Source: an optimization exercise on an open RTL-to-GDS flow (aim: small area). Production flows keep margins and buffers that such runs may drop. RTL that was checked went through simulation tests only; none was proved equivalent to the original. The series may have gaps, and a smaller design here may also do less where the tests do not look. The RTL of run 2 was laid out without a check of its function. Power is estimated from default activity; no workload was simulated.

### flow/config.mk
export PLATFORM = sky130hd
export DESIGN_NAME = cmvga
export DESIGN_NICKNAME = cmvga
export VERILOG_FILES = /design/flow/design.v
export SDC_FILE = /design/flow/constraint.sdc
export NUM_CORES = 4
export LEC_CHECK = 0
export CAP_MARGIN = 20
export CORE_MARGIN = 2
export CORE_UTILIZATION = 40
export PLACE_DENSITY = 0.6
export SLEW_MARGIN = 20
### flow/constraint.sdc
create_clock -name core_clock -period 10.0 [get_ports {clk}]
set_input_delay 2.0000 -clock core_clock [delete_from_list [all_inputs] [get_ports {clk}]]
set_output_delay 2.0000 -clock core_clock [all_outputs]
set_load 0.01 [all_outputs]
### flow/design.v
module CM_Counter
	#(parameter UART_DATA_WIDTH =8,
parameter WORD_WIDTH =16,
parameter c_addr_WIDTH = 4,
parameter c_data_WIDTH = 14,
parameter CONFIG_NOTIFICATION_WIDTH = 4,
parameter CONFIG_STATUS_WIDTH = 8,
parameter CONFIG_ERROR_WIDTH = 4,
parameter STATE_WIDTH =3,
parameter COUNTER_WIDTH = 10,
parameter VGA_NOTIFICATION_WIDTH = 4,
parameter DATA_WIDTH = 12, 
parameter BACKPORCH_WIDTH=8,
parameter FRONTPORCH_WIDTH=10,
parameter QUADRAN_WIDTH = 2,
parameter c_data_CONFIG_WIDTH = 2,
parameter CONFIG_BOUDRATE_WIDTH 	= 3,
parameter CONFIG_PARITY_WIDTH		= 2,
parameter CONFIG_REZOLUTION_WIDTH 	= 2,
parameter CONFIG_QUADRAN_WIDTH 		= 2) 
	(input clk,
	input rst_n,
	input[BACKPORCH_WIDTH-1:0] BackPorch,
	input[FRONTPORCH_WIDTH-1:0] FrontPorch,
	input Sync,
	output  Counter_Valid,
	output  [FRONTPORCH_WIDTH-1:0] CounterP);
	reg							Counter_Valid_reg, Counter_Valid_nxt;	
	reg	[FRONTPORCH_WIDTH-1:0]  	Count_reg, Count_nxt;
	reg [FRONTPORCH_WIDTH-1:0]    Count_intern_reg, Count_intern_nxt;
	always@(posedge clk or negedge rst_n)
	begin
		if(~rst_n)
		begin
			Counter_Valid_reg	<= 1'b0;
			Count_reg		 	<= 'b0;
			Count_intern_reg 	<= 'b0;
		end
		else begin
			Counter_Valid_reg	<= Counter_Valid_nxt;
			Count_reg			<= Count_nxt;
			Count_intern_reg 	<= Count_intern_nxt;
		end
	end
	always@*
	begin
		Count_nxt = Count_reg;
		Count_intern_nxt = Count_intern_reg;
		Counter_Valid_nxt = Counter_Valid_reg;
		if(!Sync)
		begin
			Count_nxt = 'b0;
			Count_intern_nxt = 'b0;
		end
		else begin
			Count_intern_nxt = Count_intern_reg + 1'b1;
			if((Count_intern_reg < FrontPorch) & (Count_intern_reg > BackPorch))
			begin
				Count_nxt = Count_reg + 1'b1;
				Counter_Valid_nxt = 1'b1;
			end
			else begin
				Counter_Valid_nxt = 1'b0;
				Count_nxt = 'b0;
			end
		end
	end
	assign Counter_Valid = Counter_Valid_reg;
	assign CounterP		 = Count_reg;
endmodule
module CM_Config_Manager
	#(parameter UART_DATA_WIDTH =8,
parameter WORD_WIDTH =16,
parameter c_addr_WIDTH = 4,
parameter c_data_WIDTH = 14,
parameter CONFIG_NOTIFICATION_WIDTH = 4,
parameter CONFIG_STATUS_WIDTH = 8,
parameter CONFIG_ERROR_WIDTH = 4,
parameter STATE_WIDTH =3,
parameter COUNTER_WIDTH = 10,
parameter VGA_NOTIFICATION_WIDTH = 4,
parameter DATA_WIDTH = 12, 
parameter BACKPORCH_WIDTH=8,
parameter FRONTPORCH_WIDTH=10,
parameter QUADRAN_WIDTH = 2,
parameter c_data_CONFIG_WIDTH = 2,
parameter CONFIG_BOUDRATE_WIDTH 	= 3,
parameter CONFIG_PARITY_WIDTH		= 2,
parameter CONFIG_REZOLUTION_WIDTH 	= 2,
parameter CONFIG_QUADRAN_WIDTH 		= 2,
	  parameter ADDR_WIDTH = 4,
parameter [ADDR_WIDTH-1:0] ADDR_VGA_CONFIG 		=  4'b1011,
parameter [ADDR_WIDTH-1:0] ADDR_VGA_QUADRAN		=  4'b1010,
parameter [ADDR_WIDTH-1:0] ADDR_VGA_COLOR 		=  4'b1000,
parameter ADDR_UART_BOUDRATE 				=  4'b0100,
parameter [ADDR_WIDTH-1:0] ADDR_UART_PARITY = 4'b1001,
parameter [ADDR_WIDTH-1:0] ADDR_UART_STOP 	= 4'b0110,
	  parameter [BACKPORCH_WIDTH-1:0] V_BackPorch_RD      =  'b11110,    
	  parameter [BACKPORCH_WIDTH-1:0] V_BackPorch_R8x6    =  'b10110,    
    parameter [BACKPORCH_WIDTH-1:0] V_BackPorch_R10x7   =  'b11100,    
	  parameter [BACKPORCH_WIDTH-1:0] H_BackPorch_RD      =  'b00101111,    
    parameter [BACKPORCH_WIDTH-1:0] H_BackPorch_R8x6    =  'b01010111,    
    parameter [BACKPORCH_WIDTH-1:0] H_BackPorch_R10x7   =  'b10011111,    
	parameter [FRONTPORCH_WIDTH-1:0] V_FrontPorch_RD     =  10'b0111011111,     
	parameter [FRONTPORCH_WIDTH-1:0] V_FrontPorch_R8x6   =  10'b1001010111,	    
    parameter [FRONTPORCH_WIDTH-1:0] V_FrontPorch_R10x7  =  10'b1011111111,     
	parameter [FRONTPORCH_WIDTH-1:0] H_FrontPorch_RD     =  10'b1001111111,    
    parameter [FRONTPORCH_WIDTH-1:0] H_FrontPorch_R8x6   =  10'b1100011111,    
    parameter [FRONTPORCH_WIDTH-1:0] H_FrontPorch_R10x7  =  10'b1111111111,    
	parameter DEFAULT_CONFIG = 8'b01000000,
	parameter NOTIFICATION_PARITY_START = 4,
	parameter NOTIFICATION_STOP_POSITION = 2, 
	parameter BOUDRATE2400   = 3'b000, 
	parameter BOUDRATE4800   = 3'b001, 
    parameter BOUDRATE9600   = 3'b010, 
    parameter BOUDRATE19200  = 3'b011, 
    parameter BOUDRATE57600  = 3'b100, 
    parameter BOUDRATE112000 = 3'b101,
	parameter PARITYOFF  = 2'b00,
	parameter PARITYODD  = 2'b11,            
    parameter PARITYEVEN = 2'b10, 
	parameter R6X4  = 2'b00,
	parameter R8X6  = 2'b01,
	parameter R10X7 = 2'b10,
	parameter FAILED_CONFIGURATION_ADDRESS = 4'b0011,
	parameter FAILED_BAUDRATE_CONFIGURATION = 4'b0100,
	parameter FAILED_PARITYBIT_CONFIGURATION = 4'b0101,
	parameter FAILED_QUADRAN_CONFIGURATION = 4'b0110,
	parameter FAILED_RESOLUTION_CONFIGURATION = 4'b0111,
	parameter CORRECT_BAUDRATE_CONFIGURATION = 4'b1100,
	parameter CORRECT_PARITYBIT_CONFIGURATION = 4'b1101,
	parameter CORRECT_STOPBIT_CONFIGURATION = 4'b1110,
	parameter CORRECT_RESOLUTION_CONFIGURATION = 4'b1111,
	parameter CONFIG_BOUDRATE = 2'b00,
	parameter CONFIG_PARITY = 2'b01,
	parameter CONFIG_STOP_BIT = 2'b10,
	parameter CONFIG_REZOLUTON = 2'b11,
	parameter CONFIG_QUADRAN= 2'b10,
	parameter ADDR_MODULE_START=14,
	parameter ADDR_MODULE_STOP=13,
	parameter ADDR_REG_START=12,
	parameter ADDR_REG_STOP=11,
	parameter DATA_BOUDRATE_START=10,
	parameter DATA_STOP=8,
	parameter DATA_PARITY_START=9,
	parameter DATA_REZOLUTION_START=9,
	parameter DATA_QUADRAN_START=9,
	parameter IDLE 			= 3'b000,
	parameter READ 			= 3'b001,
	parameter PROCESS 	    = 3'b011,
	parameter DELIVER_DATA  = 3'b100,
	parameter WAIT			= 3'b101,
	parameter ERR 		    = 3'b111,
	parameter FIRST_HALF_WORD_START  = 15,
	parameter FIRST_HALF_WORD_STOP 	 = 8,
	parameter SECOND_HALF_WORD_START = 7,
	parameter SECOND_HALF_WORD_STOP  = 0,
	parameter STATE0SPLIT 			 = 2'b00,
	parameter STATE2VERTICAL_SPLIT	 = 2'b01,
	parameter STATE2HORIZONTAL_SPLIT = 2'b10,
	parameter STATE4SPLIT 	    	 = 2'b11,
	parameter QLEFTUP 	 = 2'b00,
	parameter QRIGHTUP 	 = 2'b01,
	parameter QLEFTDOWN	 = 2'b10,
	parameter QRIGHTDOWN = 2'b11,
	parameter  Left_UP_debug 		= 12'b111101111001,
	parameter  Left_DOWN_debug 	= 12'b011111111001,
	parameter  Right_UP_debug 		= 12'b111101100000,
	parameter  Right_DOWN_debug 	=12'b011111110000,
	parameter STATE0SPLIT_CHANGE 		= 4'b1000,
	parameter STATE2VERTICAL_CHANGE 	= 4'b1001,
	parameter STATE2HORIZONTAL_CHANGE 	= 4'b1010,
	parameter STATE4SPLIT_CHANGE 		= 4'b1011)
	(input clk, 
	input rst_n,
	input Empty,
	input c_ready,
	input [UART_DATA_WIDTH-1:0] RXD_Data,
	output [c_addr_WIDTH-1:0] c_addr,
	output [c_data_WIDTH-1:0] c_data,
	output c_valid,
	output [CONFIG_STATUS_WIDTH-1:0] Config_Status,
	output [CONFIG_NOTIFICATION_WIDTH-1:0] Config_Notification,
	output Config_Notification_Valid,
	output [CONFIG_ERROR_WIDTH-1:0] Config_Error,
	output Error_Valid);
	reg [STATE_WIDTH-1:0] State_reg, State_nxt;
	reg Err_reg, Err_nxt;
	reg [WORD_WIDTH-1:0] RXD_Data_reg, RXD_Data_nxt;
	reg [c_addr_WIDTH-1:0] c_addr_reg, c_addr_nxt;
	reg [c_data_WIDTH-1:0] c_data_reg, c_data_nxt;
	reg c_valid_reg, c_valid_nxt;
	reg [CONFIG_STATUS_WIDTH-1:0] Config_Status_reg, Config_Status_nxt;
	reg [CONFIG_NOTIFICATION_WIDTH-1:0] Config_Notification_reg, Config_Notification_nxt;
	reg Config_Notification_Valid_reg, Config_Notification_Valid_nxt;
	reg [CONFIG_ERROR_WIDTH-1:0] Config_Error_reg, Config_Error_nxt;
	reg Error_Valid_reg, Error_Valid_nxt;
	always@(posedge clk or negedge rst_n)
	begin
		if(~rst_n)
		begin
			State_reg						<= IDLE;
			Err_reg 						<= 0;			
			RXD_Data_reg 					<= 0;
			c_addr_reg   					<= 0;
			c_data_reg   					<= 0;
			c_valid_reg 					<= 0;			
			Config_Status_reg    			<= DEFAULT_CONFIG;
			Config_Notification_reg 		<= 0;
			Config_Notification_Valid_reg 	<= 0;
			Config_Error_reg 				<= 0;
			Error_Valid_reg 				<= 0;
		end
		else
		begin
			State_reg						<= State_nxt;
			Err_reg 						<= Err_nxt;			
			RXD_Data_reg 					<= RXD_Data_nxt;
			c_addr_reg   					<= c_addr_nxt;
			c_data_reg   					<= c_data_nxt;
			c_valid_reg 					<= c_valid_nxt;			
			Config_Status_reg				<= Config_Status_nxt;
			Config_Notification_reg 		<= Config_Notification_nxt;
			Config_Notification_Valid_reg 	<= Config_Notification_Valid_nxt;
			Config_Error_reg 				<= Config_Error_nxt;
			Error_Valid_reg 				<= Error_Valid_nxt;
		end
	end
	always@*
	begin
		State_nxt 					= State_reg;
		Err_nxt 						= 0;
		RXD_Data_nxt 					= RXD_Data_reg;
		c_addr_nxt   					= c_addr_reg;
		c_data_nxt   					= c_data_reg;
		c_valid_nxt 					= 0;
		Config_Status_nxt 				= Config_Status_reg;
		Config_Notification_nxt 		= Config_Notification_reg;
		Config_Notification_Valid_nxt 	= 0;
		Config_Error_nxt 				= Config_Error_reg;
		Error_Valid_nxt 				= 0;	
		case(State_reg)
			IDLE:
			begin
				if(Empty)
				begin
					State_nxt=IDLE;
				end
				else begin
					State_nxt=READ;
					RXD_Data_nxt={RXD_Data,8'b0}; 
				end
			end
			READ:
			begin
				if(Empty)
				begin
					State_nxt = READ;	
				end
				else begin
					State_nxt = PROCESS;	
					RXD_Data_nxt={RXD_Data_reg[FIRST_HALF_WORD_START:FIRST_HALF_WORD_STOP], RXD_Data};
				end
			end
			PROCESS:
			begin
				if(RXD_Data_reg[WORD_WIDTH-1])  
				begin
					case(RXD_Data_reg[ADDR_MODULE_START:ADDR_REG_STOP])
						ADDR_UART_BOUDRATE:
						begin
							c_addr_nxt = ADDR_UART_BOUDRATE;
							case(RXD_Data_reg[DATA_BOUDRATE_START:DATA_STOP])
								BOUDRATE2400,BOUDRATE4800,BOUDRATE9600,BOUDRATE19200,BOUDRATE57600,BOUDRATE112000: begin
									c_data_nxt[CONFIG_BOUDRATE_WIDTH-1:0] = RXD_Data_reg[DATA_BOUDRATE_START:DATA_STOP];
									Config_Status_nxt[CONFIG_STATUS_WIDTH-1:NOTIFICATION_PARITY_START+1]= RXD_Data_reg[DATA_BOUDRATE_START:DATA_STOP];
									Config_Notification_Valid_nxt = 1;
									Config_Notification_nxt = CORRECT_BAUDRATE_CONFIGURATION;
								end
								default: begin
									Config_Error_nxt = FAILED_BAUDRATE_CONFIGURATION;
									Err_nxt = 1;
								end
							endcase
						end						
						ADDR_UART_PARITY:
						begin
							c_addr_nxt = ADDR_UART_PARITY;
							case(RXD_Data_reg[DATA_PARITY_START:DATA_STOP])
								PARITYOFF, PARITYODD, PARITYEVEN: begin
									c_data_nxt[CONFIG_PARITY_WIDTH-1:0] = RXD_Data_reg[DATA_PARITY_START:DATA_STOP];
									Config_Status_nxt[NOTIFICATION_PARITY_START-1:NOTIFICATION_STOP_POSITION+1]= RXD_Data_reg[DATA_PARITY_START:DATA_STOP];
									Config_Notification_Valid_nxt = 1;
									Config_Notification_nxt = CORRECT_PARITYBIT_CONFIGURATION;
								end
								default: begin
									Config_Error_nxt = FAILED_PARITYBIT_CONFIGURATION;
									Err_nxt = 1;
								end
							endcase
						end
						ADDR_UART_STOP: begin
							c_addr_nxt = ADDR_UART_STOP;
							c_data_nxt[0]=RXD_Data_reg[DATA_STOP];
							Config_Status_nxt[NOTIFICATION_STOP_POSITION]= RXD_Data_reg[DATA_STOP];
							Config_Notification_nxt = CORRECT_STOPBIT_CONFIGURATION;
							Config_Notification_Valid_nxt = 1;
						end
						ADDR_VGA_CONFIG: begin
							c_addr_nxt = ADDR_VGA_CONFIG;
							case(RXD_Data_reg[DATA_REZOLUTION_START:DATA_STOP])
								R6X4, R8X6, R10X7: begin
									c_data_nxt[CONFIG_REZOLUTION_WIDTH-1:0] = RXD_Data_reg[DATA_REZOLUTION_START:DATA_STOP];
									Config_Status_nxt[NOTIFICATION_STOP_POSITION-1:0] = RXD_Data_reg[DATA_REZOLUTION_START:DATA_STOP];
									Config_Notification_Valid_nxt = 1;
									Config_Notification_nxt = CORRECT_RESOLUTION_CONFIGURATION;																
								end
								default: begin
									Config_Error_nxt = FAILED_RESOLUTION_CONFIGURATION;
									Err_nxt = 1;
								end
							endcase
						end
						ADDR_VGA_QUADRAN:
						begin
							c_addr_nxt = ADDR_VGA_QUADRAN;
							case(RXD_Data_reg[DATA_QUADRAN_START:DATA_STOP])
								STATE0SPLIT, STATE2HORIZONTAL_SPLIT, STATE2VERTICAL_SPLIT: begin
									c_data_nxt[CONFIG_QUADRAN_WIDTH:0] = RXD_Data_reg[DATA_QUADRAN_START:DATA_STOP];
								end
								default: begin
									Config_Error_nxt = FAILED_QUADRAN_CONFIGURATION;
									Err_nxt = 1;
								end
							endcase
						end
						default: begin
							Err_nxt = 1;
							Config_Error_nxt = FAILED_CONFIGURATION_ADDRESS;
						end
					endcase
				end
				else begin
					if(RXD_Data_reg[WORD_WIDTH-2])
					begin
						Err_nxt = 1;
						Config_Error_nxt = FAILED_CONFIGURATION_ADDRESS; 		
					end
					else begin
						c_addr_nxt = ADDR_VGA_COLOR;
						c_data_nxt = RXD_Data_reg[WORD_WIDTH-3:0]; 
					end
				end
				State_nxt=WAIT;
			end
			WAIT: begin
				if(Err_reg)
					State_nxt=ERR;
				else
					State_nxt=DELIVER_DATA;
			end
			DELIVER_DATA: begin
				if(c_ready === 1'b1)
				begin
					c_valid_nxt = 1;
					Config_Notification_Valid_nxt = 1;
					State_nxt=IDLE;
				end
				else begin
					State_nxt = DELIVER_DATA;
				end
			end
			ERR: begin
				State_nxt=IDLE;
				Error_Valid_nxt = 1;
			end
		endcase
	end
	assign c_addr  						= c_addr_reg;
	assign c_data  						= c_data_reg;
	assign c_valid 						= c_valid_reg;
	assign Config_Status				= Config_Status_reg;
	assign Config_Notification 			= Config_Notification_reg;
	assign Config_Notification_Valid	= Config_Notification_Valid_reg;
	assign Config_Error 				= Config_Error_reg;
	assign Error_Valid 					= Error_Valid_reg;
endmodule
module CM_Assign_Data
	#(parameter UART_DATA_WIDTH =8,
parameter WORD_WIDTH =16,
parameter c_addr_WIDTH = 4,
parameter c_data_WIDTH = 14,
parameter CONFIG_NOTIFICATION_WIDTH = 4,
parameter CONFIG_STATUS_WIDTH = 8,
parameter CONFIG_ERROR_WIDTH = 4,
parameter STATE_WIDTH =3,
parameter COUNTER_WIDTH = 10,
parameter VGA_NOTIFICATION_WIDTH = 4,
parameter DATA_WIDTH = 12, 
parameter BACKPORCH_WIDTH=8,
parameter FRONTPORCH_WIDTH=10,
parameter QUADRAN_WIDTH = 2,
parameter c_data_CONFIG_WIDTH = 2,
parameter CONFIG_BOUDRATE_WIDTH 	= 3,
parameter CONFIG_PARITY_WIDTH		= 2,
parameter CONFIG_REZOLUTION_WIDTH 	= 2,
parameter CONFIG_QUADRAN_WIDTH 		= 2,
	  parameter [BACKPORCH_WIDTH-1:0] V_BackPorch_RD      =  'b11110,    
	  parameter [BACKPORCH_WIDTH-1:0] V_BackPorch_R8x6    =  'b10110,    
    parameter [BACKPORCH_WIDTH-1:0] V_BackPorch_R10x7   =  'b11100,    
	  parameter [BACKPORCH_WIDTH-1:0] H_BackPorch_RD      =  'b00101111,    
    parameter [BACKPORCH_WIDTH-1:0] H_BackPorch_R8x6    =  'b01010111,    
    parameter [BACKPORCH_WIDTH-1:0] H_BackPorch_R10x7   =  'b10011111,    
	parameter [FRONTPORCH_WIDTH-1:0] V_FrontPorch_RD     =  10'b0111011111,     
	parameter [FRONTPORCH_WIDTH-1:0] V_FrontPorch_R8x6   =  10'b1001010111,	    
    parameter [FRONTPORCH_WIDTH-1:0] V_FrontPorch_R10x7  =  10'b1011111111,     
	parameter [FRONTPORCH_WIDTH-1:0] H_FrontPorch_RD     =  10'b1001111111,    
    parameter [FRONTPORCH_WIDTH-1:0] H_FrontPorch_R8x6   =  10'b1100011111,    
    parameter [FRONTPORCH_WIDTH-1:0] H_FrontPorch_R10x7  =  10'b1111111111,    
	parameter DEFAULT_CONFIG = 8'b01000000,
	parameter NOTIFICATION_PARITY_START = 4,
	parameter NOTIFICATION_STOP_POSITION = 2, 
	parameter BOUDRATE2400   = 3'b000, 
	parameter BOUDRATE4800   = 3'b001, 
    parameter BOUDRATE9600   = 3'b010, 
    parameter BOUDRATE19200  = 3'b011, 
    parameter BOUDRATE57600  = 3'b100, 
    parameter BOUDRATE112000 = 3'b101,
	parameter PARITYOFF  = 2'b00,
	parameter PARITYODD  = 2'b11,            
    parameter PARITYEVEN = 2'b10, 
	parameter R6X4  = 2'b00,
	parameter R8X6  = 2'b01,
	parameter R10X7 = 2'b10,
	parameter FAILED_CONFIGURATION_ADDRESS = 4'b0011,
	parameter FAILED_BAUDRATE_CONFIGURATION = 4'b0100,
	parameter FAILED_PARITYBIT_CONFIGURATION = 4'b0101,
	parameter FAILED_QUADRAN_CONFIGURATION = 4'b0110,
	parameter FAILED_RESOLUTION_CONFIGURATION = 4'b0111,
	parameter CORRECT_BAUDRATE_CONFIGURATION = 4'b1100,
	parameter CORRECT_PARITYBIT_CONFIGURATION = 4'b1101,
	parameter CORRECT_STOPBIT_CONFIGURATION = 4'b1110,
	parameter CORRECT_RESOLUTION_CONFIGURATION = 4'b1111,
	parameter CONFIG_BOUDRATE = 2'b00,
	parameter CONFIG_PARITY = 2'b01,
	parameter CONFIG_STOP_BIT = 2'b10,
	parameter CONFIG_REZOLUTON = 2'b11,
	parameter CONFIG_QUADRAN= 2'b10,
	parameter ADDR_MODULE_START=14,
	parameter ADDR_MODULE_STOP=13,
	parameter ADDR_REG_START=12,
	parameter ADDR_REG_STOP=11,
	parameter DATA_BOUDRATE_START=10,
	parameter DATA_STOP=8,
	parameter DATA_PARITY_START=9,
	parameter DATA_REZOLUTION_START=9,
	parameter DATA_QUADRAN_START=9,
	parameter IDLE 			= 3'b000,
	parameter READ 			= 3'b001,
	parameter PROCESS 	    = 3'b011,
	parameter DELIVER_DATA  = 3'b100,
	parameter WAIT			= 3'b101,
	parameter ERR 		    = 3'b111,
	parameter FIRST_HALF_WORD_START  = 15,
	parameter FIRST_HALF_WORD_STOP 	 = 8,
	parameter SECOND_HALF_WORD_START = 7,
	parameter SECOND_HALF_WORD_STOP  = 0,
	parameter STATE0SPLIT 			 = 2'b00,
	parameter STATE2VERTICAL_SPLIT	 = 2'b01,
	parameter STATE2HORIZONTAL_SPLIT = 2'b10,
	parameter STATE4SPLIT 	    	 = 2'b11,
	parameter QLEFTUP 	 = 2'b00,
	parameter QRIGHTUP 	 = 2'b01,
	parameter QLEFTDOWN	 = 2'b10,
	parameter QRIGHTDOWN = 2'b11,
	parameter  Left_UP_debug 		= 12'b111101111001,
	parameter  Left_DOWN_debug 	= 12'b011111111001,
	parameter  Right_UP_debug 		= 12'b111101100000,
	parameter  Right_DOWN_debug 	=12'b011111110000,
	parameter STATE0SPLIT_CHANGE 		= 4'b1000,
	parameter STATE2VERTICAL_CHANGE 	= 4'b1001,
	parameter STATE2HORIZONTAL_CHANGE 	= 4'b1010,
	parameter STATE4SPLIT_CHANGE 		= 4'b1011,
	  parameter ADDR_WIDTH = 4,
parameter [ADDR_WIDTH-1:0] ADDR_VGA_CONFIG 		=  4'b1011,
parameter [ADDR_WIDTH-1:0] ADDR_VGA_QUADRAN		=  4'b1010,
parameter [ADDR_WIDTH-1:0] ADDR_VGA_COLOR 		=  4'b1000,
parameter ADDR_UART_BOUDRATE 				=  4'b0100,
parameter [ADDR_WIDTH-1:0] ADDR_UART_PARITY = 4'b1001,
parameter [ADDR_WIDTH-1:0] ADDR_UART_STOP 	= 4'b0110)
	(input clk,
	input rst_n,
	input [c_addr_WIDTH-1:0] c_addr,
	input [c_data_WIDTH-1:0] c_data,
	input 					 c_valid,
	input Vertical_Split,
	input Horizontal_Split,
	input VGA_debug,
	input 						Counter_X_Valid,
	input [COUNTER_WIDTH-1:0] 	Counter_X,
	input 					 	Counter_Y_Valid,
	input [COUNTER_WIDTH-1:0]	Counter_Y,
	output 					  c_ready,
	output [VGA_NOTIFICATION_WIDTH-1:0] VGA_Notification,
	output 								VGA_Notification_Valid,
	output [DATA_WIDTH-1:0]   Data_VGA,
	output [BACKPORCH_WIDTH-1:0]  H_BackPorch,
	output [FRONTPORCH_WIDTH-1:0] H_FrontPorch,
	output [BACKPORCH_WIDTH-1:0]  V_BackPorch,
	output [FRONTPORCH_WIDTH-1:0] V_FrontPorch);
	reg c_ready_reg, c_ready_nxt;
	reg	VGA_Notification_Valid_reg, VGA_Notification_Valid_nxt;
	reg [VGA_NOTIFICATION_WIDTH-1:0] VGA_Notification_reg, VGA_Notification_nxt;
	reg [DATA_WIDTH-1:0]   Data_VGA_reg, Data_VGA_nxt;
	reg [BACKPORCH_WIDTH-1:0]  H_BackPorch_reg, H_BackPorch_nxt;
	reg [FRONTPORCH_WIDTH-1:0] H_FrontPorch_reg, H_FrontPorch_nxt;
	reg [BACKPORCH_WIDTH-1:0]  V_BackPorch_reg, V_BackPorch_nxt;
	reg [FRONTPORCH_WIDTH-1:0] V_FrontPorch_reg, V_FrontPorch_nxt;
	reg [DATA_WIDTH-1:0] Left_UP_reg, Left_UP_nxt;
	reg [DATA_WIDTH-1:0] Left_DOWN_reg, Left_DOWN_nxt;
	reg [DATA_WIDTH-1:0] Right_UP_reg, Right_UP_nxt;
	reg [DATA_WIDTH-1:0] Right_DOWN_reg, Right_DOWN_nxt;
	reg [COUNTER_WIDTH-1:0] HalfX_reg, HalfX_nxt;
	reg [COUNTER_WIDTH-1:0] HalfY_reg, HalfY_nxt;
	reg [QUADRAN_WIDTH-1:0] Current_Qudran_Config_reg, Current_Qudran_Config_nxt;
	reg [QUADRAN_WIDTH-1:0] Previous_Qudran_Config_reg, Previous_Qudran_Config_nxt;
	always@(posedge clk or negedge rst_n)
	begin
		if(~rst_n)
		begin		
			c_ready_reg <= 1; 
			VGA_Notification_Valid_reg <= 0;
			VGA_Notification_reg   <= 0;
			Data_VGA_reg 	 <= 0;
			Left_UP_reg 	<= 0;
			Left_DOWN_reg	<= 0;
			Right_UP_reg 	<= 0;
			Right_DOWN_reg  <= 0;
			Current_Qudran_Config_reg  <= STATE0SPLIT;
			Previous_Qudran_Config_reg <= STATE0SPLIT;
			H_BackPorch_reg  <= H_BackPorch_RD;
			H_FrontPorch_reg <= H_FrontPorch_RD;
			V_BackPorch_reg  <= V_BackPorch_RD;
			V_FrontPorch_reg <= V_FrontPorch_RD;
			HalfX_reg <= H_FrontPorch_RD>>1;
			HalfY_reg <= V_FrontPorch_RD>>1;
		end
		else begin
			c_ready_reg <= c_ready_nxt;
			VGA_Notification_Valid_reg <= VGA_Notification_Valid_nxt;
			VGA_Notification_reg   <= VGA_Notification_nxt;
			Data_VGA_reg 	 <= Data_VGA_nxt;
			H_BackPorch_reg  <= H_BackPorch_nxt;
			H_FrontPorch_reg <= H_FrontPorch_nxt;
			V_BackPorch_reg  <=  V_BackPorch_nxt;
			V_FrontPorch_reg <= V_FrontPorch_nxt;
			Left_UP_reg 	<= Left_UP_nxt;
			Left_DOWN_reg	<= Left_DOWN_nxt;
			Right_UP_reg 	<= Right_UP_nxt;
			Right_DOWN_reg  <= Right_DOWN_nxt;
			HalfX_reg <= HalfX_nxt;
			HalfY_reg <= HalfY_nxt;
			Current_Qudran_Config_reg  <= Current_Qudran_Config_nxt;
			Previous_Qudran_Config_reg <= Previous_Qudran_Config_nxt;
		end
	end
	always@*
	begin
		c_ready_nxt = 1;
		VGA_Notification_Valid_nxt  = 0;
		VGA_Notification_nxt    = VGA_Notification_reg;
		Data_VGA_nxt 	  = Data_VGA_reg;
		H_BackPorch_nxt   = H_BackPorch_reg;
		H_FrontPorch_nxt  = H_FrontPorch_reg;
		V_BackPorch_nxt   =  V_BackPorch_reg;
		V_FrontPorch_nxt  = V_FrontPorch_reg;
		Left_UP_nxt 	 = Left_UP_reg;
		Left_DOWN_nxt	 = Left_DOWN_reg;
		Right_UP_nxt 	 = Right_UP_reg;
		Right_DOWN_nxt   = Right_DOWN_reg;
		HalfX_nxt = HalfX_reg;
		HalfY_nxt = HalfY_reg;
		Current_Qudran_Config_nxt  = Current_Qudran_Config_reg;
		Previous_Qudran_Config_nxt = Previous_Qudran_Config_reg;
		if(VGA_debug)
		begin
			if(Counter_X_Valid && Counter_Y_Valid)
			begin
				if(Counter_X < HalfX_reg && Counter_Y < HalfY_reg)  
				begin
					Data_VGA_nxt=Left_UP_debug;
				end
				else begin
					if(Counter_X < HalfX_reg && Counter_Y >= HalfY_reg)  
					begin
						Data_VGA_nxt=Left_DOWN_debug;
					end
					else begin
						if(Counter_X >= HalfX_reg && Counter_Y >= HalfY_reg)  
						begin
							Data_VGA_nxt=Right_DOWN_debug;
						end
						else begin
							if(Counter_X >= HalfX_reg && Counter_Y < HalfY_reg)  
							begin
								Data_VGA_nxt=Right_UP_debug;
							end
						end
					end
				end
			end
		end
		else begin
			if(c_addr == ADDR_VGA_CONFIG && c_valid == 1'b1) 
			begin	
				case (c_data[c_data_CONFIG_WIDTH-1:0])	
					R6X4: begin
						H_BackPorch_nxt  = H_BackPorch_RD;
						H_FrontPorch_nxt = H_FrontPorch_RD;
						V_BackPorch_nxt  = V_BackPorch_RD;
						V_FrontPorch_nxt = V_FrontPorch_RD;
						HalfX_nxt = H_FrontPorch_RD>>1;
						HalfY_nxt = V_FrontPorch_RD>>1;
						c_ready_nxt = 0;
					end
					R8X6: begin
						H_BackPorch_nxt  = H_BackPorch_R8x6;
						H_FrontPorch_nxt = H_FrontPorch_R8x6;
						V_BackPorch_nxt  = V_BackPorch_R8x6;
						V_FrontPorch_nxt = V_FrontPorch_R8x6;
						HalfX_nxt = H_FrontPorch_R8x6>>1;
						HalfY_nxt = V_FrontPorch_R8x6>>1;
						c_ready_nxt = 0;
					end
					R10X7: begin
						H_BackPorch_nxt  = H_BackPorch_R10x7;
						H_FrontPorch_nxt = H_FrontPorch_R10x7;
						V_BackPorch_nxt  = V_BackPorch_R10x7;
						V_FrontPorch_nxt = V_FrontPorch_R10x7;
						HalfX_nxt = H_FrontPorch_R10x7>>1;
						HalfY_nxt = V_FrontPorch_R10x7>>1;
						c_ready_nxt = 0;
					end	
				endcase
			end
			if(c_addr == ADDR_VGA_COLOR && c_valid == 1'b1) 
			begin
				case(c_data[c_data_WIDTH-1:c_data_WIDTH-2])  
					QLEFTUP: begin
						Left_UP_nxt = c_data[c_data_WIDTH-3:0];
					end					
					QRIGHTUP: begin
						Right_UP_nxt = c_data[c_data_WIDTH-3:0]; 
					end
					QLEFTDOWN: begin
						Left_DOWN_nxt = c_data[c_data_WIDTH-3:0]; 
					end
					QRIGHTDOWN: begin
						Right_DOWN_nxt = c_data[c_data_WIDTH-3:0]; 
					end
				endcase
				c_ready_nxt = 0;
			end
			if(Horizontal_Split | Vertical_Split)
			begin
				Current_Qudran_Config_nxt = {Horizontal_Split,Vertical_Split};
				Previous_Qudran_Config_nxt = Current_Qudran_Config_reg;
			end
			else begin
				if((c_addr == ADDR_VGA_QUADRAN) & (c_valid == 1'b1)) 
				begin
					Current_Qudran_Config_nxt = c_data[c_data_CONFIG_WIDTH-1:0];
					Previous_Qudran_Config_nxt = Current_Qudran_Config_reg;
					c_ready_nxt = 0;
				end
			end
			if(Previous_Qudran_Config_reg != Current_Qudran_Config_reg)
			begin
				case(Current_Qudran_Config_reg)
					STATE0SPLIT: begin
						VGA_Notification_nxt = STATE0SPLIT_CHANGE;
					end
					STATE2VERTICAL_SPLIT: begin
						VGA_Notification_nxt = STATE2VERTICAL_CHANGE;
					end
					STATE2HORIZONTAL_SPLIT: begin
						VGA_Notification_nxt = STATE2HORIZONTAL_CHANGE;
					end
					STATE4SPLIT: begin
						VGA_Notification_nxt = STATE4SPLIT_CHANGE;
					end
				endcase
				VGA_Notification_Valid_nxt = 1;
			end
			if(Counter_X_Valid && Counter_Y_Valid)
			begin
				case(Current_Qudran_Config_reg)
					STATE0SPLIT: begin
						Data_VGA_nxt=Left_UP_reg;
					end
					STATE2VERTICAL_SPLIT: begin
						if(Counter_X < HalfX_reg)  
						begin
							Data_VGA_nxt=Left_UP_reg;
						end
						else begin
							Data_VGA_nxt=Right_UP_reg;
						end
					end
					STATE2HORIZONTAL_SPLIT: begin
						if(Counter_Y < HalfY_reg)  
						begin
							Data_VGA_nxt=Left_UP_reg;
						end
						else begin
							Data_VGA_nxt=Left_DOWN_reg;
						end
					end
					STATE4SPLIT: begin
						if((Counter_X < HalfX_reg) && (Counter_Y < HalfY_reg))  
						begin
							Data_VGA_nxt=Left_UP_reg;
						end
						else begin
							if((Counter_X < HalfX_reg) && (Counter_Y >= HalfY_reg))  
							begin
								Data_VGA_nxt=Left_DOWN_reg;
							end
							else begin
								if((Counter_X >= HalfX_reg) && (Counter_Y < HalfY_reg))  
								begin
									Data_VGA_nxt=Right_UP_reg;
								end
								else begin
									Data_VGA_nxt=Right_DOWN_reg;
								end
							end
						end
					end
				endcase
			end				
		end
	end
	assign c_ready = c_ready_reg;
	assign VGA_Notification_Valid = VGA_Notification_Valid_reg;
	assign VGA_Notification = VGA_Notification_reg;
	assign Data_VGA = Data_VGA_reg;
	assign H_BackPorch = H_BackPorch_reg;
	assign H_FrontPorch = H_FrontPorch_reg;
	assign V_BackPorch = V_BackPorch_reg;
	assign V_FrontPorch = V_FrontPorch_reg;
endmodule
module CM
#(parameter UART_DATA_WIDTH =8,
parameter WORD_WIDTH =16,
parameter c_addr_WIDTH = 4,
parameter c_data_WIDTH = 14,
parameter CONFIG_NOTIFICATION_WIDTH = 4,
parameter CONFIG_STATUS_WIDTH = 8,
parameter CONFIG_ERROR_WIDTH = 4,
parameter STATE_WIDTH =3,
parameter COUNTER_WIDTH = 10,
parameter VGA_NOTIFICATION_WIDTH = 4,
parameter DATA_WIDTH = 12, 
parameter BACKPORCH_WIDTH=8,
parameter FRONTPORCH_WIDTH=10,
parameter QUADRAN_WIDTH = 2,
parameter c_data_CONFIG_WIDTH = 2,
parameter CONFIG_BOUDRATE_WIDTH 	= 3,
parameter CONFIG_PARITY_WIDTH		= 2,
parameter CONFIG_REZOLUTION_WIDTH 	= 2,
parameter CONFIG_QUADRAN_WIDTH 		= 2)
   (input clk,
	input rst_n,
	input Empty,
	input c_ready,
	input [UART_DATA_WIDTH-1:0] RXD_Data,
	input Vertical_Split,
	input Horizontal_Split,
	input VGA_debug,
	input HSync,
	input VSync,
	output [c_addr_WIDTH-1:0] c_addr,
	output [c_data_WIDTH-1:0] c_data,
	output c_valid,
	output [CONFIG_STATUS_WIDTH-1:0] Config_Status,
	output [CONFIG_NOTIFICATION_WIDTH-1:0] Config_Notification,
	output Config_Notification_Valid,
	output [CONFIG_ERROR_WIDTH-1:0] Config_Error,
	output Error_Valid,
	output [VGA_NOTIFICATION_WIDTH-1:0] VGA_Notification,
	output 								VGA_Notification_Valid,
	output [DATA_WIDTH-1:0]   Data_VGA);
	wire [BACKPORCH_WIDTH-1:0]  H_BackPorch;
	wire [FRONTPORCH_WIDTH-1:0] H_FrontPorch;
	wire [BACKPORCH_WIDTH-1:0]  V_BackPorch;
	wire [FRONTPORCH_WIDTH-1:0] V_FrontPorch;
	wire						Counter_X_Valid;
	wire [COUNTER_WIDTH-1:0] 	Counter_X;
	wire 					 	Counter_Y_Valid;
	wire [COUNTER_WIDTH-1:0]	Counter_Y;
	wire 					    c_ready_Assign;
	CM_Config_Manager configCM(.clk(clk),
							.rst_n(rst_n),
							.Empty(Empty),
							.c_ready(c_ready & c_ready_Assign),
							.RXD_Data(RXD_Data),
							.c_addr(c_addr),
							.c_data(c_data),
							.c_valid(c_valid),
							.Config_Status(Config_Status),
							.Config_Notification(Config_Notification),
							.Config_Notification_Valid(Config_Notification_Valid),
							.Config_Error(Config_Error),
							.Error_Valid(Error_Valid));
	CM_Assign_Data assignCM(.clk(clk),
						.rst_n(rst_n),
						.c_addr(c_addr),
						.c_data(c_data),
						.c_valid(c_valid),
						.Vertical_Split(Vertical_Split),
						.Horizontal_Split(Horizontal_Split),
						.VGA_debug(VGA_debug),
						.Counter_X_Valid(Counter_X_Valid),
						.Counter_X(Counter_X),
						.Counter_Y_Valid(Counter_Y_Valid),
						.Counter_Y(Counter_Y),
						.c_ready(c_ready_Assign),
						.VGA_Notification(VGA_Notification),
						.VGA_Notification_Valid(VGA_Notification_Valid),
						.Data_VGA(Data_VGA),
						.H_BackPorch(H_BackPorch),
						.H_FrontPorch(H_FrontPorch),
						.V_BackPorch(V_BackPorch),
						.V_FrontPorch(V_FrontPorch));
	CM_Counter counterH(.clk(clk),
				 .rst_n(rst_n),
				 .BackPorch(H_BackPorch),
				 .FrontPorch(H_FrontPorch), 
				 .Sync(HSync),
				 .Counter_Valid(Counter_X_Valid),
				 .CounterP(Counter_X));
	CM_Counter counterV(.clk(clk),
				 .rst_n(rst_n),
				 .BackPorch(V_BackPorch),
				 .FrontPorch(V_FrontPorch), 
				 .Sync(VSync),
				 .Counter_Valid(Counter_Y_Valid),
				 .CounterP(Counter_Y));
endmodule
module VGA_Config
	#(parameter CONFIG_WIDTH  	=  2,
parameter COLOR_WIDTH   	=  4,
parameter VL_MARGIN_WIDTH 	=  6,
parameter PULSE_WIDTH   	=  8,
parameter HL_MARGIN_WIDTH 	=  9,
parameter VR_MARGIN_WIDTH 	= 10,
parameter HR_MARGIN_WIDTH 	= 11,
parameter REZ_MAX_WIDTH 	= 12,
parameter DATA_WIDTH    	= 12
 ,
	parameter [VL_MARGIN_WIDTH-1:0] V_Left_Margin_RD      =  6'b100001,    
	parameter [VL_MARGIN_WIDTH-1:0] V_Left_Margin_R8x6    =  6'b011011,    
    parameter [VL_MARGIN_WIDTH-1:0] V_Left_Margin_R10x7   =  6'b100011,    
	parameter [HL_MARGIN_WIDTH-1:0] H_Left_Margin_RD      =  9'b010010000,    
    parameter [HL_MARGIN_WIDTH-1:0] H_Left_Margin_R8x6    =  9'b011010100,    
    parameter [HL_MARGIN_WIDTH-1:0] H_Left_Margin_R10x7   =  9'b100101000,    
	parameter [VR_MARGIN_WIDTH-1:0] V_Right_Margin_RD     =  10'b1000000001,     
	parameter [VR_MARGIN_WIDTH-1:0] V_Right_Margin_R8x6   =  10'b1001110011,	 
    parameter [VR_MARGIN_WIDTH-1:0] V_Right_Margin_R10x7  =  10'b1100100011,    
	parameter [HR_MARGIN_WIDTH-1:0] H_Right_Margin_RD     =  11'b01100010000,    
    parameter [HR_MARGIN_WIDTH-1:0] H_Right_Margin_R8x6   =  11'b01111111000,    
    parameter [HR_MARGIN_WIDTH-1:0] H_Right_Margin_R10x7  =  11'b10100101000,    
	parameter [PULSE_WIDTH-1:0] H_Sync_Pulse_RD    =  8'b01011110,   
	parameter [PULSE_WIDTH-1:0] V_Sync_Pulse_RD    =  8'b00000000,   
	parameter [PULSE_WIDTH-1:0] H_Sync_Pulse_R8x6  =  8'b01111110,   
    parameter [PULSE_WIDTH-1:0] V_Sync_Pulse_R8x6  =  8'b00000010,   
	parameter [PULSE_WIDTH-1:0] H_Sync_Pulse_R10x7 =  8'b10000110,   
	parameter [PULSE_WIDTH-1:0] V_Sync_Pulse_R10x7 =  8'b00000100,   
    parameter [REZ_MAX_WIDTH-1:0] V_Count_Max_RD    =  12'b001000001100,    
    parameter [REZ_MAX_WIDTH-1:0] H_Count_Max_RD    =  12'b001100100000,    
    parameter [REZ_MAX_WIDTH-1:0] V_Count_Max_R8x6  =  12'b001001110100,    
    parameter [REZ_MAX_WIDTH-1:0] H_Count_Max_R8x6  =  12'b010000100000,    
	parameter [REZ_MAX_WIDTH-1:0] V_Count_Max_R10x7 =  12'b001100100110,    
    parameter [REZ_MAX_WIDTH-1:0] H_Count_Max_R10x7 =  12'b101010000000,     
	  parameter ADDR_WIDTH = 4,
parameter [ADDR_WIDTH-1:0] ADDR_VGA_CONFIG 		=  4'b1011,
parameter [ADDR_WIDTH-1:0] ADDR_VGA_QUADRAN		=  4'b1010,
parameter [ADDR_WIDTH-1:0] ADDR_VGA_COLOR 		=  4'b1000,
parameter ADDR_UART_BOUDRATE 				=  4'b0100,
parameter [ADDR_WIDTH-1:0] ADDR_UART_PARITY = 4'b1001,
parameter [ADDR_WIDTH-1:0] ADDR_UART_STOP 	= 4'b0110)
	(input clk,
	input rst_n,
	input Valid,
	input [ADDR_WIDTH-1:0] Addr,
	input [CONFIG_WIDTH-1:0] Data,
	output Load_config,
	output Load_next,
	output [PULSE_WIDTH-1:0]   		H_sync_pulse,
	output [PULSE_WIDTH-1:0]   		V_sync_pulse,
	output [REZ_MAX_WIDTH-1:0]  	H_count_max,
	output [REZ_MAX_WIDTH-1:0]  	V_count_max,
	output [HL_MARGIN_WIDTH-1:0] 	H_left_margin,
	output [HR_MARGIN_WIDTH-1:0] 	H_right_margin,
	output [VL_MARGIN_WIDTH-1:0] 	V_left_margin,
	output [VR_MARGIN_WIDTH-1:0] 	V_right_margin);
	reg 							Load_reg, Load_nxt;
	reg		[HL_MARGIN_WIDTH-1:0]		H_Left_Margin_reg, H_Left_Margin_nxt;
	reg 	[VL_MARGIN_WIDTH-1:0]		V_Left_Margin_reg, V_Left_Margin_nxt;
	reg		[HR_MARGIN_WIDTH-1:0] 		H_Right_Margin_reg, H_Right_Margin_nxt;
	reg		[VR_MARGIN_WIDTH-1:0] 		V_Right_Margin_reg, V_Right_Margin_nxt;
	reg     [PULSE_WIDTH-1:0]  		H_Sync_Pulse_reg, H_Sync_Pulse_nxt;
	reg     [PULSE_WIDTH-1:0]  		V_Sync_Pulse_reg, V_Sync_Pulse_nxt;
	reg     [REZ_MAX_WIDTH-1:0] 	H_Count_Max_reg, H_Count_Max_nxt;
	reg     [REZ_MAX_WIDTH-1:0]  	V_Count_Max_reg, V_Count_Max_nxt;
	always@(posedge clk or negedge rst_n)
	begin
		if(~rst_n)
		begin
			Load_reg    		<= 1;
			H_Left_Margin_reg   <= H_Left_Margin_RD;
			V_Left_Margin_reg   <= V_Left_Margin_RD;
			H_Right_Margin_reg  <= H_Right_Margin_RD;
			V_Right_Margin_reg	<= V_Right_Margin_RD;
			H_Sync_Pulse_reg  	<= H_Sync_Pulse_RD;
			V_Sync_Pulse_reg  	<= V_Sync_Pulse_RD;
			H_Count_Max_reg 	<= H_Count_Max_RD;
			V_Count_Max_reg 	<= V_Count_Max_RD;
		end
		else
		begin
			Load_reg    		<= Load_nxt;
			H_Left_Margin_reg   <= H_Left_Margin_nxt;
			V_Left_Margin_reg   <= V_Left_Margin_nxt;
			H_Right_Margin_reg  <= H_Right_Margin_nxt;
			V_Right_Margin_reg	<= V_Right_Margin_nxt;
			H_Sync_Pulse_reg  	<= H_Sync_Pulse_nxt;
			V_Sync_Pulse_reg  	<= V_Sync_Pulse_nxt;
			H_Count_Max_reg 	<= H_Count_Max_nxt;
			V_Count_Max_reg 	<= V_Count_Max_nxt;
		end
	end
	always @*
	begin
		H_Left_Margin_nxt   = H_Left_Margin_reg;
		V_Left_Margin_nxt   = V_Left_Margin_reg;
		H_Right_Margin_nxt  = H_Right_Margin_reg;
		V_Right_Margin_nxt	= V_Right_Margin_reg;
		H_Sync_Pulse_nxt  	= H_Sync_Pulse_reg;
		V_Sync_Pulse_nxt  	= V_Sync_Pulse_reg;
		H_Count_Max_nxt 	= H_Count_Max_reg;
		V_Count_Max_nxt 	= V_Count_Max_reg;
		Load_nxt    		= 0;
		if(Addr == ADDR_VGA_CONFIG && Valid == 1'b1)
		begin	
			case (Data)	
				2'b00:
				begin
					H_Left_Margin_nxt   = H_Left_Margin_RD;
					V_Left_Margin_nxt   = V_Left_Margin_RD;
					H_Right_Margin_nxt  = H_Right_Margin_RD;
					V_Right_Margin_nxt	= V_Right_Margin_RD;
					H_Sync_Pulse_nxt  	= H_Sync_Pulse_RD;
					V_Sync_Pulse_nxt  	= V_Sync_Pulse_RD;
					H_Count_Max_nxt 	= H_Count_Max_RD;
					V_Count_Max_nxt 	= V_Count_Max_RD;
					Load_nxt    		= 1;
				end
				2'b01:
				begin
					H_Left_Margin_nxt 	= H_Left_Margin_R8x6;
					V_Left_Margin_nxt	= V_Left_Margin_R8x6;
					H_Right_Margin_nxt	= H_Right_Margin_R8x6;
					V_Right_Margin_nxt 	= V_Right_Margin_R8x6;
					H_Sync_Pulse_nxt 	= H_Sync_Pulse_R8x6; 
					V_Sync_Pulse_nxt 	= V_Sync_Pulse_R8x6; 
					H_Count_Max_nxt 	= H_Count_Max_R8x6;
					V_Count_Max_nxt 	= V_Count_Max_R8x6;
					Load_nxt			= 1;
				end
				2'b10:
				begin
					H_Left_Margin_nxt 	= H_Left_Margin_R10x7;
					V_Left_Margin_nxt	= V_Left_Margin_R10x7;
					H_Right_Margin_nxt	= H_Right_Margin_R10x7;
					V_Right_Margin_nxt 	= V_Right_Margin_R10x7;
					H_Sync_Pulse_nxt 	= H_Sync_Pulse_R10x7; 
					V_Sync_Pulse_nxt 	= V_Sync_Pulse_R10x7; 
					H_Count_Max_nxt 	= H_Count_Max_R10x7;
					V_Count_Max_nxt 	= V_Count_Max_R10x7;
					Load_nxt			= 1;
				end	
			endcase
		end
		else
		begin
			H_Left_Margin_nxt   = H_Left_Margin_reg;
			V_Left_Margin_nxt   = V_Left_Margin_reg;
			H_Right_Margin_nxt  = H_Right_Margin_reg;
			V_Right_Margin_nxt	= V_Right_Margin_reg;
			H_Sync_Pulse_nxt  	= H_Sync_Pulse_reg;
			V_Sync_Pulse_nxt  	= V_Sync_Pulse_reg;
			H_Count_Max_nxt 	= H_Count_Max_reg;
			V_Count_Max_nxt 	= V_Count_Max_reg; 
			Load_nxt    		= 0;
		end
		if(Load_reg == 1)
			Load_nxt = 0;
	end
	assign Load_config   	= Load_reg;
	assign Load_next   	= Load_nxt;
	assign H_count_max   	= H_Count_Max_reg;
	assign H_sync_pulse  	= H_Sync_Pulse_reg;
	assign V_count_max   	= V_Count_Max_reg;
	assign V_sync_pulse  	= V_Sync_Pulse_reg;
	assign H_left_margin 	= H_Left_Margin_reg;
	assign H_right_margin   = H_Right_Margin_reg;
	assign V_left_margin 	= V_Left_Margin_reg;
	assign V_right_margin  	= V_Right_Margin_reg;
	endmodule
module VGA_Counter
	#(parameter CONFIG_WIDTH  	=  2,
parameter COLOR_WIDTH   	=  4,
parameter VL_MARGIN_WIDTH 	=  6,
parameter PULSE_WIDTH   	=  8,
parameter HL_MARGIN_WIDTH 	=  9,
parameter VR_MARGIN_WIDTH 	= 10,
parameter HR_MARGIN_WIDTH 	= 11,
parameter REZ_MAX_WIDTH 	= 12,
parameter DATA_WIDTH    	= 12
 )
	(input clk,
	input rst_n,
	input clr,
	input en,
	input [PULSE_WIDTH-1:0] Sync_pulse,
	input [REZ_MAX_WIDTH-1:0] Count_max,
	output  Counter_sync,
	output  Counter_sync_next,
	output  [REZ_MAX_WIDTH-1:0] CounterP);
	reg							Sync_State_reg, Sync_State_nxt;	
	reg	[REZ_MAX_WIDTH-1:0]  	Count_reg, Count_nxt;
	always@(posedge clk or negedge rst_n)
	begin
		if(~rst_n)
		begin
			Sync_State_reg	<= 0;
			Count_reg		<= 0;
		end
		else if(clr)
		begin
			Sync_State_reg	<= 0;
			Count_reg		<= 0;
		end
		else if(en)
		begin
			Sync_State_reg	<= Sync_State_nxt;
			Count_reg		<= Count_nxt;
		end
	end
	always@*
	begin
		Sync_State_nxt 	= Sync_State_reg;
		Count_nxt 		= Count_reg;
		if(Count_reg < Count_max)
		begin
			Count_nxt = Count_reg + 1;
			if(Count_reg > Sync_pulse)
				Sync_State_nxt = 1;
			else
				Sync_State_nxt = 0;
		end
		else
		begin 
			Count_nxt 	   = 0;
			Sync_State_nxt = 0;
		end
	end
	assign Counter_sync	= Sync_State_reg;
	assign Counter_sync_next	= Sync_State_nxt;
	assign CounterP		= Count_reg;
endmodule
module VGA_Assign_color
	#(parameter CONFIG_WIDTH  	=  2,
parameter COLOR_WIDTH   	=  4,
parameter VL_MARGIN_WIDTH 	=  6,
parameter PULSE_WIDTH   	=  8,
parameter HL_MARGIN_WIDTH 	=  9,
parameter VR_MARGIN_WIDTH 	= 10,
parameter HR_MARGIN_WIDTH 	= 11,
parameter REZ_MAX_WIDTH 	= 12,
parameter DATA_WIDTH    	= 12
 )
	(input clk,
	input rst_n,
	input  [DATA_WIDTH-1:0]     	Data,
	input  [REZ_MAX_WIDTH-1:0]  	Count_h,
	input  [REZ_MAX_WIDTH-1:0]  	Count_v,
	input  [HL_MARGIN_WIDTH-1:0] 	H_left_margin,
	input  [HR_MARGIN_WIDTH-1:0] 	H_right_margin,
	input  [VL_MARGIN_WIDTH-1:0] 	V_left_margin,
	input  [VR_MARGIN_WIDTH-1:0] 	V_right_margin,
	output [COLOR_WIDTH-1:0] 	RED,
	output [COLOR_WIDTH-1:0] 	GREEN,
	output [COLOR_WIDTH-1:0] 	BLUE);
	reg   Active_reg, Active_nxt;
	always@(posedge clk or negedge rst_n)
	begin
		if(~rst_n)
		begin
			Active_reg   <= 0;
		end
		else begin
			Active_reg   <= Active_nxt;
		end
	end
	always@*
	begin
		if(Count_h>=H_left_margin && Count_h<=H_right_margin && Count_v>=V_left_margin && Count_v<=V_right_margin)
			Active_nxt = 1;
		else
			Active_nxt = 0;	
	end
	assign RED   = Active_reg?Data[3:0] :4'b0000;
    assign GREEN = Active_reg?Data[7:4] :4'b0000;
    assign BLUE  = Active_reg?Data[11:8]:4'b0000;
endmodule
module VGA
	#(parameter CONFIG_WIDTH  	=  2,
parameter COLOR_WIDTH   	=  4,
parameter VL_MARGIN_WIDTH 	=  6,
parameter PULSE_WIDTH   	=  8,
parameter HL_MARGIN_WIDTH 	=  9,
parameter VR_MARGIN_WIDTH 	= 10,
parameter HR_MARGIN_WIDTH 	= 11,
parameter REZ_MAX_WIDTH 	= 12,
parameter DATA_WIDTH    	= 12
 )
	(input clk,
	input rst_n,
	input c_valid,
	input [3:0] c_addr,
	input [CONFIG_WIDTH-1:0] c_data,
	input [DATA_WIDTH-1:0]  data_in,
	output 	c_ready,
	output  HSync,
	output  VSync,
	output [COLOR_WIDTH-1:0] RED,
	output [COLOR_WIDTH-1:0] GREEN,
	output [COLOR_WIDTH-1:0] BLUE);
	wire Load_config;
	wire Load_next;
	wire Counter_clr;
	wire HSync_next;
	wire HSync_rise;
	wire [HL_MARGIN_WIDTH-1:0] 	H_left_margin;
	wire [HR_MARGIN_WIDTH-1:0] 	H_right_margin;
	wire [VL_MARGIN_WIDTH-1:0] 	V_left_margin;
	wire [VR_MARGIN_WIDTH-1:0] 	V_right_margin;
	wire [REZ_MAX_WIDTH-1:0] H_count_max;
	wire [PULSE_WIDTH-1:0]   H_sync_pulse;
	wire [REZ_MAX_WIDTH-1:0] V_count_max;
	wire [PULSE_WIDTH-1:0]   V_sync_pulse;
	wire  [REZ_MAX_WIDTH-1:0]  	Count_h;
	wire  [REZ_MAX_WIDTH-1:0]  	Count_v;
	VGA_Config config1(	.clk(clk), 
					.rst_n(rst_n),
					.Valid(c_valid),
					.Addr(c_addr),
					.Data(c_data),
					.Load_config(Load_config),
					.Load_next(Load_next),
					.H_left_margin(H_left_margin),
					.H_right_margin(H_right_margin),
					.V_left_margin(V_left_margin),
					.V_right_margin(V_right_margin),
					.H_count_max(H_count_max),
					.H_sync_pulse(H_sync_pulse),
					.V_count_max(V_count_max),
					.V_sync_pulse(V_sync_pulse));
	assign Counter_clr = Load_next | Load_config;
	assign HSync_rise  = HSync_next & ~HSync & ~Counter_clr;
	VGA_Counter CounterH(.clk(clk),
					.rst_n(rst_n),
					.clr(Counter_clr),
					.en(1'b1),
					.Sync_pulse(H_sync_pulse),
					.Count_max(H_count_max), 
					.Counter_sync(HSync),
					.Counter_sync_next(HSync_next),
					.CounterP(Count_h));
	VGA_Counter CounterV(.clk(clk),
					.rst_n(rst_n),
					.clr(Counter_clr),
					.en(HSync_rise),
					.Sync_pulse(V_sync_pulse),
					.Count_max(V_count_max), 
					.Counter_sync(VSync),
					.Counter_sync_next(),
					.CounterP(Count_v));
	VGA_Assign_color assgncolor(.clk(clk),
							.rst_n(rst_n),
							.Data(data_in),
							.Count_h(Count_h),
							.Count_v(Count_v),
							.H_left_margin(H_left_margin),
							.H_right_margin(H_right_margin),
							.V_left_margin(V_left_margin),
							.V_right_margin(V_right_margin),
							.RED(RED),
							.GREEN(GREEN),
							.BLUE(BLUE));
    assign c_ready = ~Load_config;
endmodule
module cmvga(
	input clk,
	input rst_n,
	input Empty,
	input [7:0] RXD_Data,
	input c_ready_ext,
	input Vertical_Split,
	input Horizontal_Split,
	input VGA_debug,
	output HSYNC,
	output VSYNC,
	output [3:0] RED,
	output [3:0] GREEN,
	output [3:0] BLUE,
	output [3:0] c_addr,
	output [13:0] c_data,
	output c_valid,
	output [7:0] Config_Status,
	output [3:0] Config_Notification,
	output Config_Notification_Valid,
	output [3:0] Config_Error,
	output Error_Valid,
	output [3:0] VGA_Notification,
	output VGA_Notification_Valid);
	wire [11:0] Data_VGA;
	wire c_ready_vga;
	CM cm(.clk(clk), .rst_n(rst_n),
		.Empty(Empty), .RXD_Data(RXD_Data),
		.c_ready(c_ready_ext & c_ready_vga), .c_addr(c_addr),
		.c_data(c_data), .c_valid(c_valid),
		.Vertical_Split(Vertical_Split), .Horizontal_Split(Horizontal_Split),
		.VGA_debug(VGA_debug),
		.HSync(HSYNC), .VSync(VSYNC),
		.Config_Status(Config_Status),
		.Config_Notification(Config_Notification), .Config_Notification_Valid(Config_Notification_Valid),
		.Config_Error(Config_Error), .Error_Valid(Error_Valid),
		.VGA_Notification(VGA_Notification), .VGA_Notification_Valid(VGA_Notification_Valid),
		.Data_VGA(Data_VGA));
	VGA vga(.clk(clk), .rst_n(rst_n),
		.data_in(Data_VGA),
		.c_valid(c_valid), .c_addr(c_addr),
		.c_data(c_data[1:0]), .c_ready(c_ready_vga),
		.RED(RED), .GREEN(GREEN), .BLUE(BLUE),
		.HSync(HSYNC), .VSync(VSYNC));
endmodule
### flow/run.sh
#!/bin/bash
# synth_recipe.tcl (not shown) runs the flow's synth.tcl, then flattens the netlist and writes it again
# the make line also repeats each setting of config.mk as NAME=value (left out here)
make -C /OpenROAD-flow-scripts/flow DESIGN_CONFIG=/design/flow/config.mk WORK_HOME=/design/flow/orfs CLKGATE_MAP_FILE= SYNTH_SCRIPT=/design/flow/synth_recipe.tcl finish
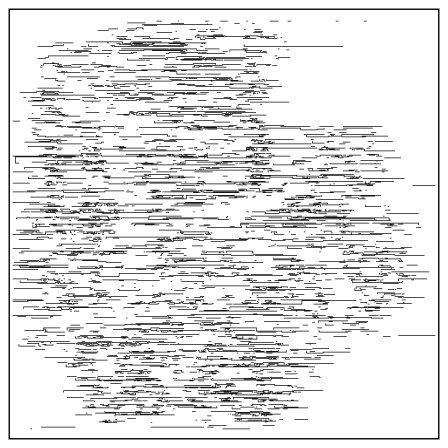
Figure 1: run 1, M1 wires.
1064 nets have wire on it. The layer carries 11600 um of wire.

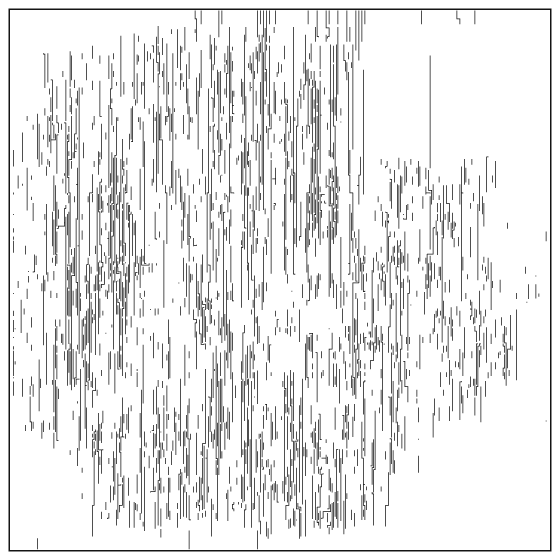
Figure 2: run 1, the metal 2 layer.
The longest straight run is 82.3 um. 966 nets have wire on it. The layer carries 10700 um of wire. The wires run mostly vertical. The layer holds 45% of the routed length.

==> qor.tcl, run 1 <==
set qor(worst_setup_path_endpoint) {cm.assignCM.Left_UP_reg[2]}
set qor(grt_first_pass_wirelength_um) 41100
set qor(met3_usage_pct) 3.87
set qor(globalplace.congestion) 0.890
set qor(core_region_area_mm2) 0.0261
set qor(ios) 71
set qor(period_needed_ns) 4.09
set qor(outcome) {finished clean}
set qor(min-delay-path-class) {reg2reg}
set qor(critical_path.reg2reg.startpoint) {cm.assignCM.H_BackPorch_reg[3]}
set qor(min_delay_path_depth) 1
set qor(synthDominantAreaCellType) {sky130_fd_sc_hd__dfrtp_1}
set qor(setup_viol) 0
set qor(synthMuxAreaShare_pct) 9.20
set qor(layout.cells.most_common_list) {sky130_fd_sc_hd__dfrtp_1, sky130_fd_sc_hd__nor2_1, sky130_fd_sc_hd__nand2_1}
set qor(post_detail_place_hpwl_um) 17000
set qor(cp_cell_sequence) {clkdlybuf4s50_1 > nor4_2 > nor3b_2 > mux2_1}
set qor(synthArstFlopShare_pct) 100
set qor(report.final.hold_viol_count) 0
set qor(tritoncts) {yes}
set qor(critical-path-max-stage-delay_ns) 0.90
set qor(gr-usage-all-layers_pct) 17.8
set qor(timing.slew.headroom_pct) 30.9
set qor(top_usage_layer) {met2}
set qor(ys_top_cells_by_count) {sky130_fd_sc_hd__dfrtp_1, sky130_fd_sc_hd__nor2_1, sky130_fd_sc_hd__nand2_1}
set qor(synth_top_family_by_area) {simple AND/OR/NAND/NOR gates}
set qor(clock-sinks) 205
set qor(hold_path_startpoint) {cm.counterH.Count_reg[0]}
set qor(numPlacedInstances) 1392
set qor(tightest_hold_margin_ns) 0.459
set qor(grt-ovfl-total) 0
set qor(synth_top_cell_area_share_pct) 46.2
set qor(site_rows) 59
set qor(most_common_cell_after_layout_fill_and_taps_aside) {sky130_fd_sc_hd__dfrtp_1}
set qor(detail_route.vias_per_cell) 5.34
set qor(design_area_final_mm2) 0.0124
set qor(power_density_mw_per_mm2) 202
set qor(cts_inserted_buffers) 24
set qor(floorplan.die.height_um) 167
set qor(final-max-slew-violation-count) 0
set qor(layoutNonFillerInstCount) 1433
set qor(warnings_synthesis) 6
set qor(htree_levels) 1
set qor(criticalPathCategory) {in2reg}
set qor(synth_compound_gate_area_share_pct) 11.6
set qor(gr_layer_usage_met2_pct) 27.6
set qor(synth_enable_flop_cells) 0
set qor(synth_top_flop_cell) {sky130_fd_sc_hd__dfrtp_1}
set qor(critPathLaunchType) {input pin}
set qor(drv.max_cap_violation_count) 0
set qor(rr_worst_depth) 8
set qor(power.static_leakage_nw) 5.68
set qor(yosys.area_share.adder_pct) 7.65
set qor(synthMostInstantiatedCell) {sky130_fd_sc_hd__dfrtp_1}
set qor(wire_length_on_met1_um) 11600
set qor(synth_simple_gate_area_share_pct) 16.1
set qor(placed_cell_area_mm2) 0.0116
set qor(yosys.cell_types.count) 75
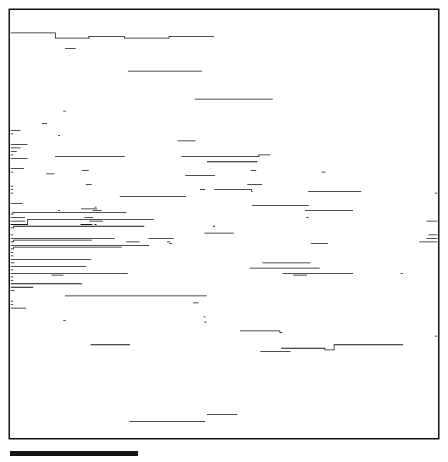
Figure 3: run 1, signal wires on met3.
Bar = 50 um.
The layer holds 5.2% of the routed length. The layer carries 1240 um of wire. 69 nets have wire on it. The longest straight run is 55.0 um.

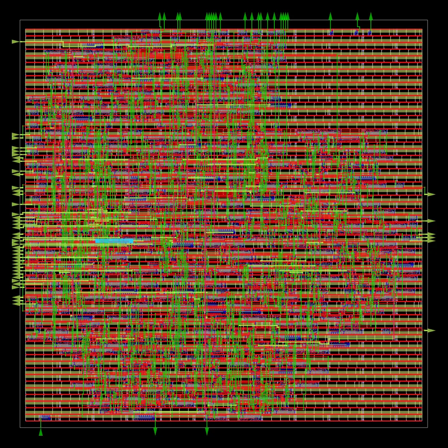
Figure 4: run 1, routing view.
Top Layer Used: met5
Wirelength per Cell: 16.7 um
overall routed net length: 24000 um

-- run 1: metrics by stage --
| step | power [mW] | setup WS, ns |
|---|---|---|
| floorplan | 1.38 | 6.63 |
| global placement | 1.64 | 5.42 |
| detailed placement | 1.65 | 5.31 |
| CTS | 2.52 | 5.87 |
| global route | 2.64 | 5.78 |
| finish | 2.49 | 5.91 |
-- run 1: report_power, final --
part           internal (mW)  switching [mW]  total, mW
Combinational          0.243           0.256      0.499
Clock                  0.516           0.345      0.861
Sequential             0.967           0.166       1.13
Total                   1.73           0.767       2.49
-- run 1: layout make-up --
| type | count | share of cell area [%] |
|---|---|---|
| Sequential cell | 205 | 41.6 |
| Tap cell | 335 | 3.39 |
| Multi-Input combinational cell | 731 | 41.6 |
| Clock buffer | 35 | 5.76 |
| Inverter | 51 | 1.55 |
| Antenna cell | 1 | 0.0202 |
| Clock inverter | 5 | 0.536 |
| Timing Repair Buffer | 70 | 5.63 |
-- run 1: cell families (layout without fill, tap and decap cells) --
family,Yosys count,in the layout
and+or+nand+nor,348,348
AOI/OAI and AO/OA,182,182
xor gates and xnor gates,44,44
buffers and inverters,83,161
adders and majority gates,65,65
muxes,89,89
DFF,205,205
other,1,4
--- run 2 (changed files replaced; the others as in run 1) ---
==> flow/design.v <==
module cmvga(
	input clk,
	input rst_n,
	input Empty,
	input [7:0] RXD_Data,
	input c_ready_ext,
	input Vertical_Split,
	input Horizontal_Split,
	input VGA_debug,
	output HSYNC,
	output VSYNC,
	output [3:0] RED,
	output [3:0] GREEN,
	output [3:0] BLUE,
	output [3:0] c_addr,
	output [13:0] c_data,
	output c_valid,
	output [7:0] Config_Status,
	output [3:0] Config_Notification,
	output Config_Notification_Valid,
	output [3:0] Config_Error,
	output Error_Valid,
	output [3:0] VGA_Notification,
	output VGA_Notification_Valid);
	localparam [2:0] S_IDLE  = 3'd0,
	                 S_READ  = 3'd1,
	                 S_PROC  = 3'd2,
	                 S_WNOT  = 3'd3,   
	                 S_WSIL  = 3'd4,   
	                 S_WERR  = 3'd5,   
	                 S_DELIV = 3'd6,
	                 S_ERR   = 3'd7;
	reg [2:0]  st;
	reg        cval, ev;
	reg [15:0] rxd;
	reg [3:0]  caddr;
	reg [13:0] cdata;
	reg [2:0]  cs_baud;
	reg        cs_par, cs_stop;
	reg [1:0]  cs_res;
	reg        cn_hi;
	reg [1:0]  cn_lo;
	reg [2:0]  ce;
	always @(posedge clk) begin
		if (st == S_IDLE && !Empty)
			rxd[15:8] <= RXD_Data;
		if (st == S_READ && !Empty)
			rxd[7:0] <= RXD_Data;
	end
	always @(posedge clk or negedge rst_n) begin
		if (!rst_n) begin
			st      <= S_IDLE;
			cval    <= 1'b0;
			ev      <= 1'b0;
			caddr   <= 4'b0000;
			cdata   <= 14'd0;
			cs_baud <= 3'b010;
			cs_par  <= 1'b0;
			cs_stop <= 1'b0;
			cs_res  <= 2'b00;
			cn_hi   <= 1'b0;
			cn_lo   <= 2'b00;
			ce      <= 3'b000;
		end else begin
			cval <= 1'b0;
			ev   <= 1'b0;
			case (st)
				S_IDLE:  if (!Empty) st <= S_READ;
				S_READ:  if (!Empty) st <= S_PROC;
				S_PROC: begin
					st <= S_WERR;
					if (rxd[15]) begin
						case (rxd[14:11])
							4'b0100: begin
								caddr <= 4'b0100;
								if (rxd[10:8] <= 3'd5) begin
									cdata[2:0] <= rxd[10:8];
									cs_baud <= rxd[10:8];
									cn_hi <= 1'b1; cn_lo <= 2'b00;
									st <= S_WNOT;
								end else
									ce <= 3'd4;
							end
							4'b1001: begin
								caddr <= 4'b1001;
								if (rxd[9:8] != 2'b01) begin
									cdata[1:0] <= rxd[9:8];
									cs_par <= rxd[8];
									cn_hi <= 1'b1; cn_lo <= 2'b01;
									st <= S_WNOT;
								end else
									ce <= 3'd5;
							end
							4'b0110: begin
								caddr <= 4'b0110;
								cdata[0] <= rxd[8];
								cs_stop <= rxd[8];
								cn_hi <= 1'b1; cn_lo <= 2'b10;
								st <= S_WNOT;
							end
							4'b1011: begin
								caddr <= 4'b1011;
								if (rxd[9:8] != 2'b11) begin
									cdata[1:0] <= rxd[9:8];
									cs_res <= rxd[9:8];
									cn_hi <= 1'b1; cn_lo <= 2'b11;
									st <= S_WNOT;
								end else
									ce <= 3'd7;
							end
							4'b1010: begin
								caddr <= 4'b1010;
								if (rxd[9:8] != 2'b11) begin
									cdata[2:0] <= {1'b0, rxd[9:8]};
									st <= S_WSIL;
								end else
									ce <= 3'd6;
							end
							default: ce <= 3'd3;
						endcase
					end else if (rxd[14]) begin
						ce <= 3'd3;
					end else begin
						caddr <= 4'b1000;
						cdata <= rxd[13:0];
						st <= S_WSIL;
					end
				end
				S_WNOT, S_WSIL: st <= S_DELIV;
				S_WERR: st <= S_ERR;
				S_DELIV: if (c_ready_ext) begin
					cval <= 1'b1;
					st <= S_IDLE;
				end
				S_ERR: begin
					ev <= 1'b1;
					st <= S_IDLE;
				end
			endcase
		end
	end
	assign c_addr = caddr;
	assign c_data = cdata;
	assign c_valid = cval;
	assign Config_Status = {cs_baud, 1'b0, cs_par, cs_stop, cs_res};
	assign Config_Notification = {cn_hi, cn_hi, cn_lo};
	assign Config_Notification_Valid = cval | (st == S_WNOT);
	assign Config_Error = {1'b0, ce};
	assign Error_Valid = ev;
	wire bus_res   = cval & caddr[1] & caddr[0];
	wire bus_col   = cval & caddr[3] & ~caddr[1] & ~caddr[0];
	wire bus_quad  = cval & caddr[3] & caddr[1] & ~caddr[0];
	reg [1:0]  vres;           
	reg        load;
	reg [11:0] hcnt;
	reg [9:0]  vcnt;
	reg        hs, vs, act;
	wire load_nxt = bus_res;
	wire clr = load | load_nxt;
	reg [11:0] h_max, h_sp1, h_lm, h_rm;
	reg [9:0]  v_max, v_sp1, v_lm, v_rm;
	reg [7:0]  h_off;
	always @* begin
		case (vres)
			2'b01: begin
				h_max = 12'd1056; h_sp1 = 12'd127; h_lm = 12'd212; h_rm = 12'd1016;
				v_max = 10'd628;  v_sp1 = 10'd3;   v_lm = 10'd27;  v_rm = 10'd627;
				h_off = 8'd128;
			end
			2'b10: begin
				h_max = 12'd2688; h_sp1 = 12'd135; h_lm = 12'd296; h_rm = 12'd1320;
				v_max = 10'd806;  v_sp1 = 10'd5;   v_lm = 10'd35;  v_rm = 10'd803;
				h_off = 8'd136;
			end
			default: begin
				h_max = 12'd800;  h_sp1 = 12'd95;  h_lm = 12'd144; h_rm = 12'd784;
				v_max = 10'd524;  v_sp1 = 10'd1;   v_lm = 10'd33;  v_rm = 10'd513;
				h_off = 8'd96;
			end
		endcase
	end
	wire h_end = (hcnt == h_max);
	wire h_rise = (hcnt == h_sp1);
	wire en_v = h_rise & ~clr;
	wire v_end = (vcnt == v_max);
	always @(posedge clk) begin
		if (clr | h_end)
			hcnt <= 12'd0;
		else
			hcnt <= hcnt + 12'd1;
		if (clr)
			vcnt <= 10'd0;
		else if (en_v)
			vcnt <= v_end ? 10'd0 : vcnt + 10'd1;
	end
	always @(posedge clk or negedge rst_n) begin
		if (!rst_n) begin
			vres <= 2'b00;
			load <= 1'b1;
			hs   <= 1'b0;
			vs   <= 1'b0;
			act  <= 1'b0;
		end else begin
			if (bus_res)
				vres <= cdata[1:0];
			load <= load_nxt;
			hs <= ~clr & (hs ? ~h_end : h_rise);
			if (clr)
				vs <= 1'b0;
			else if (en_v)
				vs <= vs ? ~v_end : (vcnt == v_sp1);
			act <= ~load & (hcnt >= h_lm) & (hcnt <= h_rm)
			             & (vcnt >= v_lm) & (vcnt <= v_rm);
		end
	end
	assign HSYNC = hs;
	assign VSYNC = vs;
	reg [1:0] cmres;          
	reg [9:0] cx, cy, iy;
	reg       vx, vy;
	reg [9:0] x_bp, x_fp, y_bp, y_fp, x_half, y_half;
	always @* begin
		case (cmres)
			2'b01: begin
				x_bp = 10'd87;  x_fp = 10'd799;  y_bp = 10'd22; y_fp = 10'd599;
				x_half = 10'd399; y_half = 10'd299;
			end
			2'b10: begin
				x_bp = 10'd159; x_fp = 10'd1023; y_bp = 10'd28; y_fp = 10'd767;
				x_half = 10'd511; y_half = 10'd383;
			end
			default: begin
				x_bp = 10'd47;  x_fp = 10'd639;  y_bp = 10'd30; y_fp = 10'd479;
				x_half = 10'd319; y_half = 10'd239;
			end
		endcase
	end
	wire [9:0] ix = hcnt[9:0] - {2'b00, h_off};
	wire in_x = (ix > x_bp) & (ix < x_fp);
	wire in_y = (iy > y_bp) & (iy < y_fp);
	always @(posedge clk) begin
		cx <= (hs & in_x) ? cx + 10'd1 : 10'd0;
		cy <= (vs & in_y) ? cy + 10'd1 : 10'd0;
		iy <= vs ? iy + 10'd1 : 10'd0;
	end
	always @(posedge clk or negedge rst_n) begin
		if (!rst_n) begin
			vx <= 1'b0;
			vy <= 1'b0;
		end else begin
			if (hs) vx <= in_x;
			if (vs) vy <= in_y;
		end
	end
	reg [11:0] col0, col1, col2, col3, dvga;
	reg [3:0]  cw;
	reg        dz;
	reg [1:0]  cur;
	reg        diff;
	reg        vn_hi;
	reg [1:0]  vn_lo;
	reg        vnv;
	wire xl = cx < x_half;
	wire yl = cy < y_half;
	wire right = ~xl & (cur[0] | VGA_debug);
	wire down  = ~yl & (cur[1] | VGA_debug);
	reg [11:0] pick;
	reg        pick_w;
	always @* begin
		case ({VGA_debug, down, right})
			3'b000: pick = col0;
			3'b001: pick = col1;
			3'b010: pick = col2;
			3'b011: pick = col3;
			3'b100: pick = 12'hF79;
			3'b101: pick = 12'hF60;
			3'b110: pick = 12'h7F9;
			default: pick = 12'h7F0;
		endcase
		case ({down, right})
			2'b00: pick_w = cw[0];
			2'b01: pick_w = cw[1];
			2'b10: pick_w = cw[2];
			default: pick_w = cw[3];
		endcase
	end
	wire sw = Horizontal_Split | Vertical_Split;
	wire [1:0] qnew = sw ? {Horizontal_Split, Vertical_Split} : cdata[1:0];
	wire qupd = ~VGA_debug & (sw | bus_quad);
	wire colw = ~VGA_debug & bus_col;
	wire dload = vx & vy;
	always @(posedge clk) begin
		if (colw & (cdata[13:12] == 2'b00)) col0 <= cdata[11:0];
		if (colw & (cdata[13:12] == 2'b01)) col1 <= cdata[11:0];
		if (colw & (cdata[13:12] == 2'b10)) col2 <= cdata[11:0];
		if (colw & (cdata[13:12] == 2'b11)) col3 <= cdata[11:0];
		if (dload) dvga <= pick;
	end
	always @(posedge clk or negedge rst_n) begin
		if (!rst_n) begin
			cmres <= 2'b00;
			cw <= 4'b0000;
			dz <= 1'b1;
			cur <= 2'b00;
			diff <= 1'b0;
			vn_hi <= 1'b0;
			vn_lo <= 2'b00;
			vnv <= 1'b0;
		end else begin
			if (~VGA_debug & bus_res)
				cmres <= cdata[1:0];
			if (colw)
				cw[cdata[13:12]] <= 1'b1;
			if (dload)
				dz <= ~VGA_debug & ~pick_w;
			if (qupd) begin
				cur <= qnew;
				diff <= (qnew != cur);
			end
			vnv <= ~VGA_debug & diff;
			if (~VGA_debug & diff) begin
				vn_hi <= 1'b1;
				vn_lo <= cur;
			end
		end
	end
	wire show = act & ~dz;
	assign VGA_Notification = {vn_hi, 1'b0, vn_lo};
	assign VGA_Notification_Valid = vnv;
	assign RED   = show ? dvga[3:0]  : 4'b0000;
	assign GREEN = show ? dvga[7:4]  : 4'b0000;
	assign BLUE  = show ? dvga[11:8] : 4'b0000;
endmodule
==> flow/config.mk <==
export PLATFORM = sky130hd
export DESIGN_NAME = cmvga
export DESIGN_NICKNAME = cmvga
export VERILOG_FILES = /design/flow/design.v
export SDC_FILE = /design/flow/constraint.sdc
export NUM_CORES = 4
export LEC_CHECK = 0
export CAP_MARGIN = 20
export CORE_MARGIN = 2
export CORE_UTILIZATION = 40
export CTS_BUF_LIST = sky130_fd_sc_hd__clkbuf_8
export PLACE_DENSITY = 0.6
export SLEW_MARGIN = 20
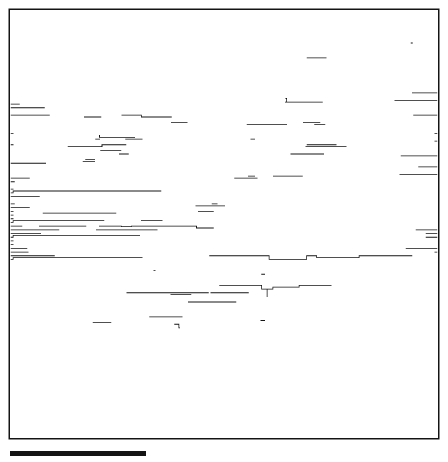
Figure 5: run 2, signal wires on met3.
Bar = 50 um.
The layer carries 965 um of wire. The longest straight run is 54.3 um.

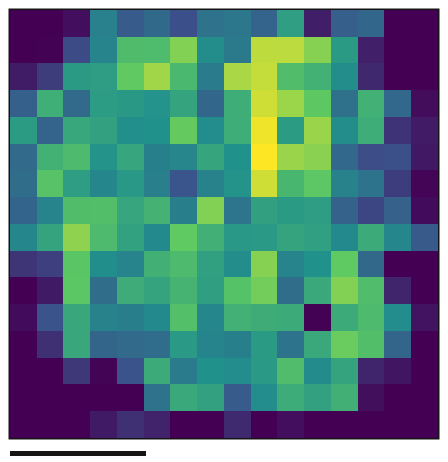
Figure 6: run 2, cell density map.
Bar = 50 um. The die is cut into 16 by 16 equal tiles; dark purple is low, yellow is high, 0 to 100% covered.
16% of the tiles are nearly empty. The fullest tile reaches 100%. The mean over all tiles is 41%. The emptiest ninth of the die: lower left. 9.8% of the tiles are over 75% full.

==> run 2 against run 1 <==
  * Global-route usage shrank 0.62 points
  * Core utilization shrank 1.7 points
  * Synthesized area shrank 12%
  * Clock skew shrank 0.010 ns
  * Worst setup slack lost 0.083 ns
  * Design area shrank 14%
  * Die area shrank 11%
  * Cell count shrank 12%
  * Highest routed layer unchanged
==> qor.tcl, run 2 <==
set qor(total_number_of_multi_input_combinational_cells) 609
set qor(layout.non_clock_inverters) 37
set qor(met3_usage_pct) 4.54
set qor(period_needed_ns) 4.17
set qor(route.top_layer_used) {met5}
set qor(ios) 71
set qor(antenna_cells) 0
set qor(totalWireLength_um) 20000
set qor(power.static_leakage_nw) 4.22
set qor(outcome) {finished clean}
set qor(layout.cells.most_common_list) {sky130_fd_sc_hd__nor2_1, sky130_fd_sc_hd__edfxtp_1, sky130_fd_sc_hd__clkdlybuf4s50_1}
set qor(synth_top_flop_cell) {sky130_fd_sc_hd__edfxtp_1}
set qor(seq_cell_count) 186
set qor(non_clock_buffer_count) 71
set qor(intPower_mw) 1.43
set qor(htree_levels) 4
set qor(gr-usage-all-layers_pct) 17.1
set qor(pwr-share-clk_pct) 21.0
set qor(nWellTaps) 319
set qor(criticalPathCategory) {in2reg}
set qor(clkbuf_count) 17
set qor(detail_route.vias_per_cell) 5.21
set qor(post_detail_place_hpwl_um) 14300
set qor(fraction_of_standard_cell_area_in_multi_input_logic_pct) 40.2
set qor(setup_viol) 0
set qor(grt-ovfl-total) 0
set qor(report.final.hold_viol_count) 0
set qor(critPathLaunchType) {input pin}
set qor(synthDominantAreaCellType) {sky130_fd_sc_hd__edfxtp_1}
set qor(grt_first_pass_wirelength_um) 33400
set qor(synthMuxAreaShare_pct) 5.39
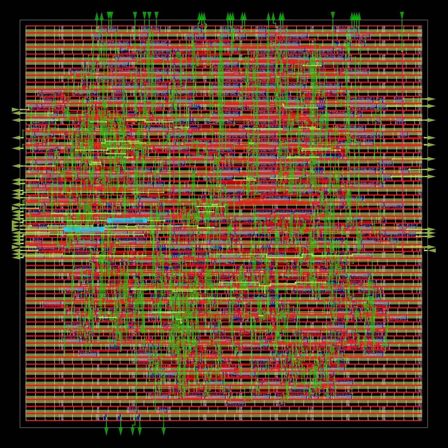
Figure 7: run 2, routing view.
DR vias: 6539
wire length on met1: 9920 um

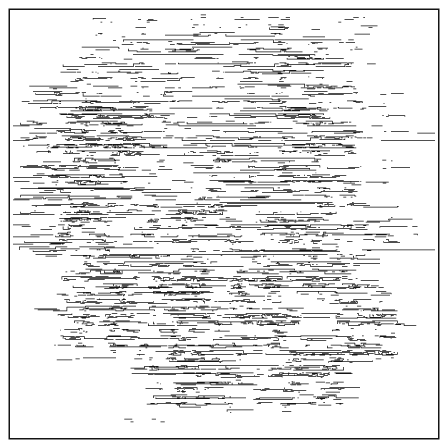
Figure 8: run 2, M1 wires.
The longest straight run is 71.3 um. The layer holds 50% of the routed length.

[run 2: through the flow]
| stage | hold WS (ns) | std cells | power (mW) | setup slack, ns |
|---|---|---|---|---|
| global route | 0.496 | 1254 | 2.34 | 5.61 |
| floorplan | 0.426 | 871 | 1.48 | 6.09 |
| detailed placement | 0.454 | 1222 | 1.75 | 5.35 |
| finish | 0.477 | 1254 | 2.19 | 5.83 |
| CTS | 0.480 | 1254 | 2.21 | 5.76 |
| global placement | 0.448 | 1222 | 1.74 | 5.44 |
[run 2: power by group through the flow]
stage / Combinational, mW / Sequential, mW / Clock, mW
after global placement: 0.626 / 1.12 / 0
after CTS: 0.637 / 1.10 / 0.474
after detailed placement: 0.632 / 1.11 / 0
after floorplan: 0.416 / 1.06 / 0
final: 0.634 / 1.10 / 0.459
after global routing: 0.710 / 1.12 / 0.507
[run 2: how the worst max path moves through the flow]
stage,start,end,slack [ns],depth (start not counted)
after global routing,VGA_debug,dvga[7],5.61,8
after floorplan,VGA_debug,col0[0],6.09,3
final,VGA_debug,dvga[7],5.83,8
after global placement,VGA_debug,dvga[7],5.44,8
after detailed placement,VGA_debug,dvga[7],5.35,8
after CTS,act,RED[3],5.76,3
==> run 3, diff against run 2 <==
--- a/flow/design.v
+++ b/flow/design.v
@@ -253,8 +253,6 @@
 		end
 	end
 	reg [11:0] col0, col1, col2, col3, dvga;
-	reg [3:0]  cw;
-	reg        dz;
 	reg [1:0]  cur;
 	reg        diff;
 	reg        vn_hi;
@@ -265,7 +263,6 @@
 	wire right = ~xl & (cur[0] | VGA_debug);
 	wire down  = ~yl & (cur[1] | VGA_debug);
 	reg [11:0] pick;
-	reg        pick_w;
 	always @* begin
 		case ({VGA_debug, down, right})
 			3'b000: pick = col0;
@@ -277,30 +274,15 @@
 			3'b110: pick = 12'h7F9;
 			default: pick = 12'h7F0;
 		endcase
-		case ({down, right})
-			2'b00: pick_w = cw[0];
-			2'b01: pick_w = cw[1];
-			2'b10: pick_w = cw[2];
-			default: pick_w = cw[3];
-		endcase
 	end
 	wire sw = Horizontal_Split | Vertical_Split;
 	wire [1:0] qnew = sw ? {Horizontal_Split, Vertical_Split} : cdata[1:0];
 	wire qupd = ~VGA_debug & (sw | bus_quad);
-	wire colw = ~VGA_debug & bus_col;
-	wire dload = vx & vy;
-	always @(posedge clk) begin
-		if (colw & (cdata[13:12] == 2'b00)) col0 <= cdata[11:0];
-		if (colw & (cdata[13:12] == 2'b01)) col1 <= cdata[11:0];
-		if (colw & (cdata[13:12] == 2'b10)) col2 <= cdata[11:0];
-		if (colw & (cdata[13:12] == 2'b11)) col3 <= cdata[11:0];
-		if (dload) dvga <= pick;
-	end
 	always @(posedge clk or negedge rst_n) begin
 		if (!rst_n) begin
 			cmres <= 2'b00;
-			cw <= 4'b0000;
-			dz <= 1'b1;
+			col0 <= 12'd0; col1 <= 12'd0; col2 <= 12'd0; col3 <= 12'd0;
+			dvga <= 12'd0;
 			cur <= 2'b00;
 			diff <= 1'b0;
 			vn_hi <= 1'b0;
@@ -309,10 +291,14 @@
 		end else begin
 			if (~VGA_debug & bus_res)
 				cmres <= cdata[1:0];
-			if (colw)
-				cw[cdata[13:12]] <= 1'b1;
-			if (dload)
-				dz <= ~VGA_debug & ~pick_w;
+			if (~VGA_debug & bus_col) begin
+				case (cdata[13:12])
+					2'b00: col0 <= cdata[11:0];
+					2'b01: col1 <= cdata[11:0];
+					2'b10: col2 <= cdata[11:0];
+					2'b11: col3 <= cdata[11:0];
+				endcase
+			end
 			if (qupd) begin
 				cur <= qnew;
 				diff <= (qnew != cur);
@@ -322,12 +308,13 @@
 				vn_hi <= 1'b1;
 				vn_lo <= cur;
 			end
+			if (vx & vy)
+				dvga <= pick;
 		end
 	end
-	wire show = act & ~dz;
 	assign VGA_Notification = {vn_hi, 1'b0, vn_lo};
 	assign VGA_Notification_Valid = vnv;
-	assign RED   = show ? dvga[3:0]  : 4'b0000;
-	assign GREEN = show ? dvga[7:4]  : 4'b0000;
-	assign BLUE  = show ? dvga[11:8] : 4'b0000;
+	assign RED   = act ? dvga[3:0]  : 4'b0000;
+	assign GREEN = act ? dvga[7:4]  : 4'b0000;
+	assign BLUE  = act ? dvga[11:8] : 4'b0000;
 endmodule
--- a/flow/config.mk
+++ b/flow/config.mk
@@ -8,6 +8,5 @@
 export CAP_MARGIN = 20
 export CORE_MARGIN = 2
 export CORE_UTILIZATION = 40
-export CTS_BUF_LIST = sky130_fd_sc_hd__clkbuf_8
 export PLACE_DENSITY = 0.6
 export SLEW_MARGIN = 20
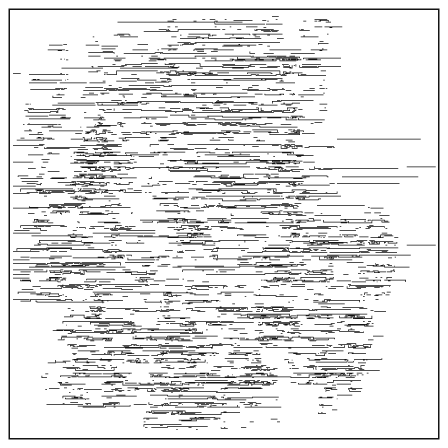
Figure 9: run 3, M1 wires.
The longest straight run is 35.9 um. 978 nets have wire on it.

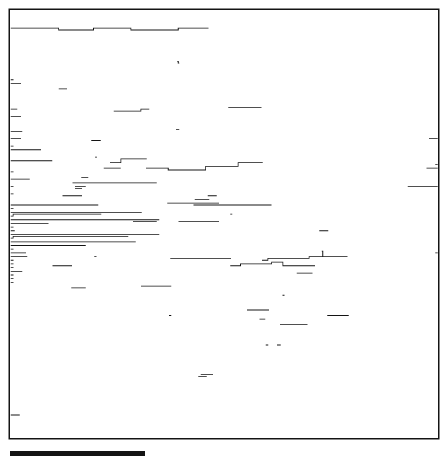
Figure 10: run 3, signal wires on met3.
Bar = 50 um.
The layer holds 4.3% of the routed length. The longest straight run is 54.5 um.

==> run 3 against run 2 <==
  * Count of clock-buffer cells in the layout stayed put
  * Synthesized area grew 0.90%
  * First-iteration DRC count is 14% lower
  * Highest routed layer unchanged
  * Flip-flop and latch count is 5 lower
  * Combinational power up 33%
  * Critical path depth is 4 lower
  * Worst setup slack lost 0.0069 ns
  * Cell count increased by 5.8%
==> qor.tcl, run 3 <==
set qor(outcome) {finished clean}
set qor(clock-sinks) 181
set qor(p_comb_mw) 0.846
set qor(synth_simple_gate_area_share_pct) 17.0
set qor(power-top-group) {registers}
set qor(synthMuxAreaShare_pct) 9.30
set qor(grt-ovfl-total) 0
set qor(synth_top_cell_area_share_pct) 29.3
set qor(design_area_final_mm2) 0.0110
set qor(timing.slew.headroom_pct) 35.6
set qor(final-max-slew-violation-count) 0
set qor(post_detail_place_hpwl_um) 15400
set qor(power.static_leakage_nw) 4.81
set qor(synth_top_flop_cell) {sky130_fd_sc_hd__dfrtp_1}
set qor(route.top_layer_used) {met5}
set qor(min-delay-path-class) {reg2reg}
set qor(setup_viol) 0
set qor(placed_cell_area_mm2) 0.0104
set qor(synth_compound_gate_area_share_pct) 12.0
set qor(totalWireLength_um) 21300
set qor(numPlacedInstances) 1293
set qor(critPathLaunchType) {input pin}
set qor(layout.cells.most_common_list) {sky130_fd_sc_hd__dfrtp_1, sky130_fd_sc_hd__nor2_1, sky130_fd_sc_hd__clkdlybuf4s50_1}
set qor(seq_power_share_pct) 41.7
set qor(most_common_cell_after_layout_fill_and_taps_aside) {sky130_fd_sc_hd__dfrtp_1}
set qor(yosys.cell_types.count) 83
set qor(core_region_area_mm2) 0.0234
set qor(power.switching_mw) 0.980
set qor(power_density_mw_per_mm2) 241
set qor(dp_slack_ns) 5.36
set qor(synthArstFlopShare_pct) 62.4
set qor(criticalPathCategory) {in2reg}
set qor(cp_cell_sequence) {clkdlybuf4s50_1 > nor3_1 > nor3b_2 > mux2_2}
set qor(synthMostInstantiatedCell) {sky130_fd_sc_hd__dfrtp_1}
set qor(layoutNonFillerInstCount) 1327
set qor(gr-usage-all-layers_pct) 18.0
set qor(ys_top_cells_by_count) {sky130_fd_sc_hd__dfrtp_1, sky130_fd_sc_hd__nor2_1, sky130_fd_sc_hd__nand2_1}
set qor(ios) 71
set qor(warnings_synthesis) 1
set qor(yosys.area_share.adder_pct) 6.59
set qor(avgRoutedWirePerCell_um) 16.0
set qor(power_clock_mw) 0.703
set qor(drv.max_cap_violation_count) 0
set qor(detailroute.via_count) 6918
set qor(tritoncts) {yes}
set qor(detail_route.vias_per_cell) 5.21
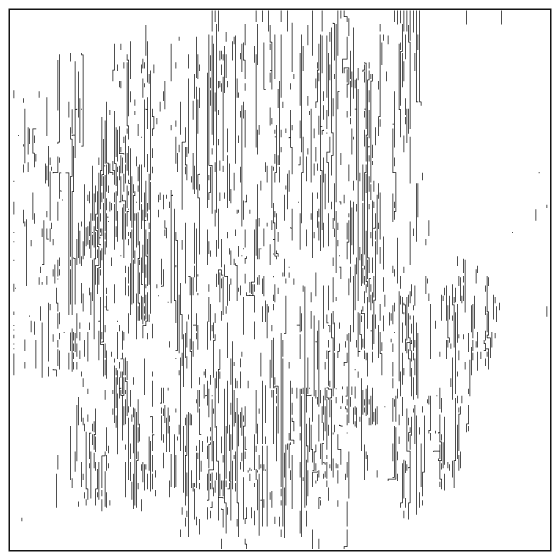
Figure 11: run 3, the metal 2 layer.
The wires run mostly vertical. The layer carries 9620 um of wire. 861 nets have wire on it.

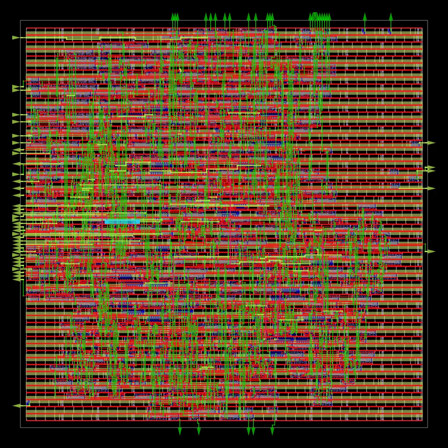
Figure 12: run 3, routing view.
wire length on met1: 10500 um
routed length on met3: 909 um

## run 3: changes by cell type after synthesis, sizes merged, moves of 6 or more
cell,previous run,this run
edfxtp,76,16
dfrtp,55,111
mux2,15,62
nand2,52,64
or2,12,1
o21ai,34,44
mux2i,27,18
nor4,17,8
nand3,34,41
inv,37,43
o221a,0,6
## run 3: routing by layer
metal	GRT usage [%]	vias to the layer above
met5	0	-
met4	5.19	2
met3	4.63	21
met2	27.7	111
met1	25.0	3315
li1	-	3469
## run 3: layout make-up
| cell class | count | area (um^2) |
|---|---|---|
| fillers | 2268 | 12400 |
| multi-input cells | 677 | 4770 |
| flip-flops and latches | 181 | 4350 |
| repair buffers | 73 | 713 |
| clock buffers | 17 | 425 |
| well taps | 319 | 399 |
| clock inverters | 15 | 211 |
| inverters | 43 | 161 |
| diodes | 2 | 5.00 |
## run 3: worst paths after layout
path                           start       to  slack [ns]  cells past startpoint
min in group asynchronous      rst_n  dvga[9]        1.52                      1
max in group asynchronous      rst_n    vn_hi        7.14                      2
hold / removal                 cy[0]    cy[0]        0.46                      1
setup / recovery           VGA_debug  col0[7]        5.82                      4
hold reg to reg                cy[0]    cy[0]        0.46                      1
setup reg to reg             vres[0]       vx        6.04                     13
==> run 4: a larger rewrite; changed files in full <==
==> flow/design.v <==
module cmvga(
	input clk,
	input rst_n,
	input Empty,
	input [7:0] RXD_Data,
	input c_ready_ext,
	input Vertical_Split,
	input Horizontal_Split,
	input VGA_debug,
	output HSYNC,
	output VSYNC,
	output [3:0] RED,
	output [3:0] GREEN,
	output [3:0] BLUE,
	output [3:0] c_addr,
	output [13:0] c_data,
	output c_valid,
	output [7:0] Config_Status,
	output [3:0] Config_Notification,
	output Config_Notification_Valid,
	output [3:0] Config_Error,
	output Error_Valid,
	output [3:0] VGA_Notification,
	output VGA_Notification_Valid);
	wire bus_res, bus_col, bus_quad;
	wire [9:0] ix;
	wire hs, vs, act, vx, vy, xl, yl;
	cm_cmd u_cmd(.clk(clk), .rst_n(rst_n), .Empty(Empty), .RXD_Data(RXD_Data),
		.c_ready_ext(c_ready_ext), .c_addr(c_addr), .c_data(c_data), .c_valid(c_valid),
		.Config_Status(Config_Status), .Config_Notification(Config_Notification),
		.Config_Notification_Valid(Config_Notification_Valid),
		.Config_Error(Config_Error), .Error_Valid(Error_Valid),
		.bus_res(bus_res), .bus_col(bus_col), .bus_quad(bus_quad));
	vga_tim u_vga(.clk(clk), .rst_n(rst_n), .bus_res(bus_res), .cdata(c_data[1:0]),
		.hs(hs), .vs(vs), .act(act), .ix(ix));
	cm_pos u_pos(.clk(clk), .rst_n(rst_n), .res_wr(bus_res & ~VGA_debug), .cdata(c_data[1:0]),
		.hs(hs), .vs(vs), .ix(ix), .vx(vx), .vy(vy), .xl(xl), .yl(yl));
	cm_dat u_dat(.clk(clk), .rst_n(rst_n), .VGA_debug(VGA_debug),
		.Horizontal_Split(Horizontal_Split), .Vertical_Split(Vertical_Split),
		.bus_col(bus_col), .bus_quad(bus_quad), .cdata(c_data),
		.vx(vx), .vy(vy), .xl(xl), .yl(yl), .act(act),
		.RED(RED), .GREEN(GREEN), .BLUE(BLUE),
		.VGA_Notification(VGA_Notification), .VGA_Notification_Valid(VGA_Notification_Valid));
	assign HSYNC = hs;
	assign VSYNC = vs;
endmodule
module cm_cmd(
	input clk,
	input rst_n,
	input Empty,
	input [7:0] RXD_Data,
	input c_ready_ext,
	output [3:0] c_addr,
	output [13:0] c_data,
	output c_valid,
	output [7:0] Config_Status,
	output [3:0] Config_Notification,
	output Config_Notification_Valid,
	output [3:0] Config_Error,
	output Error_Valid,
	output bus_res,
	output bus_col,
	output bus_quad);
	localparam [2:0] S_IDLE  = 3'd0,
	                 S_READ  = 3'd1,
	                 S_PROC  = 3'd2,
	                 S_WNOT  = 3'd3,   
	                 S_WSIL  = 3'd4,   
	                 S_WERR  = 3'd5,   
	                 S_DELIV = 3'd6,
	                 S_ERR   = 3'd7;
	reg [2:0]  st;
	reg        cval, ev;
	reg [15:0] rxd;
	reg [3:0]  caddr;
	reg [13:0] cdata;
	reg [2:0]  cs_baud;
	reg        cs_par, cs_stop;
	reg [1:0]  cs_res;
	reg        cn_hi;
	reg [1:0]  cn_lo;
	reg [2:0]  ce;
	always @(posedge clk) begin
		if (st == S_IDLE && !Empty)
			rxd[15:8] <= RXD_Data;
		if (st == S_READ && !Empty)
			rxd[7:0] <= RXD_Data;
	end
	always @(posedge clk or negedge rst_n) begin
		if (!rst_n) begin
			st      <= S_IDLE;
			cval    <= 1'b0;
			ev      <= 1'b0;
			caddr   <= 4'b0000;
			cdata   <= 14'd0;
			cs_baud <= 3'b010;
			cs_par  <= 1'b0;
			cs_stop <= 1'b0;
			cs_res  <= 2'b00;
			cn_hi   <= 1'b0;
			cn_lo   <= 2'b00;
			ce      <= 3'b000;
		end else begin
			cval <= 1'b0;
			ev   <= 1'b0;
			case (st)
				S_IDLE:  if (!Empty) st <= S_READ;
				S_READ:  if (!Empty) st <= S_PROC;
				S_PROC: begin
					st <= S_WERR;
					if (rxd[15]) begin
						case (rxd[14:11])
							4'b0100: begin
								caddr <= 4'b0100;
								if (rxd[10:8] <= 3'd5) begin
									cdata[2:0] <= rxd[10:8];
									cs_baud <= rxd[10:8];
									cn_hi <= 1'b1; cn_lo <= 2'b00;
									st <= S_WNOT;
								end else
									ce <= 3'd4;
							end
							4'b1001: begin
								caddr <= 4'b1001;
								if (rxd[9:8] != 2'b01) begin
									cdata[1:0] <= rxd[9:8];
									cs_par <= rxd[8];
									cn_hi <= 1'b1; cn_lo <= 2'b01;
									st <= S_WNOT;
								end else
									ce <= 3'd5;
							end
							4'b0110: begin
								caddr <= 4'b0110;
								cdata[0] <= rxd[8];
								cs_stop <= rxd[8];
								cn_hi <= 1'b1; cn_lo <= 2'b10;
								st <= S_WNOT;
							end
							4'b1011: begin
								caddr <= 4'b1011;
								if (rxd[9:8] != 2'b11) begin
									cdata[1:0] <= rxd[9:8];
									cs_res <= rxd[9:8];
									cn_hi <= 1'b1; cn_lo <= 2'b11;
									st <= S_WNOT;
								end else
									ce <= 3'd7;
							end
							4'b1010: begin
								caddr <= 4'b1010;
								if (rxd[9:8] != 2'b11) begin
									cdata[2:0] <= {1'b0, rxd[9:8]};
									st <= S_WSIL;
								end else
									ce <= 3'd6;
							end
							default: ce <= 3'd3;
						endcase
					end else if (rxd[14]) begin
						ce <= 3'd3;
					end else begin
						caddr <= 4'b1000;
						cdata <= rxd[13:0];
						st <= S_WSIL;
					end
				end
				S_WNOT, S_WSIL: st <= S_DELIV;
				S_WERR: st <= S_ERR;
				S_DELIV: if (c_ready_ext) begin
					cval <= 1'b1;
					st <= S_IDLE;
				end
				S_ERR: begin
					ev <= 1'b1;
					st <= S_IDLE;
				end
			endcase
		end
	end
	assign c_addr = caddr;
	assign c_data = cdata;
	assign c_valid = cval;
	assign Config_Status = {cs_baud, 1'b0, cs_par, cs_stop, cs_res};
	assign Config_Notification = {cn_hi, cn_hi, cn_lo};
	assign Config_Notification_Valid = cval | (st == S_WNOT);
	assign Config_Error = {1'b0, ce};
	assign Error_Valid = ev;
	assign bus_res  = cval & caddr[1] & caddr[0];
	assign bus_col  = cval & caddr[3] & ~caddr[1] & ~caddr[0];
	assign bus_quad = cval & caddr[3] & caddr[1] & ~caddr[0];
endmodule
module vga_tim(
	input clk,
	input rst_n,
	input bus_res,
	input [1:0] cdata,
	output reg hs,
	output reg vs,
	output reg act,
	output [9:0] ix);
	reg [1:0]  vres;           
	reg        load;
	reg [11:0] hcnt;
	reg [9:0]  vcnt;
	wire load_nxt = bus_res;
	wire clr = load | load_nxt;
	wire r2 = vres[1];
	wire r1 = vres[0];
	wire h_end = r2 ? (hcnt[11] & hcnt[9] & hcnt[7]) :
	             r1 ? (hcnt[10] & hcnt[5]) :
	                  (hcnt[9] & hcnt[8] & hcnt[5]);
	wire v_end = r2 ? (vcnt[9] & vcnt[8] & vcnt[5] & vcnt[2] & vcnt[1]) :
	             r1 ? (vcnt[9] & vcnt[6] & vcnt[5] & vcnt[4] & vcnt[2]) :
	                  (vcnt[9] & vcnt[3] & vcnt[2]);
	wire h_rise = ~hs & (r2 ? (hcnt[7] & hcnt[2] & hcnt[1] & hcnt[0]) :
	                     r1 ? (&hcnt[6:0]) :
	                          (hcnt[6] & (&hcnt[4:0])));
	wire v_rise = r2 ? (vcnt[2] & vcnt[0]) :
	              r1 ? (vcnt[1] & vcnt[0]) :
	                   vcnt[0];
	wire en_v = h_rise & ~clr;
	wire h_in = r2 ? (hcnt >= 12'd296 && hcnt <= 12'd1320) :
	            r1 ? (hcnt >= 12'd212 && hcnt <= 12'd1016) :
	                 (hcnt >= 12'd144 && hcnt <= 12'd784);
	wire v_in = r2 ? (vcnt >= 10'd35 && vcnt <= 10'd803) :
	            r1 ? (vcnt >= 10'd27 && vcnt <= 10'd627) :
	                 (vcnt >= 10'd33 && vcnt <= 10'd513);
	wire [7:0] h_off = r2 ? 8'd136 : r1 ? 8'd128 : 8'd96;
	always @(posedge clk) begin
		if (clr | h_end)
			hcnt <= 12'd0;
		else
			hcnt <= hcnt + 12'd1;
		if (clr)
			vcnt <= 10'd0;
		else if (en_v)
			vcnt <= v_end ? 10'd0 : vcnt + 10'd1;
	end
	always @(posedge clk or negedge rst_n) begin
		if (!rst_n) begin
			vres <= 2'b00;
			load <= 1'b1;
			hs   <= 1'b0;
			vs   <= 1'b0;
			act  <= 1'b0;
		end else begin
			if (bus_res)
				vres <= cdata[1:0];
			load <= load_nxt;
			hs <= ~clr & (hs ? ~h_end : h_rise);
			if (clr)
				vs <= 1'b0;
			else if (en_v)
				vs <= vs ? ~v_end : v_rise;
			act <= ~load & h_in & v_in;
		end
	end
	assign ix = hcnt[9:0] - {2'b00, h_off};
endmodule
module cm_pos(
	input clk,
	input rst_n,
	input res_wr,
	input [1:0] cdata,
	input hs,
	input vs,
	input [9:0] ix,
	output reg vx,
	output reg vy,
	output xl,
	output yl);
	reg [1:0] cmres;          
	reg [9:0] cx, cy, iy;
	wire c2 = cmres[1];
	wire c1 = cmres[0];
	wire in_x = c2 ? (ix > 10'd159 && ix != 10'd1023) :
	            c1 ? (ix > 10'd87 && ix < 10'd799) :
	                 (ix > 10'd47 && ix < 10'd639);
	wire in_y = c2 ? (iy > 10'd28 && iy < 10'd767) :
	            c1 ? (iy > 10'd22 && iy < 10'd599) :
	                 (iy > 10'd30 && iy < 10'd479);
	always @(posedge clk) begin
		cx <= (hs & in_x) ? cx + 10'd1 : 10'd0;
		cy <= (vs & in_y) ? cy + 10'd1 : 10'd0;
		iy <= vs ? iy + 10'd1 : 10'd0;
	end
	always @(posedge clk or negedge rst_n) begin
		if (!rst_n) begin
			vx <= 1'b0;
			vy <= 1'b0;
			cmres <= 2'b00;
		end else begin
			if (res_wr)
				cmres <= cdata[1:0];
			if (hs) vx <= in_x;
			if (vs) vy <= in_y;
		end
	end
	assign xl = c2 ? (cx < 10'd511) : c1 ? (cx < 10'd399) : (cx < 10'd319);
	assign yl = c2 ? (cy < 10'd383) : c1 ? (cy < 10'd299) : (cy < 10'd239);
endmodule
module cm_dat(
	input clk,
	input rst_n,
	input VGA_debug,
	input Horizontal_Split,
	input Vertical_Split,
	input bus_col,
	input bus_quad,
	input [13:0] cdata,
	input vx,
	input vy,
	input xl,
	input yl,
	input act,
	output [3:0] RED,
	output [3:0] GREEN,
	output [3:0] BLUE,
	output [3:0] VGA_Notification,
	output VGA_Notification_Valid);
	reg [11:0] col0, col1, col2, col3, dvga;
	reg [3:0]  cw;
	reg        dz;
	reg [1:0]  cur;
	reg        diff;
	reg        vn_hi;
	reg [1:0]  vn_lo;
	reg        vnv;
	wire right = ~xl & (cur[0] | VGA_debug);
	wire down  = ~yl & (cur[1] | VGA_debug);
	reg [11:0] pick;
	reg        pick_w;
	always @* begin
		case ({VGA_debug, down, right})
			3'b000: pick = col0;
			3'b001: pick = col1;
			3'b010: pick = col2;
			3'b011: pick = col3;
			3'b100: pick = 12'hF79;
			3'b101: pick = 12'hF60;
			3'b110: pick = 12'h7F9;
			default: pick = 12'h7F0;
		endcase
		case ({down, right})
			2'b00: pick_w = cw[0];
			2'b01: pick_w = cw[1];
			2'b10: pick_w = cw[2];
			default: pick_w = cw[3];
		endcase
	end
	wire sw = Horizontal_Split | Vertical_Split;
	wire [1:0] qnew = sw ? {Horizontal_Split, Vertical_Split} : cdata[1:0];
	wire qupd = ~VGA_debug & (sw | bus_quad);
	wire colw = ~VGA_debug & bus_col;
	wire dload = vx & vy;
	always @(posedge clk) begin
		if (colw & (cdata[13:12] == 2'b00)) col0 <= cdata[11:0];
		if (colw & (cdata[13:12] == 2'b01)) col1 <= cdata[11:0];
		if (colw & (cdata[13:12] == 2'b10)) col2 <= cdata[11:0];
		if (colw & (cdata[13:12] == 2'b11)) col3 <= cdata[11:0];
		if (dload) dvga <= pick;
	end
	always @(posedge clk or negedge rst_n) begin
		if (!rst_n) begin
			cw <= 4'b0000;
			dz <= 1'b1;
			cur <= 2'b00;
			diff <= 1'b0;
			vn_hi <= 1'b0;
			vn_lo <= 2'b00;
			vnv <= 1'b0;
		end else begin
			if (colw)
				cw[cdata[13:12]] <= 1'b1;
			if (dload)
				dz <= ~VGA_debug & ~pick_w;
			if (qupd) begin
				cur <= qnew;
				diff <= (qnew != cur);
			end
			vnv <= ~VGA_debug & diff;
			if (~VGA_debug & diff) begin
				vn_hi <= 1'b1;
				vn_lo <= cur;
			end
		end
	end
	wire show = act & ~dz;
	assign VGA_Notification = {vn_hi, 1'b0, vn_lo};
	assign VGA_Notification_Valid = vnv;
	assign RED   = show ? dvga[3:0]  : 4'b0000;
	assign GREEN = show ? dvga[7:4]  : 4'b0000;
	assign BLUE  = show ? dvga[11:8] : 4'b0000;
endmodule
==> flow/config.mk <==
export PLATFORM = sky130hd
export DESIGN_NAME = cmvga
export DESIGN_NICKNAME = cmvga
export VERILOG_FILES = /design/flow/design.v
export SDC_FILE = /design/flow/constraint.sdc
export NUM_CORES = 4
export LEC_CHECK = 0
export CAP_MARGIN = 20
export CORE_MARGIN = 2
export CORE_UTILIZATION = 40
export CTS_BUF_LIST = sky130_fd_sc_hd__clkbuf_8
export PLACE_DENSITY = 0.6
export SLEW_MARGIN = 20
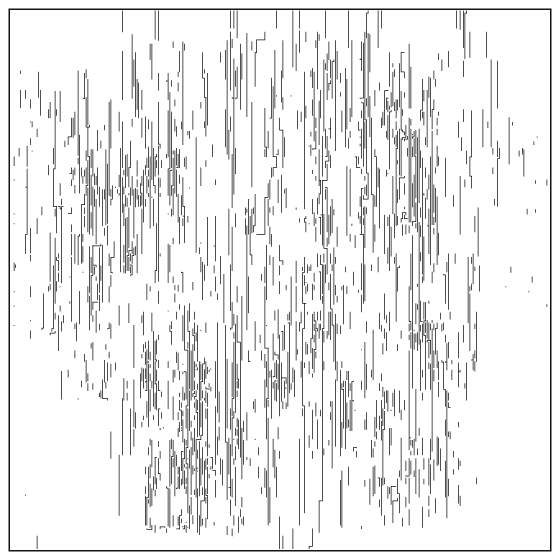
Figure 13: run 4, the metal 2 layer.
717 nets have wire on it. The layer carries 8230 um of wire. The longest straight run is 48.3 um. The layer holds 43% of the routed length.

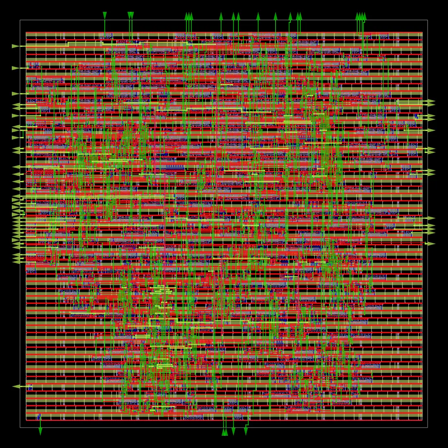
Figure 14: run 4, routing view.
routed length on met3: 1040 um
DR vias: 6211
overall routed net length: 19000 um
wire length on met1: 9570 um

==> run 4 against run 3 <==
  * Fmax down 3.5%
  * Sequential power is essentially flat
  * Total power shrank 18%
  * Global-route usage is 0.61 points lower
  * Largest power group unchanged
  * Critical path depth is 1 higher
  * Cell count shrank 13%
==> qor.tcl, run 4 <==
set qor(outcome) {finished clean}
set qor(worst_setup_path_endpoint) {u_dat.dvga[8]}
set qor(grt-ovfl-total) 0
set qor(cp-startpoint) {VGA_debug}
set qor(site_rows) 53
set qor(floorplan.die.height_um) 152
set qor(synthMuxAreaShare_pct) 5.00
set qor(yosys.cell_types.count) 72
set qor(dp_slack_ns) 5.28
set qor(period_needed_ns) 4.33
set qor(drv.max_cap_violation_count) 0
set qor(cts_inserted_buffers) 17
set qor(rr_worst_depth) 9
set qor(tritoncts) {yes}
set qor(total_power_mw) 2.17
set qor(critical_path.reg2reg.endpoint) {u_pos.vx}
set qor(synth_enable_flop_cells) 76
set qor(ios) 71
set qor(report.final.hold_viol_count) 0
set qor(core_region_area_mm2) 0.0212
set qor(power.static_leakage_nw) 3.77
set qor(worst-path-stages) 5
set qor(cp_cell_sequence) {clkdlybuf4s50_1 > o21ai_1 > nor2_1 > a32oi_1 > o211ai_1}
set qor(critical_path.reg2reg.startpoint) {u_vga.vres[0]}
set qor(reg2reg_setup_slack_ns) 6.25
set qor(nFillCells) 1992
set qor(met3_usage_pct) 4.61
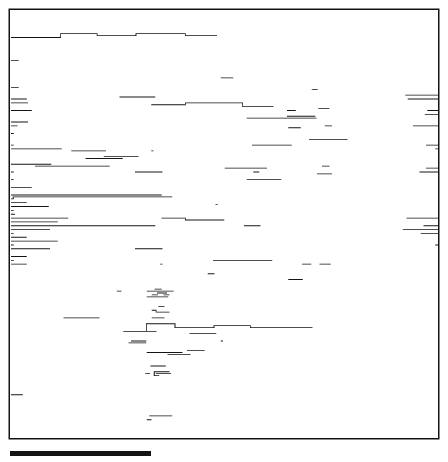
Figure 15: run 4, signal wires on met3.
Bar = 50 um.
The longest straight run is 56.1 um. The layer carries 1040 um of wire. The layer holds 5.5% of the routed length. 87 nets have wire on it. The wires run mostly horizontal.

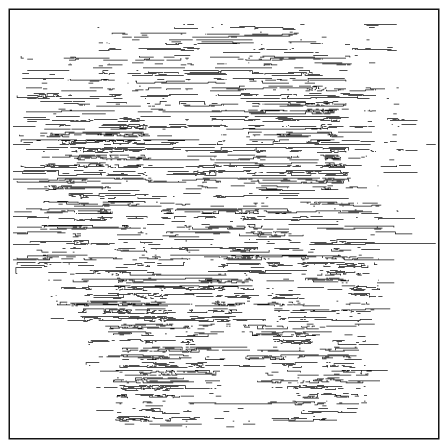
Figure 16: run 4, M1 wires.
The layer carries 9570 um of wire. 831 nets have wire on it. The wires run mostly horizontal. The layer holds 50% of the routed length. The longest straight run is 48.3 um.

## run 4: how the worst min path moves through the flow
| stage | start | end | slack (ns) | cells after the start |
|---|---|---|---|---|
| after floorplan | u_pos.cx[0] | u_pos.cx[0] | 0.43 | 1 |
| after global placement | u_pos.cy[0] | u_pos.cy[0] | 0.44 | 1 |
| after detailed placement | u_pos.cy[0] | u_pos.cy[0] | 0.45 | 1 |
| after CTS | u_pos.cy[0] | u_pos.cy[0] | 0.48 | 1 |
| after global routing | u_pos.cy[0] | u_pos.cy[0] | 0.50 | 1 |
| final | u_pos.cy[0] | u_pos.cy[0] | 0.47 | 1 |
## run 4: layout make-up
type	count	share of cell area (%)
Antenna cell	1	0.0251
Clock buffer	17	2.35
Clock inverter	15	1.68
Inverter	37	1.39
Multi-Input combinational cell	560	36.2
Sequential cell	186	48.0
Tap cell	275	3.45
Timing Repair Buffer	70	6.91
## run 4: report_power, final
part | internal (mW) | leakage (nW) | switching, mW
registers | 0.937 | 1.83 | 0.174
clock network | 0.228 | 0.201 | 0.282
logic | 0.278 | 1.73 | 0.268
total | 1.44 | 3.77 | 0.724

port drivers added, routing unchanged:
In the flow no input, the clock included, has a driving cell. The finished layouts below were timed again as built, in two steps.
Step 1 assumes that a clkbuf_16 drives the clock port and a buf_2 every other input.
Step 2, shift: input delay + t, output delay - t, t = (earliest + latest rising clock arrival at the registers) / 2. This alone moves slack from input paths to output paths.
a / b / c = ideal / step 1 / step 2; a / b = the first two.
run | shift t [ns] | setup slack, ns | cell pins on the clock port's net
run 1 | 0.566 | 5.913 / 5.914 / 5.348 | 1
run 2 | 0.495 | 5.830 / 5.833 / 5.346 | 1
run 3 | 0.477 | 5.823 / 5.807 / 5.329 | 1
run 4 | 0.502 | 5.672 / 5.646 / 5.144 | 1
After both steps every run listed still meets setup and hold. For run 1, which loses most, drivers alone change the setup slack by +0.001 ns; drivers and shift together by -0.565 ns.
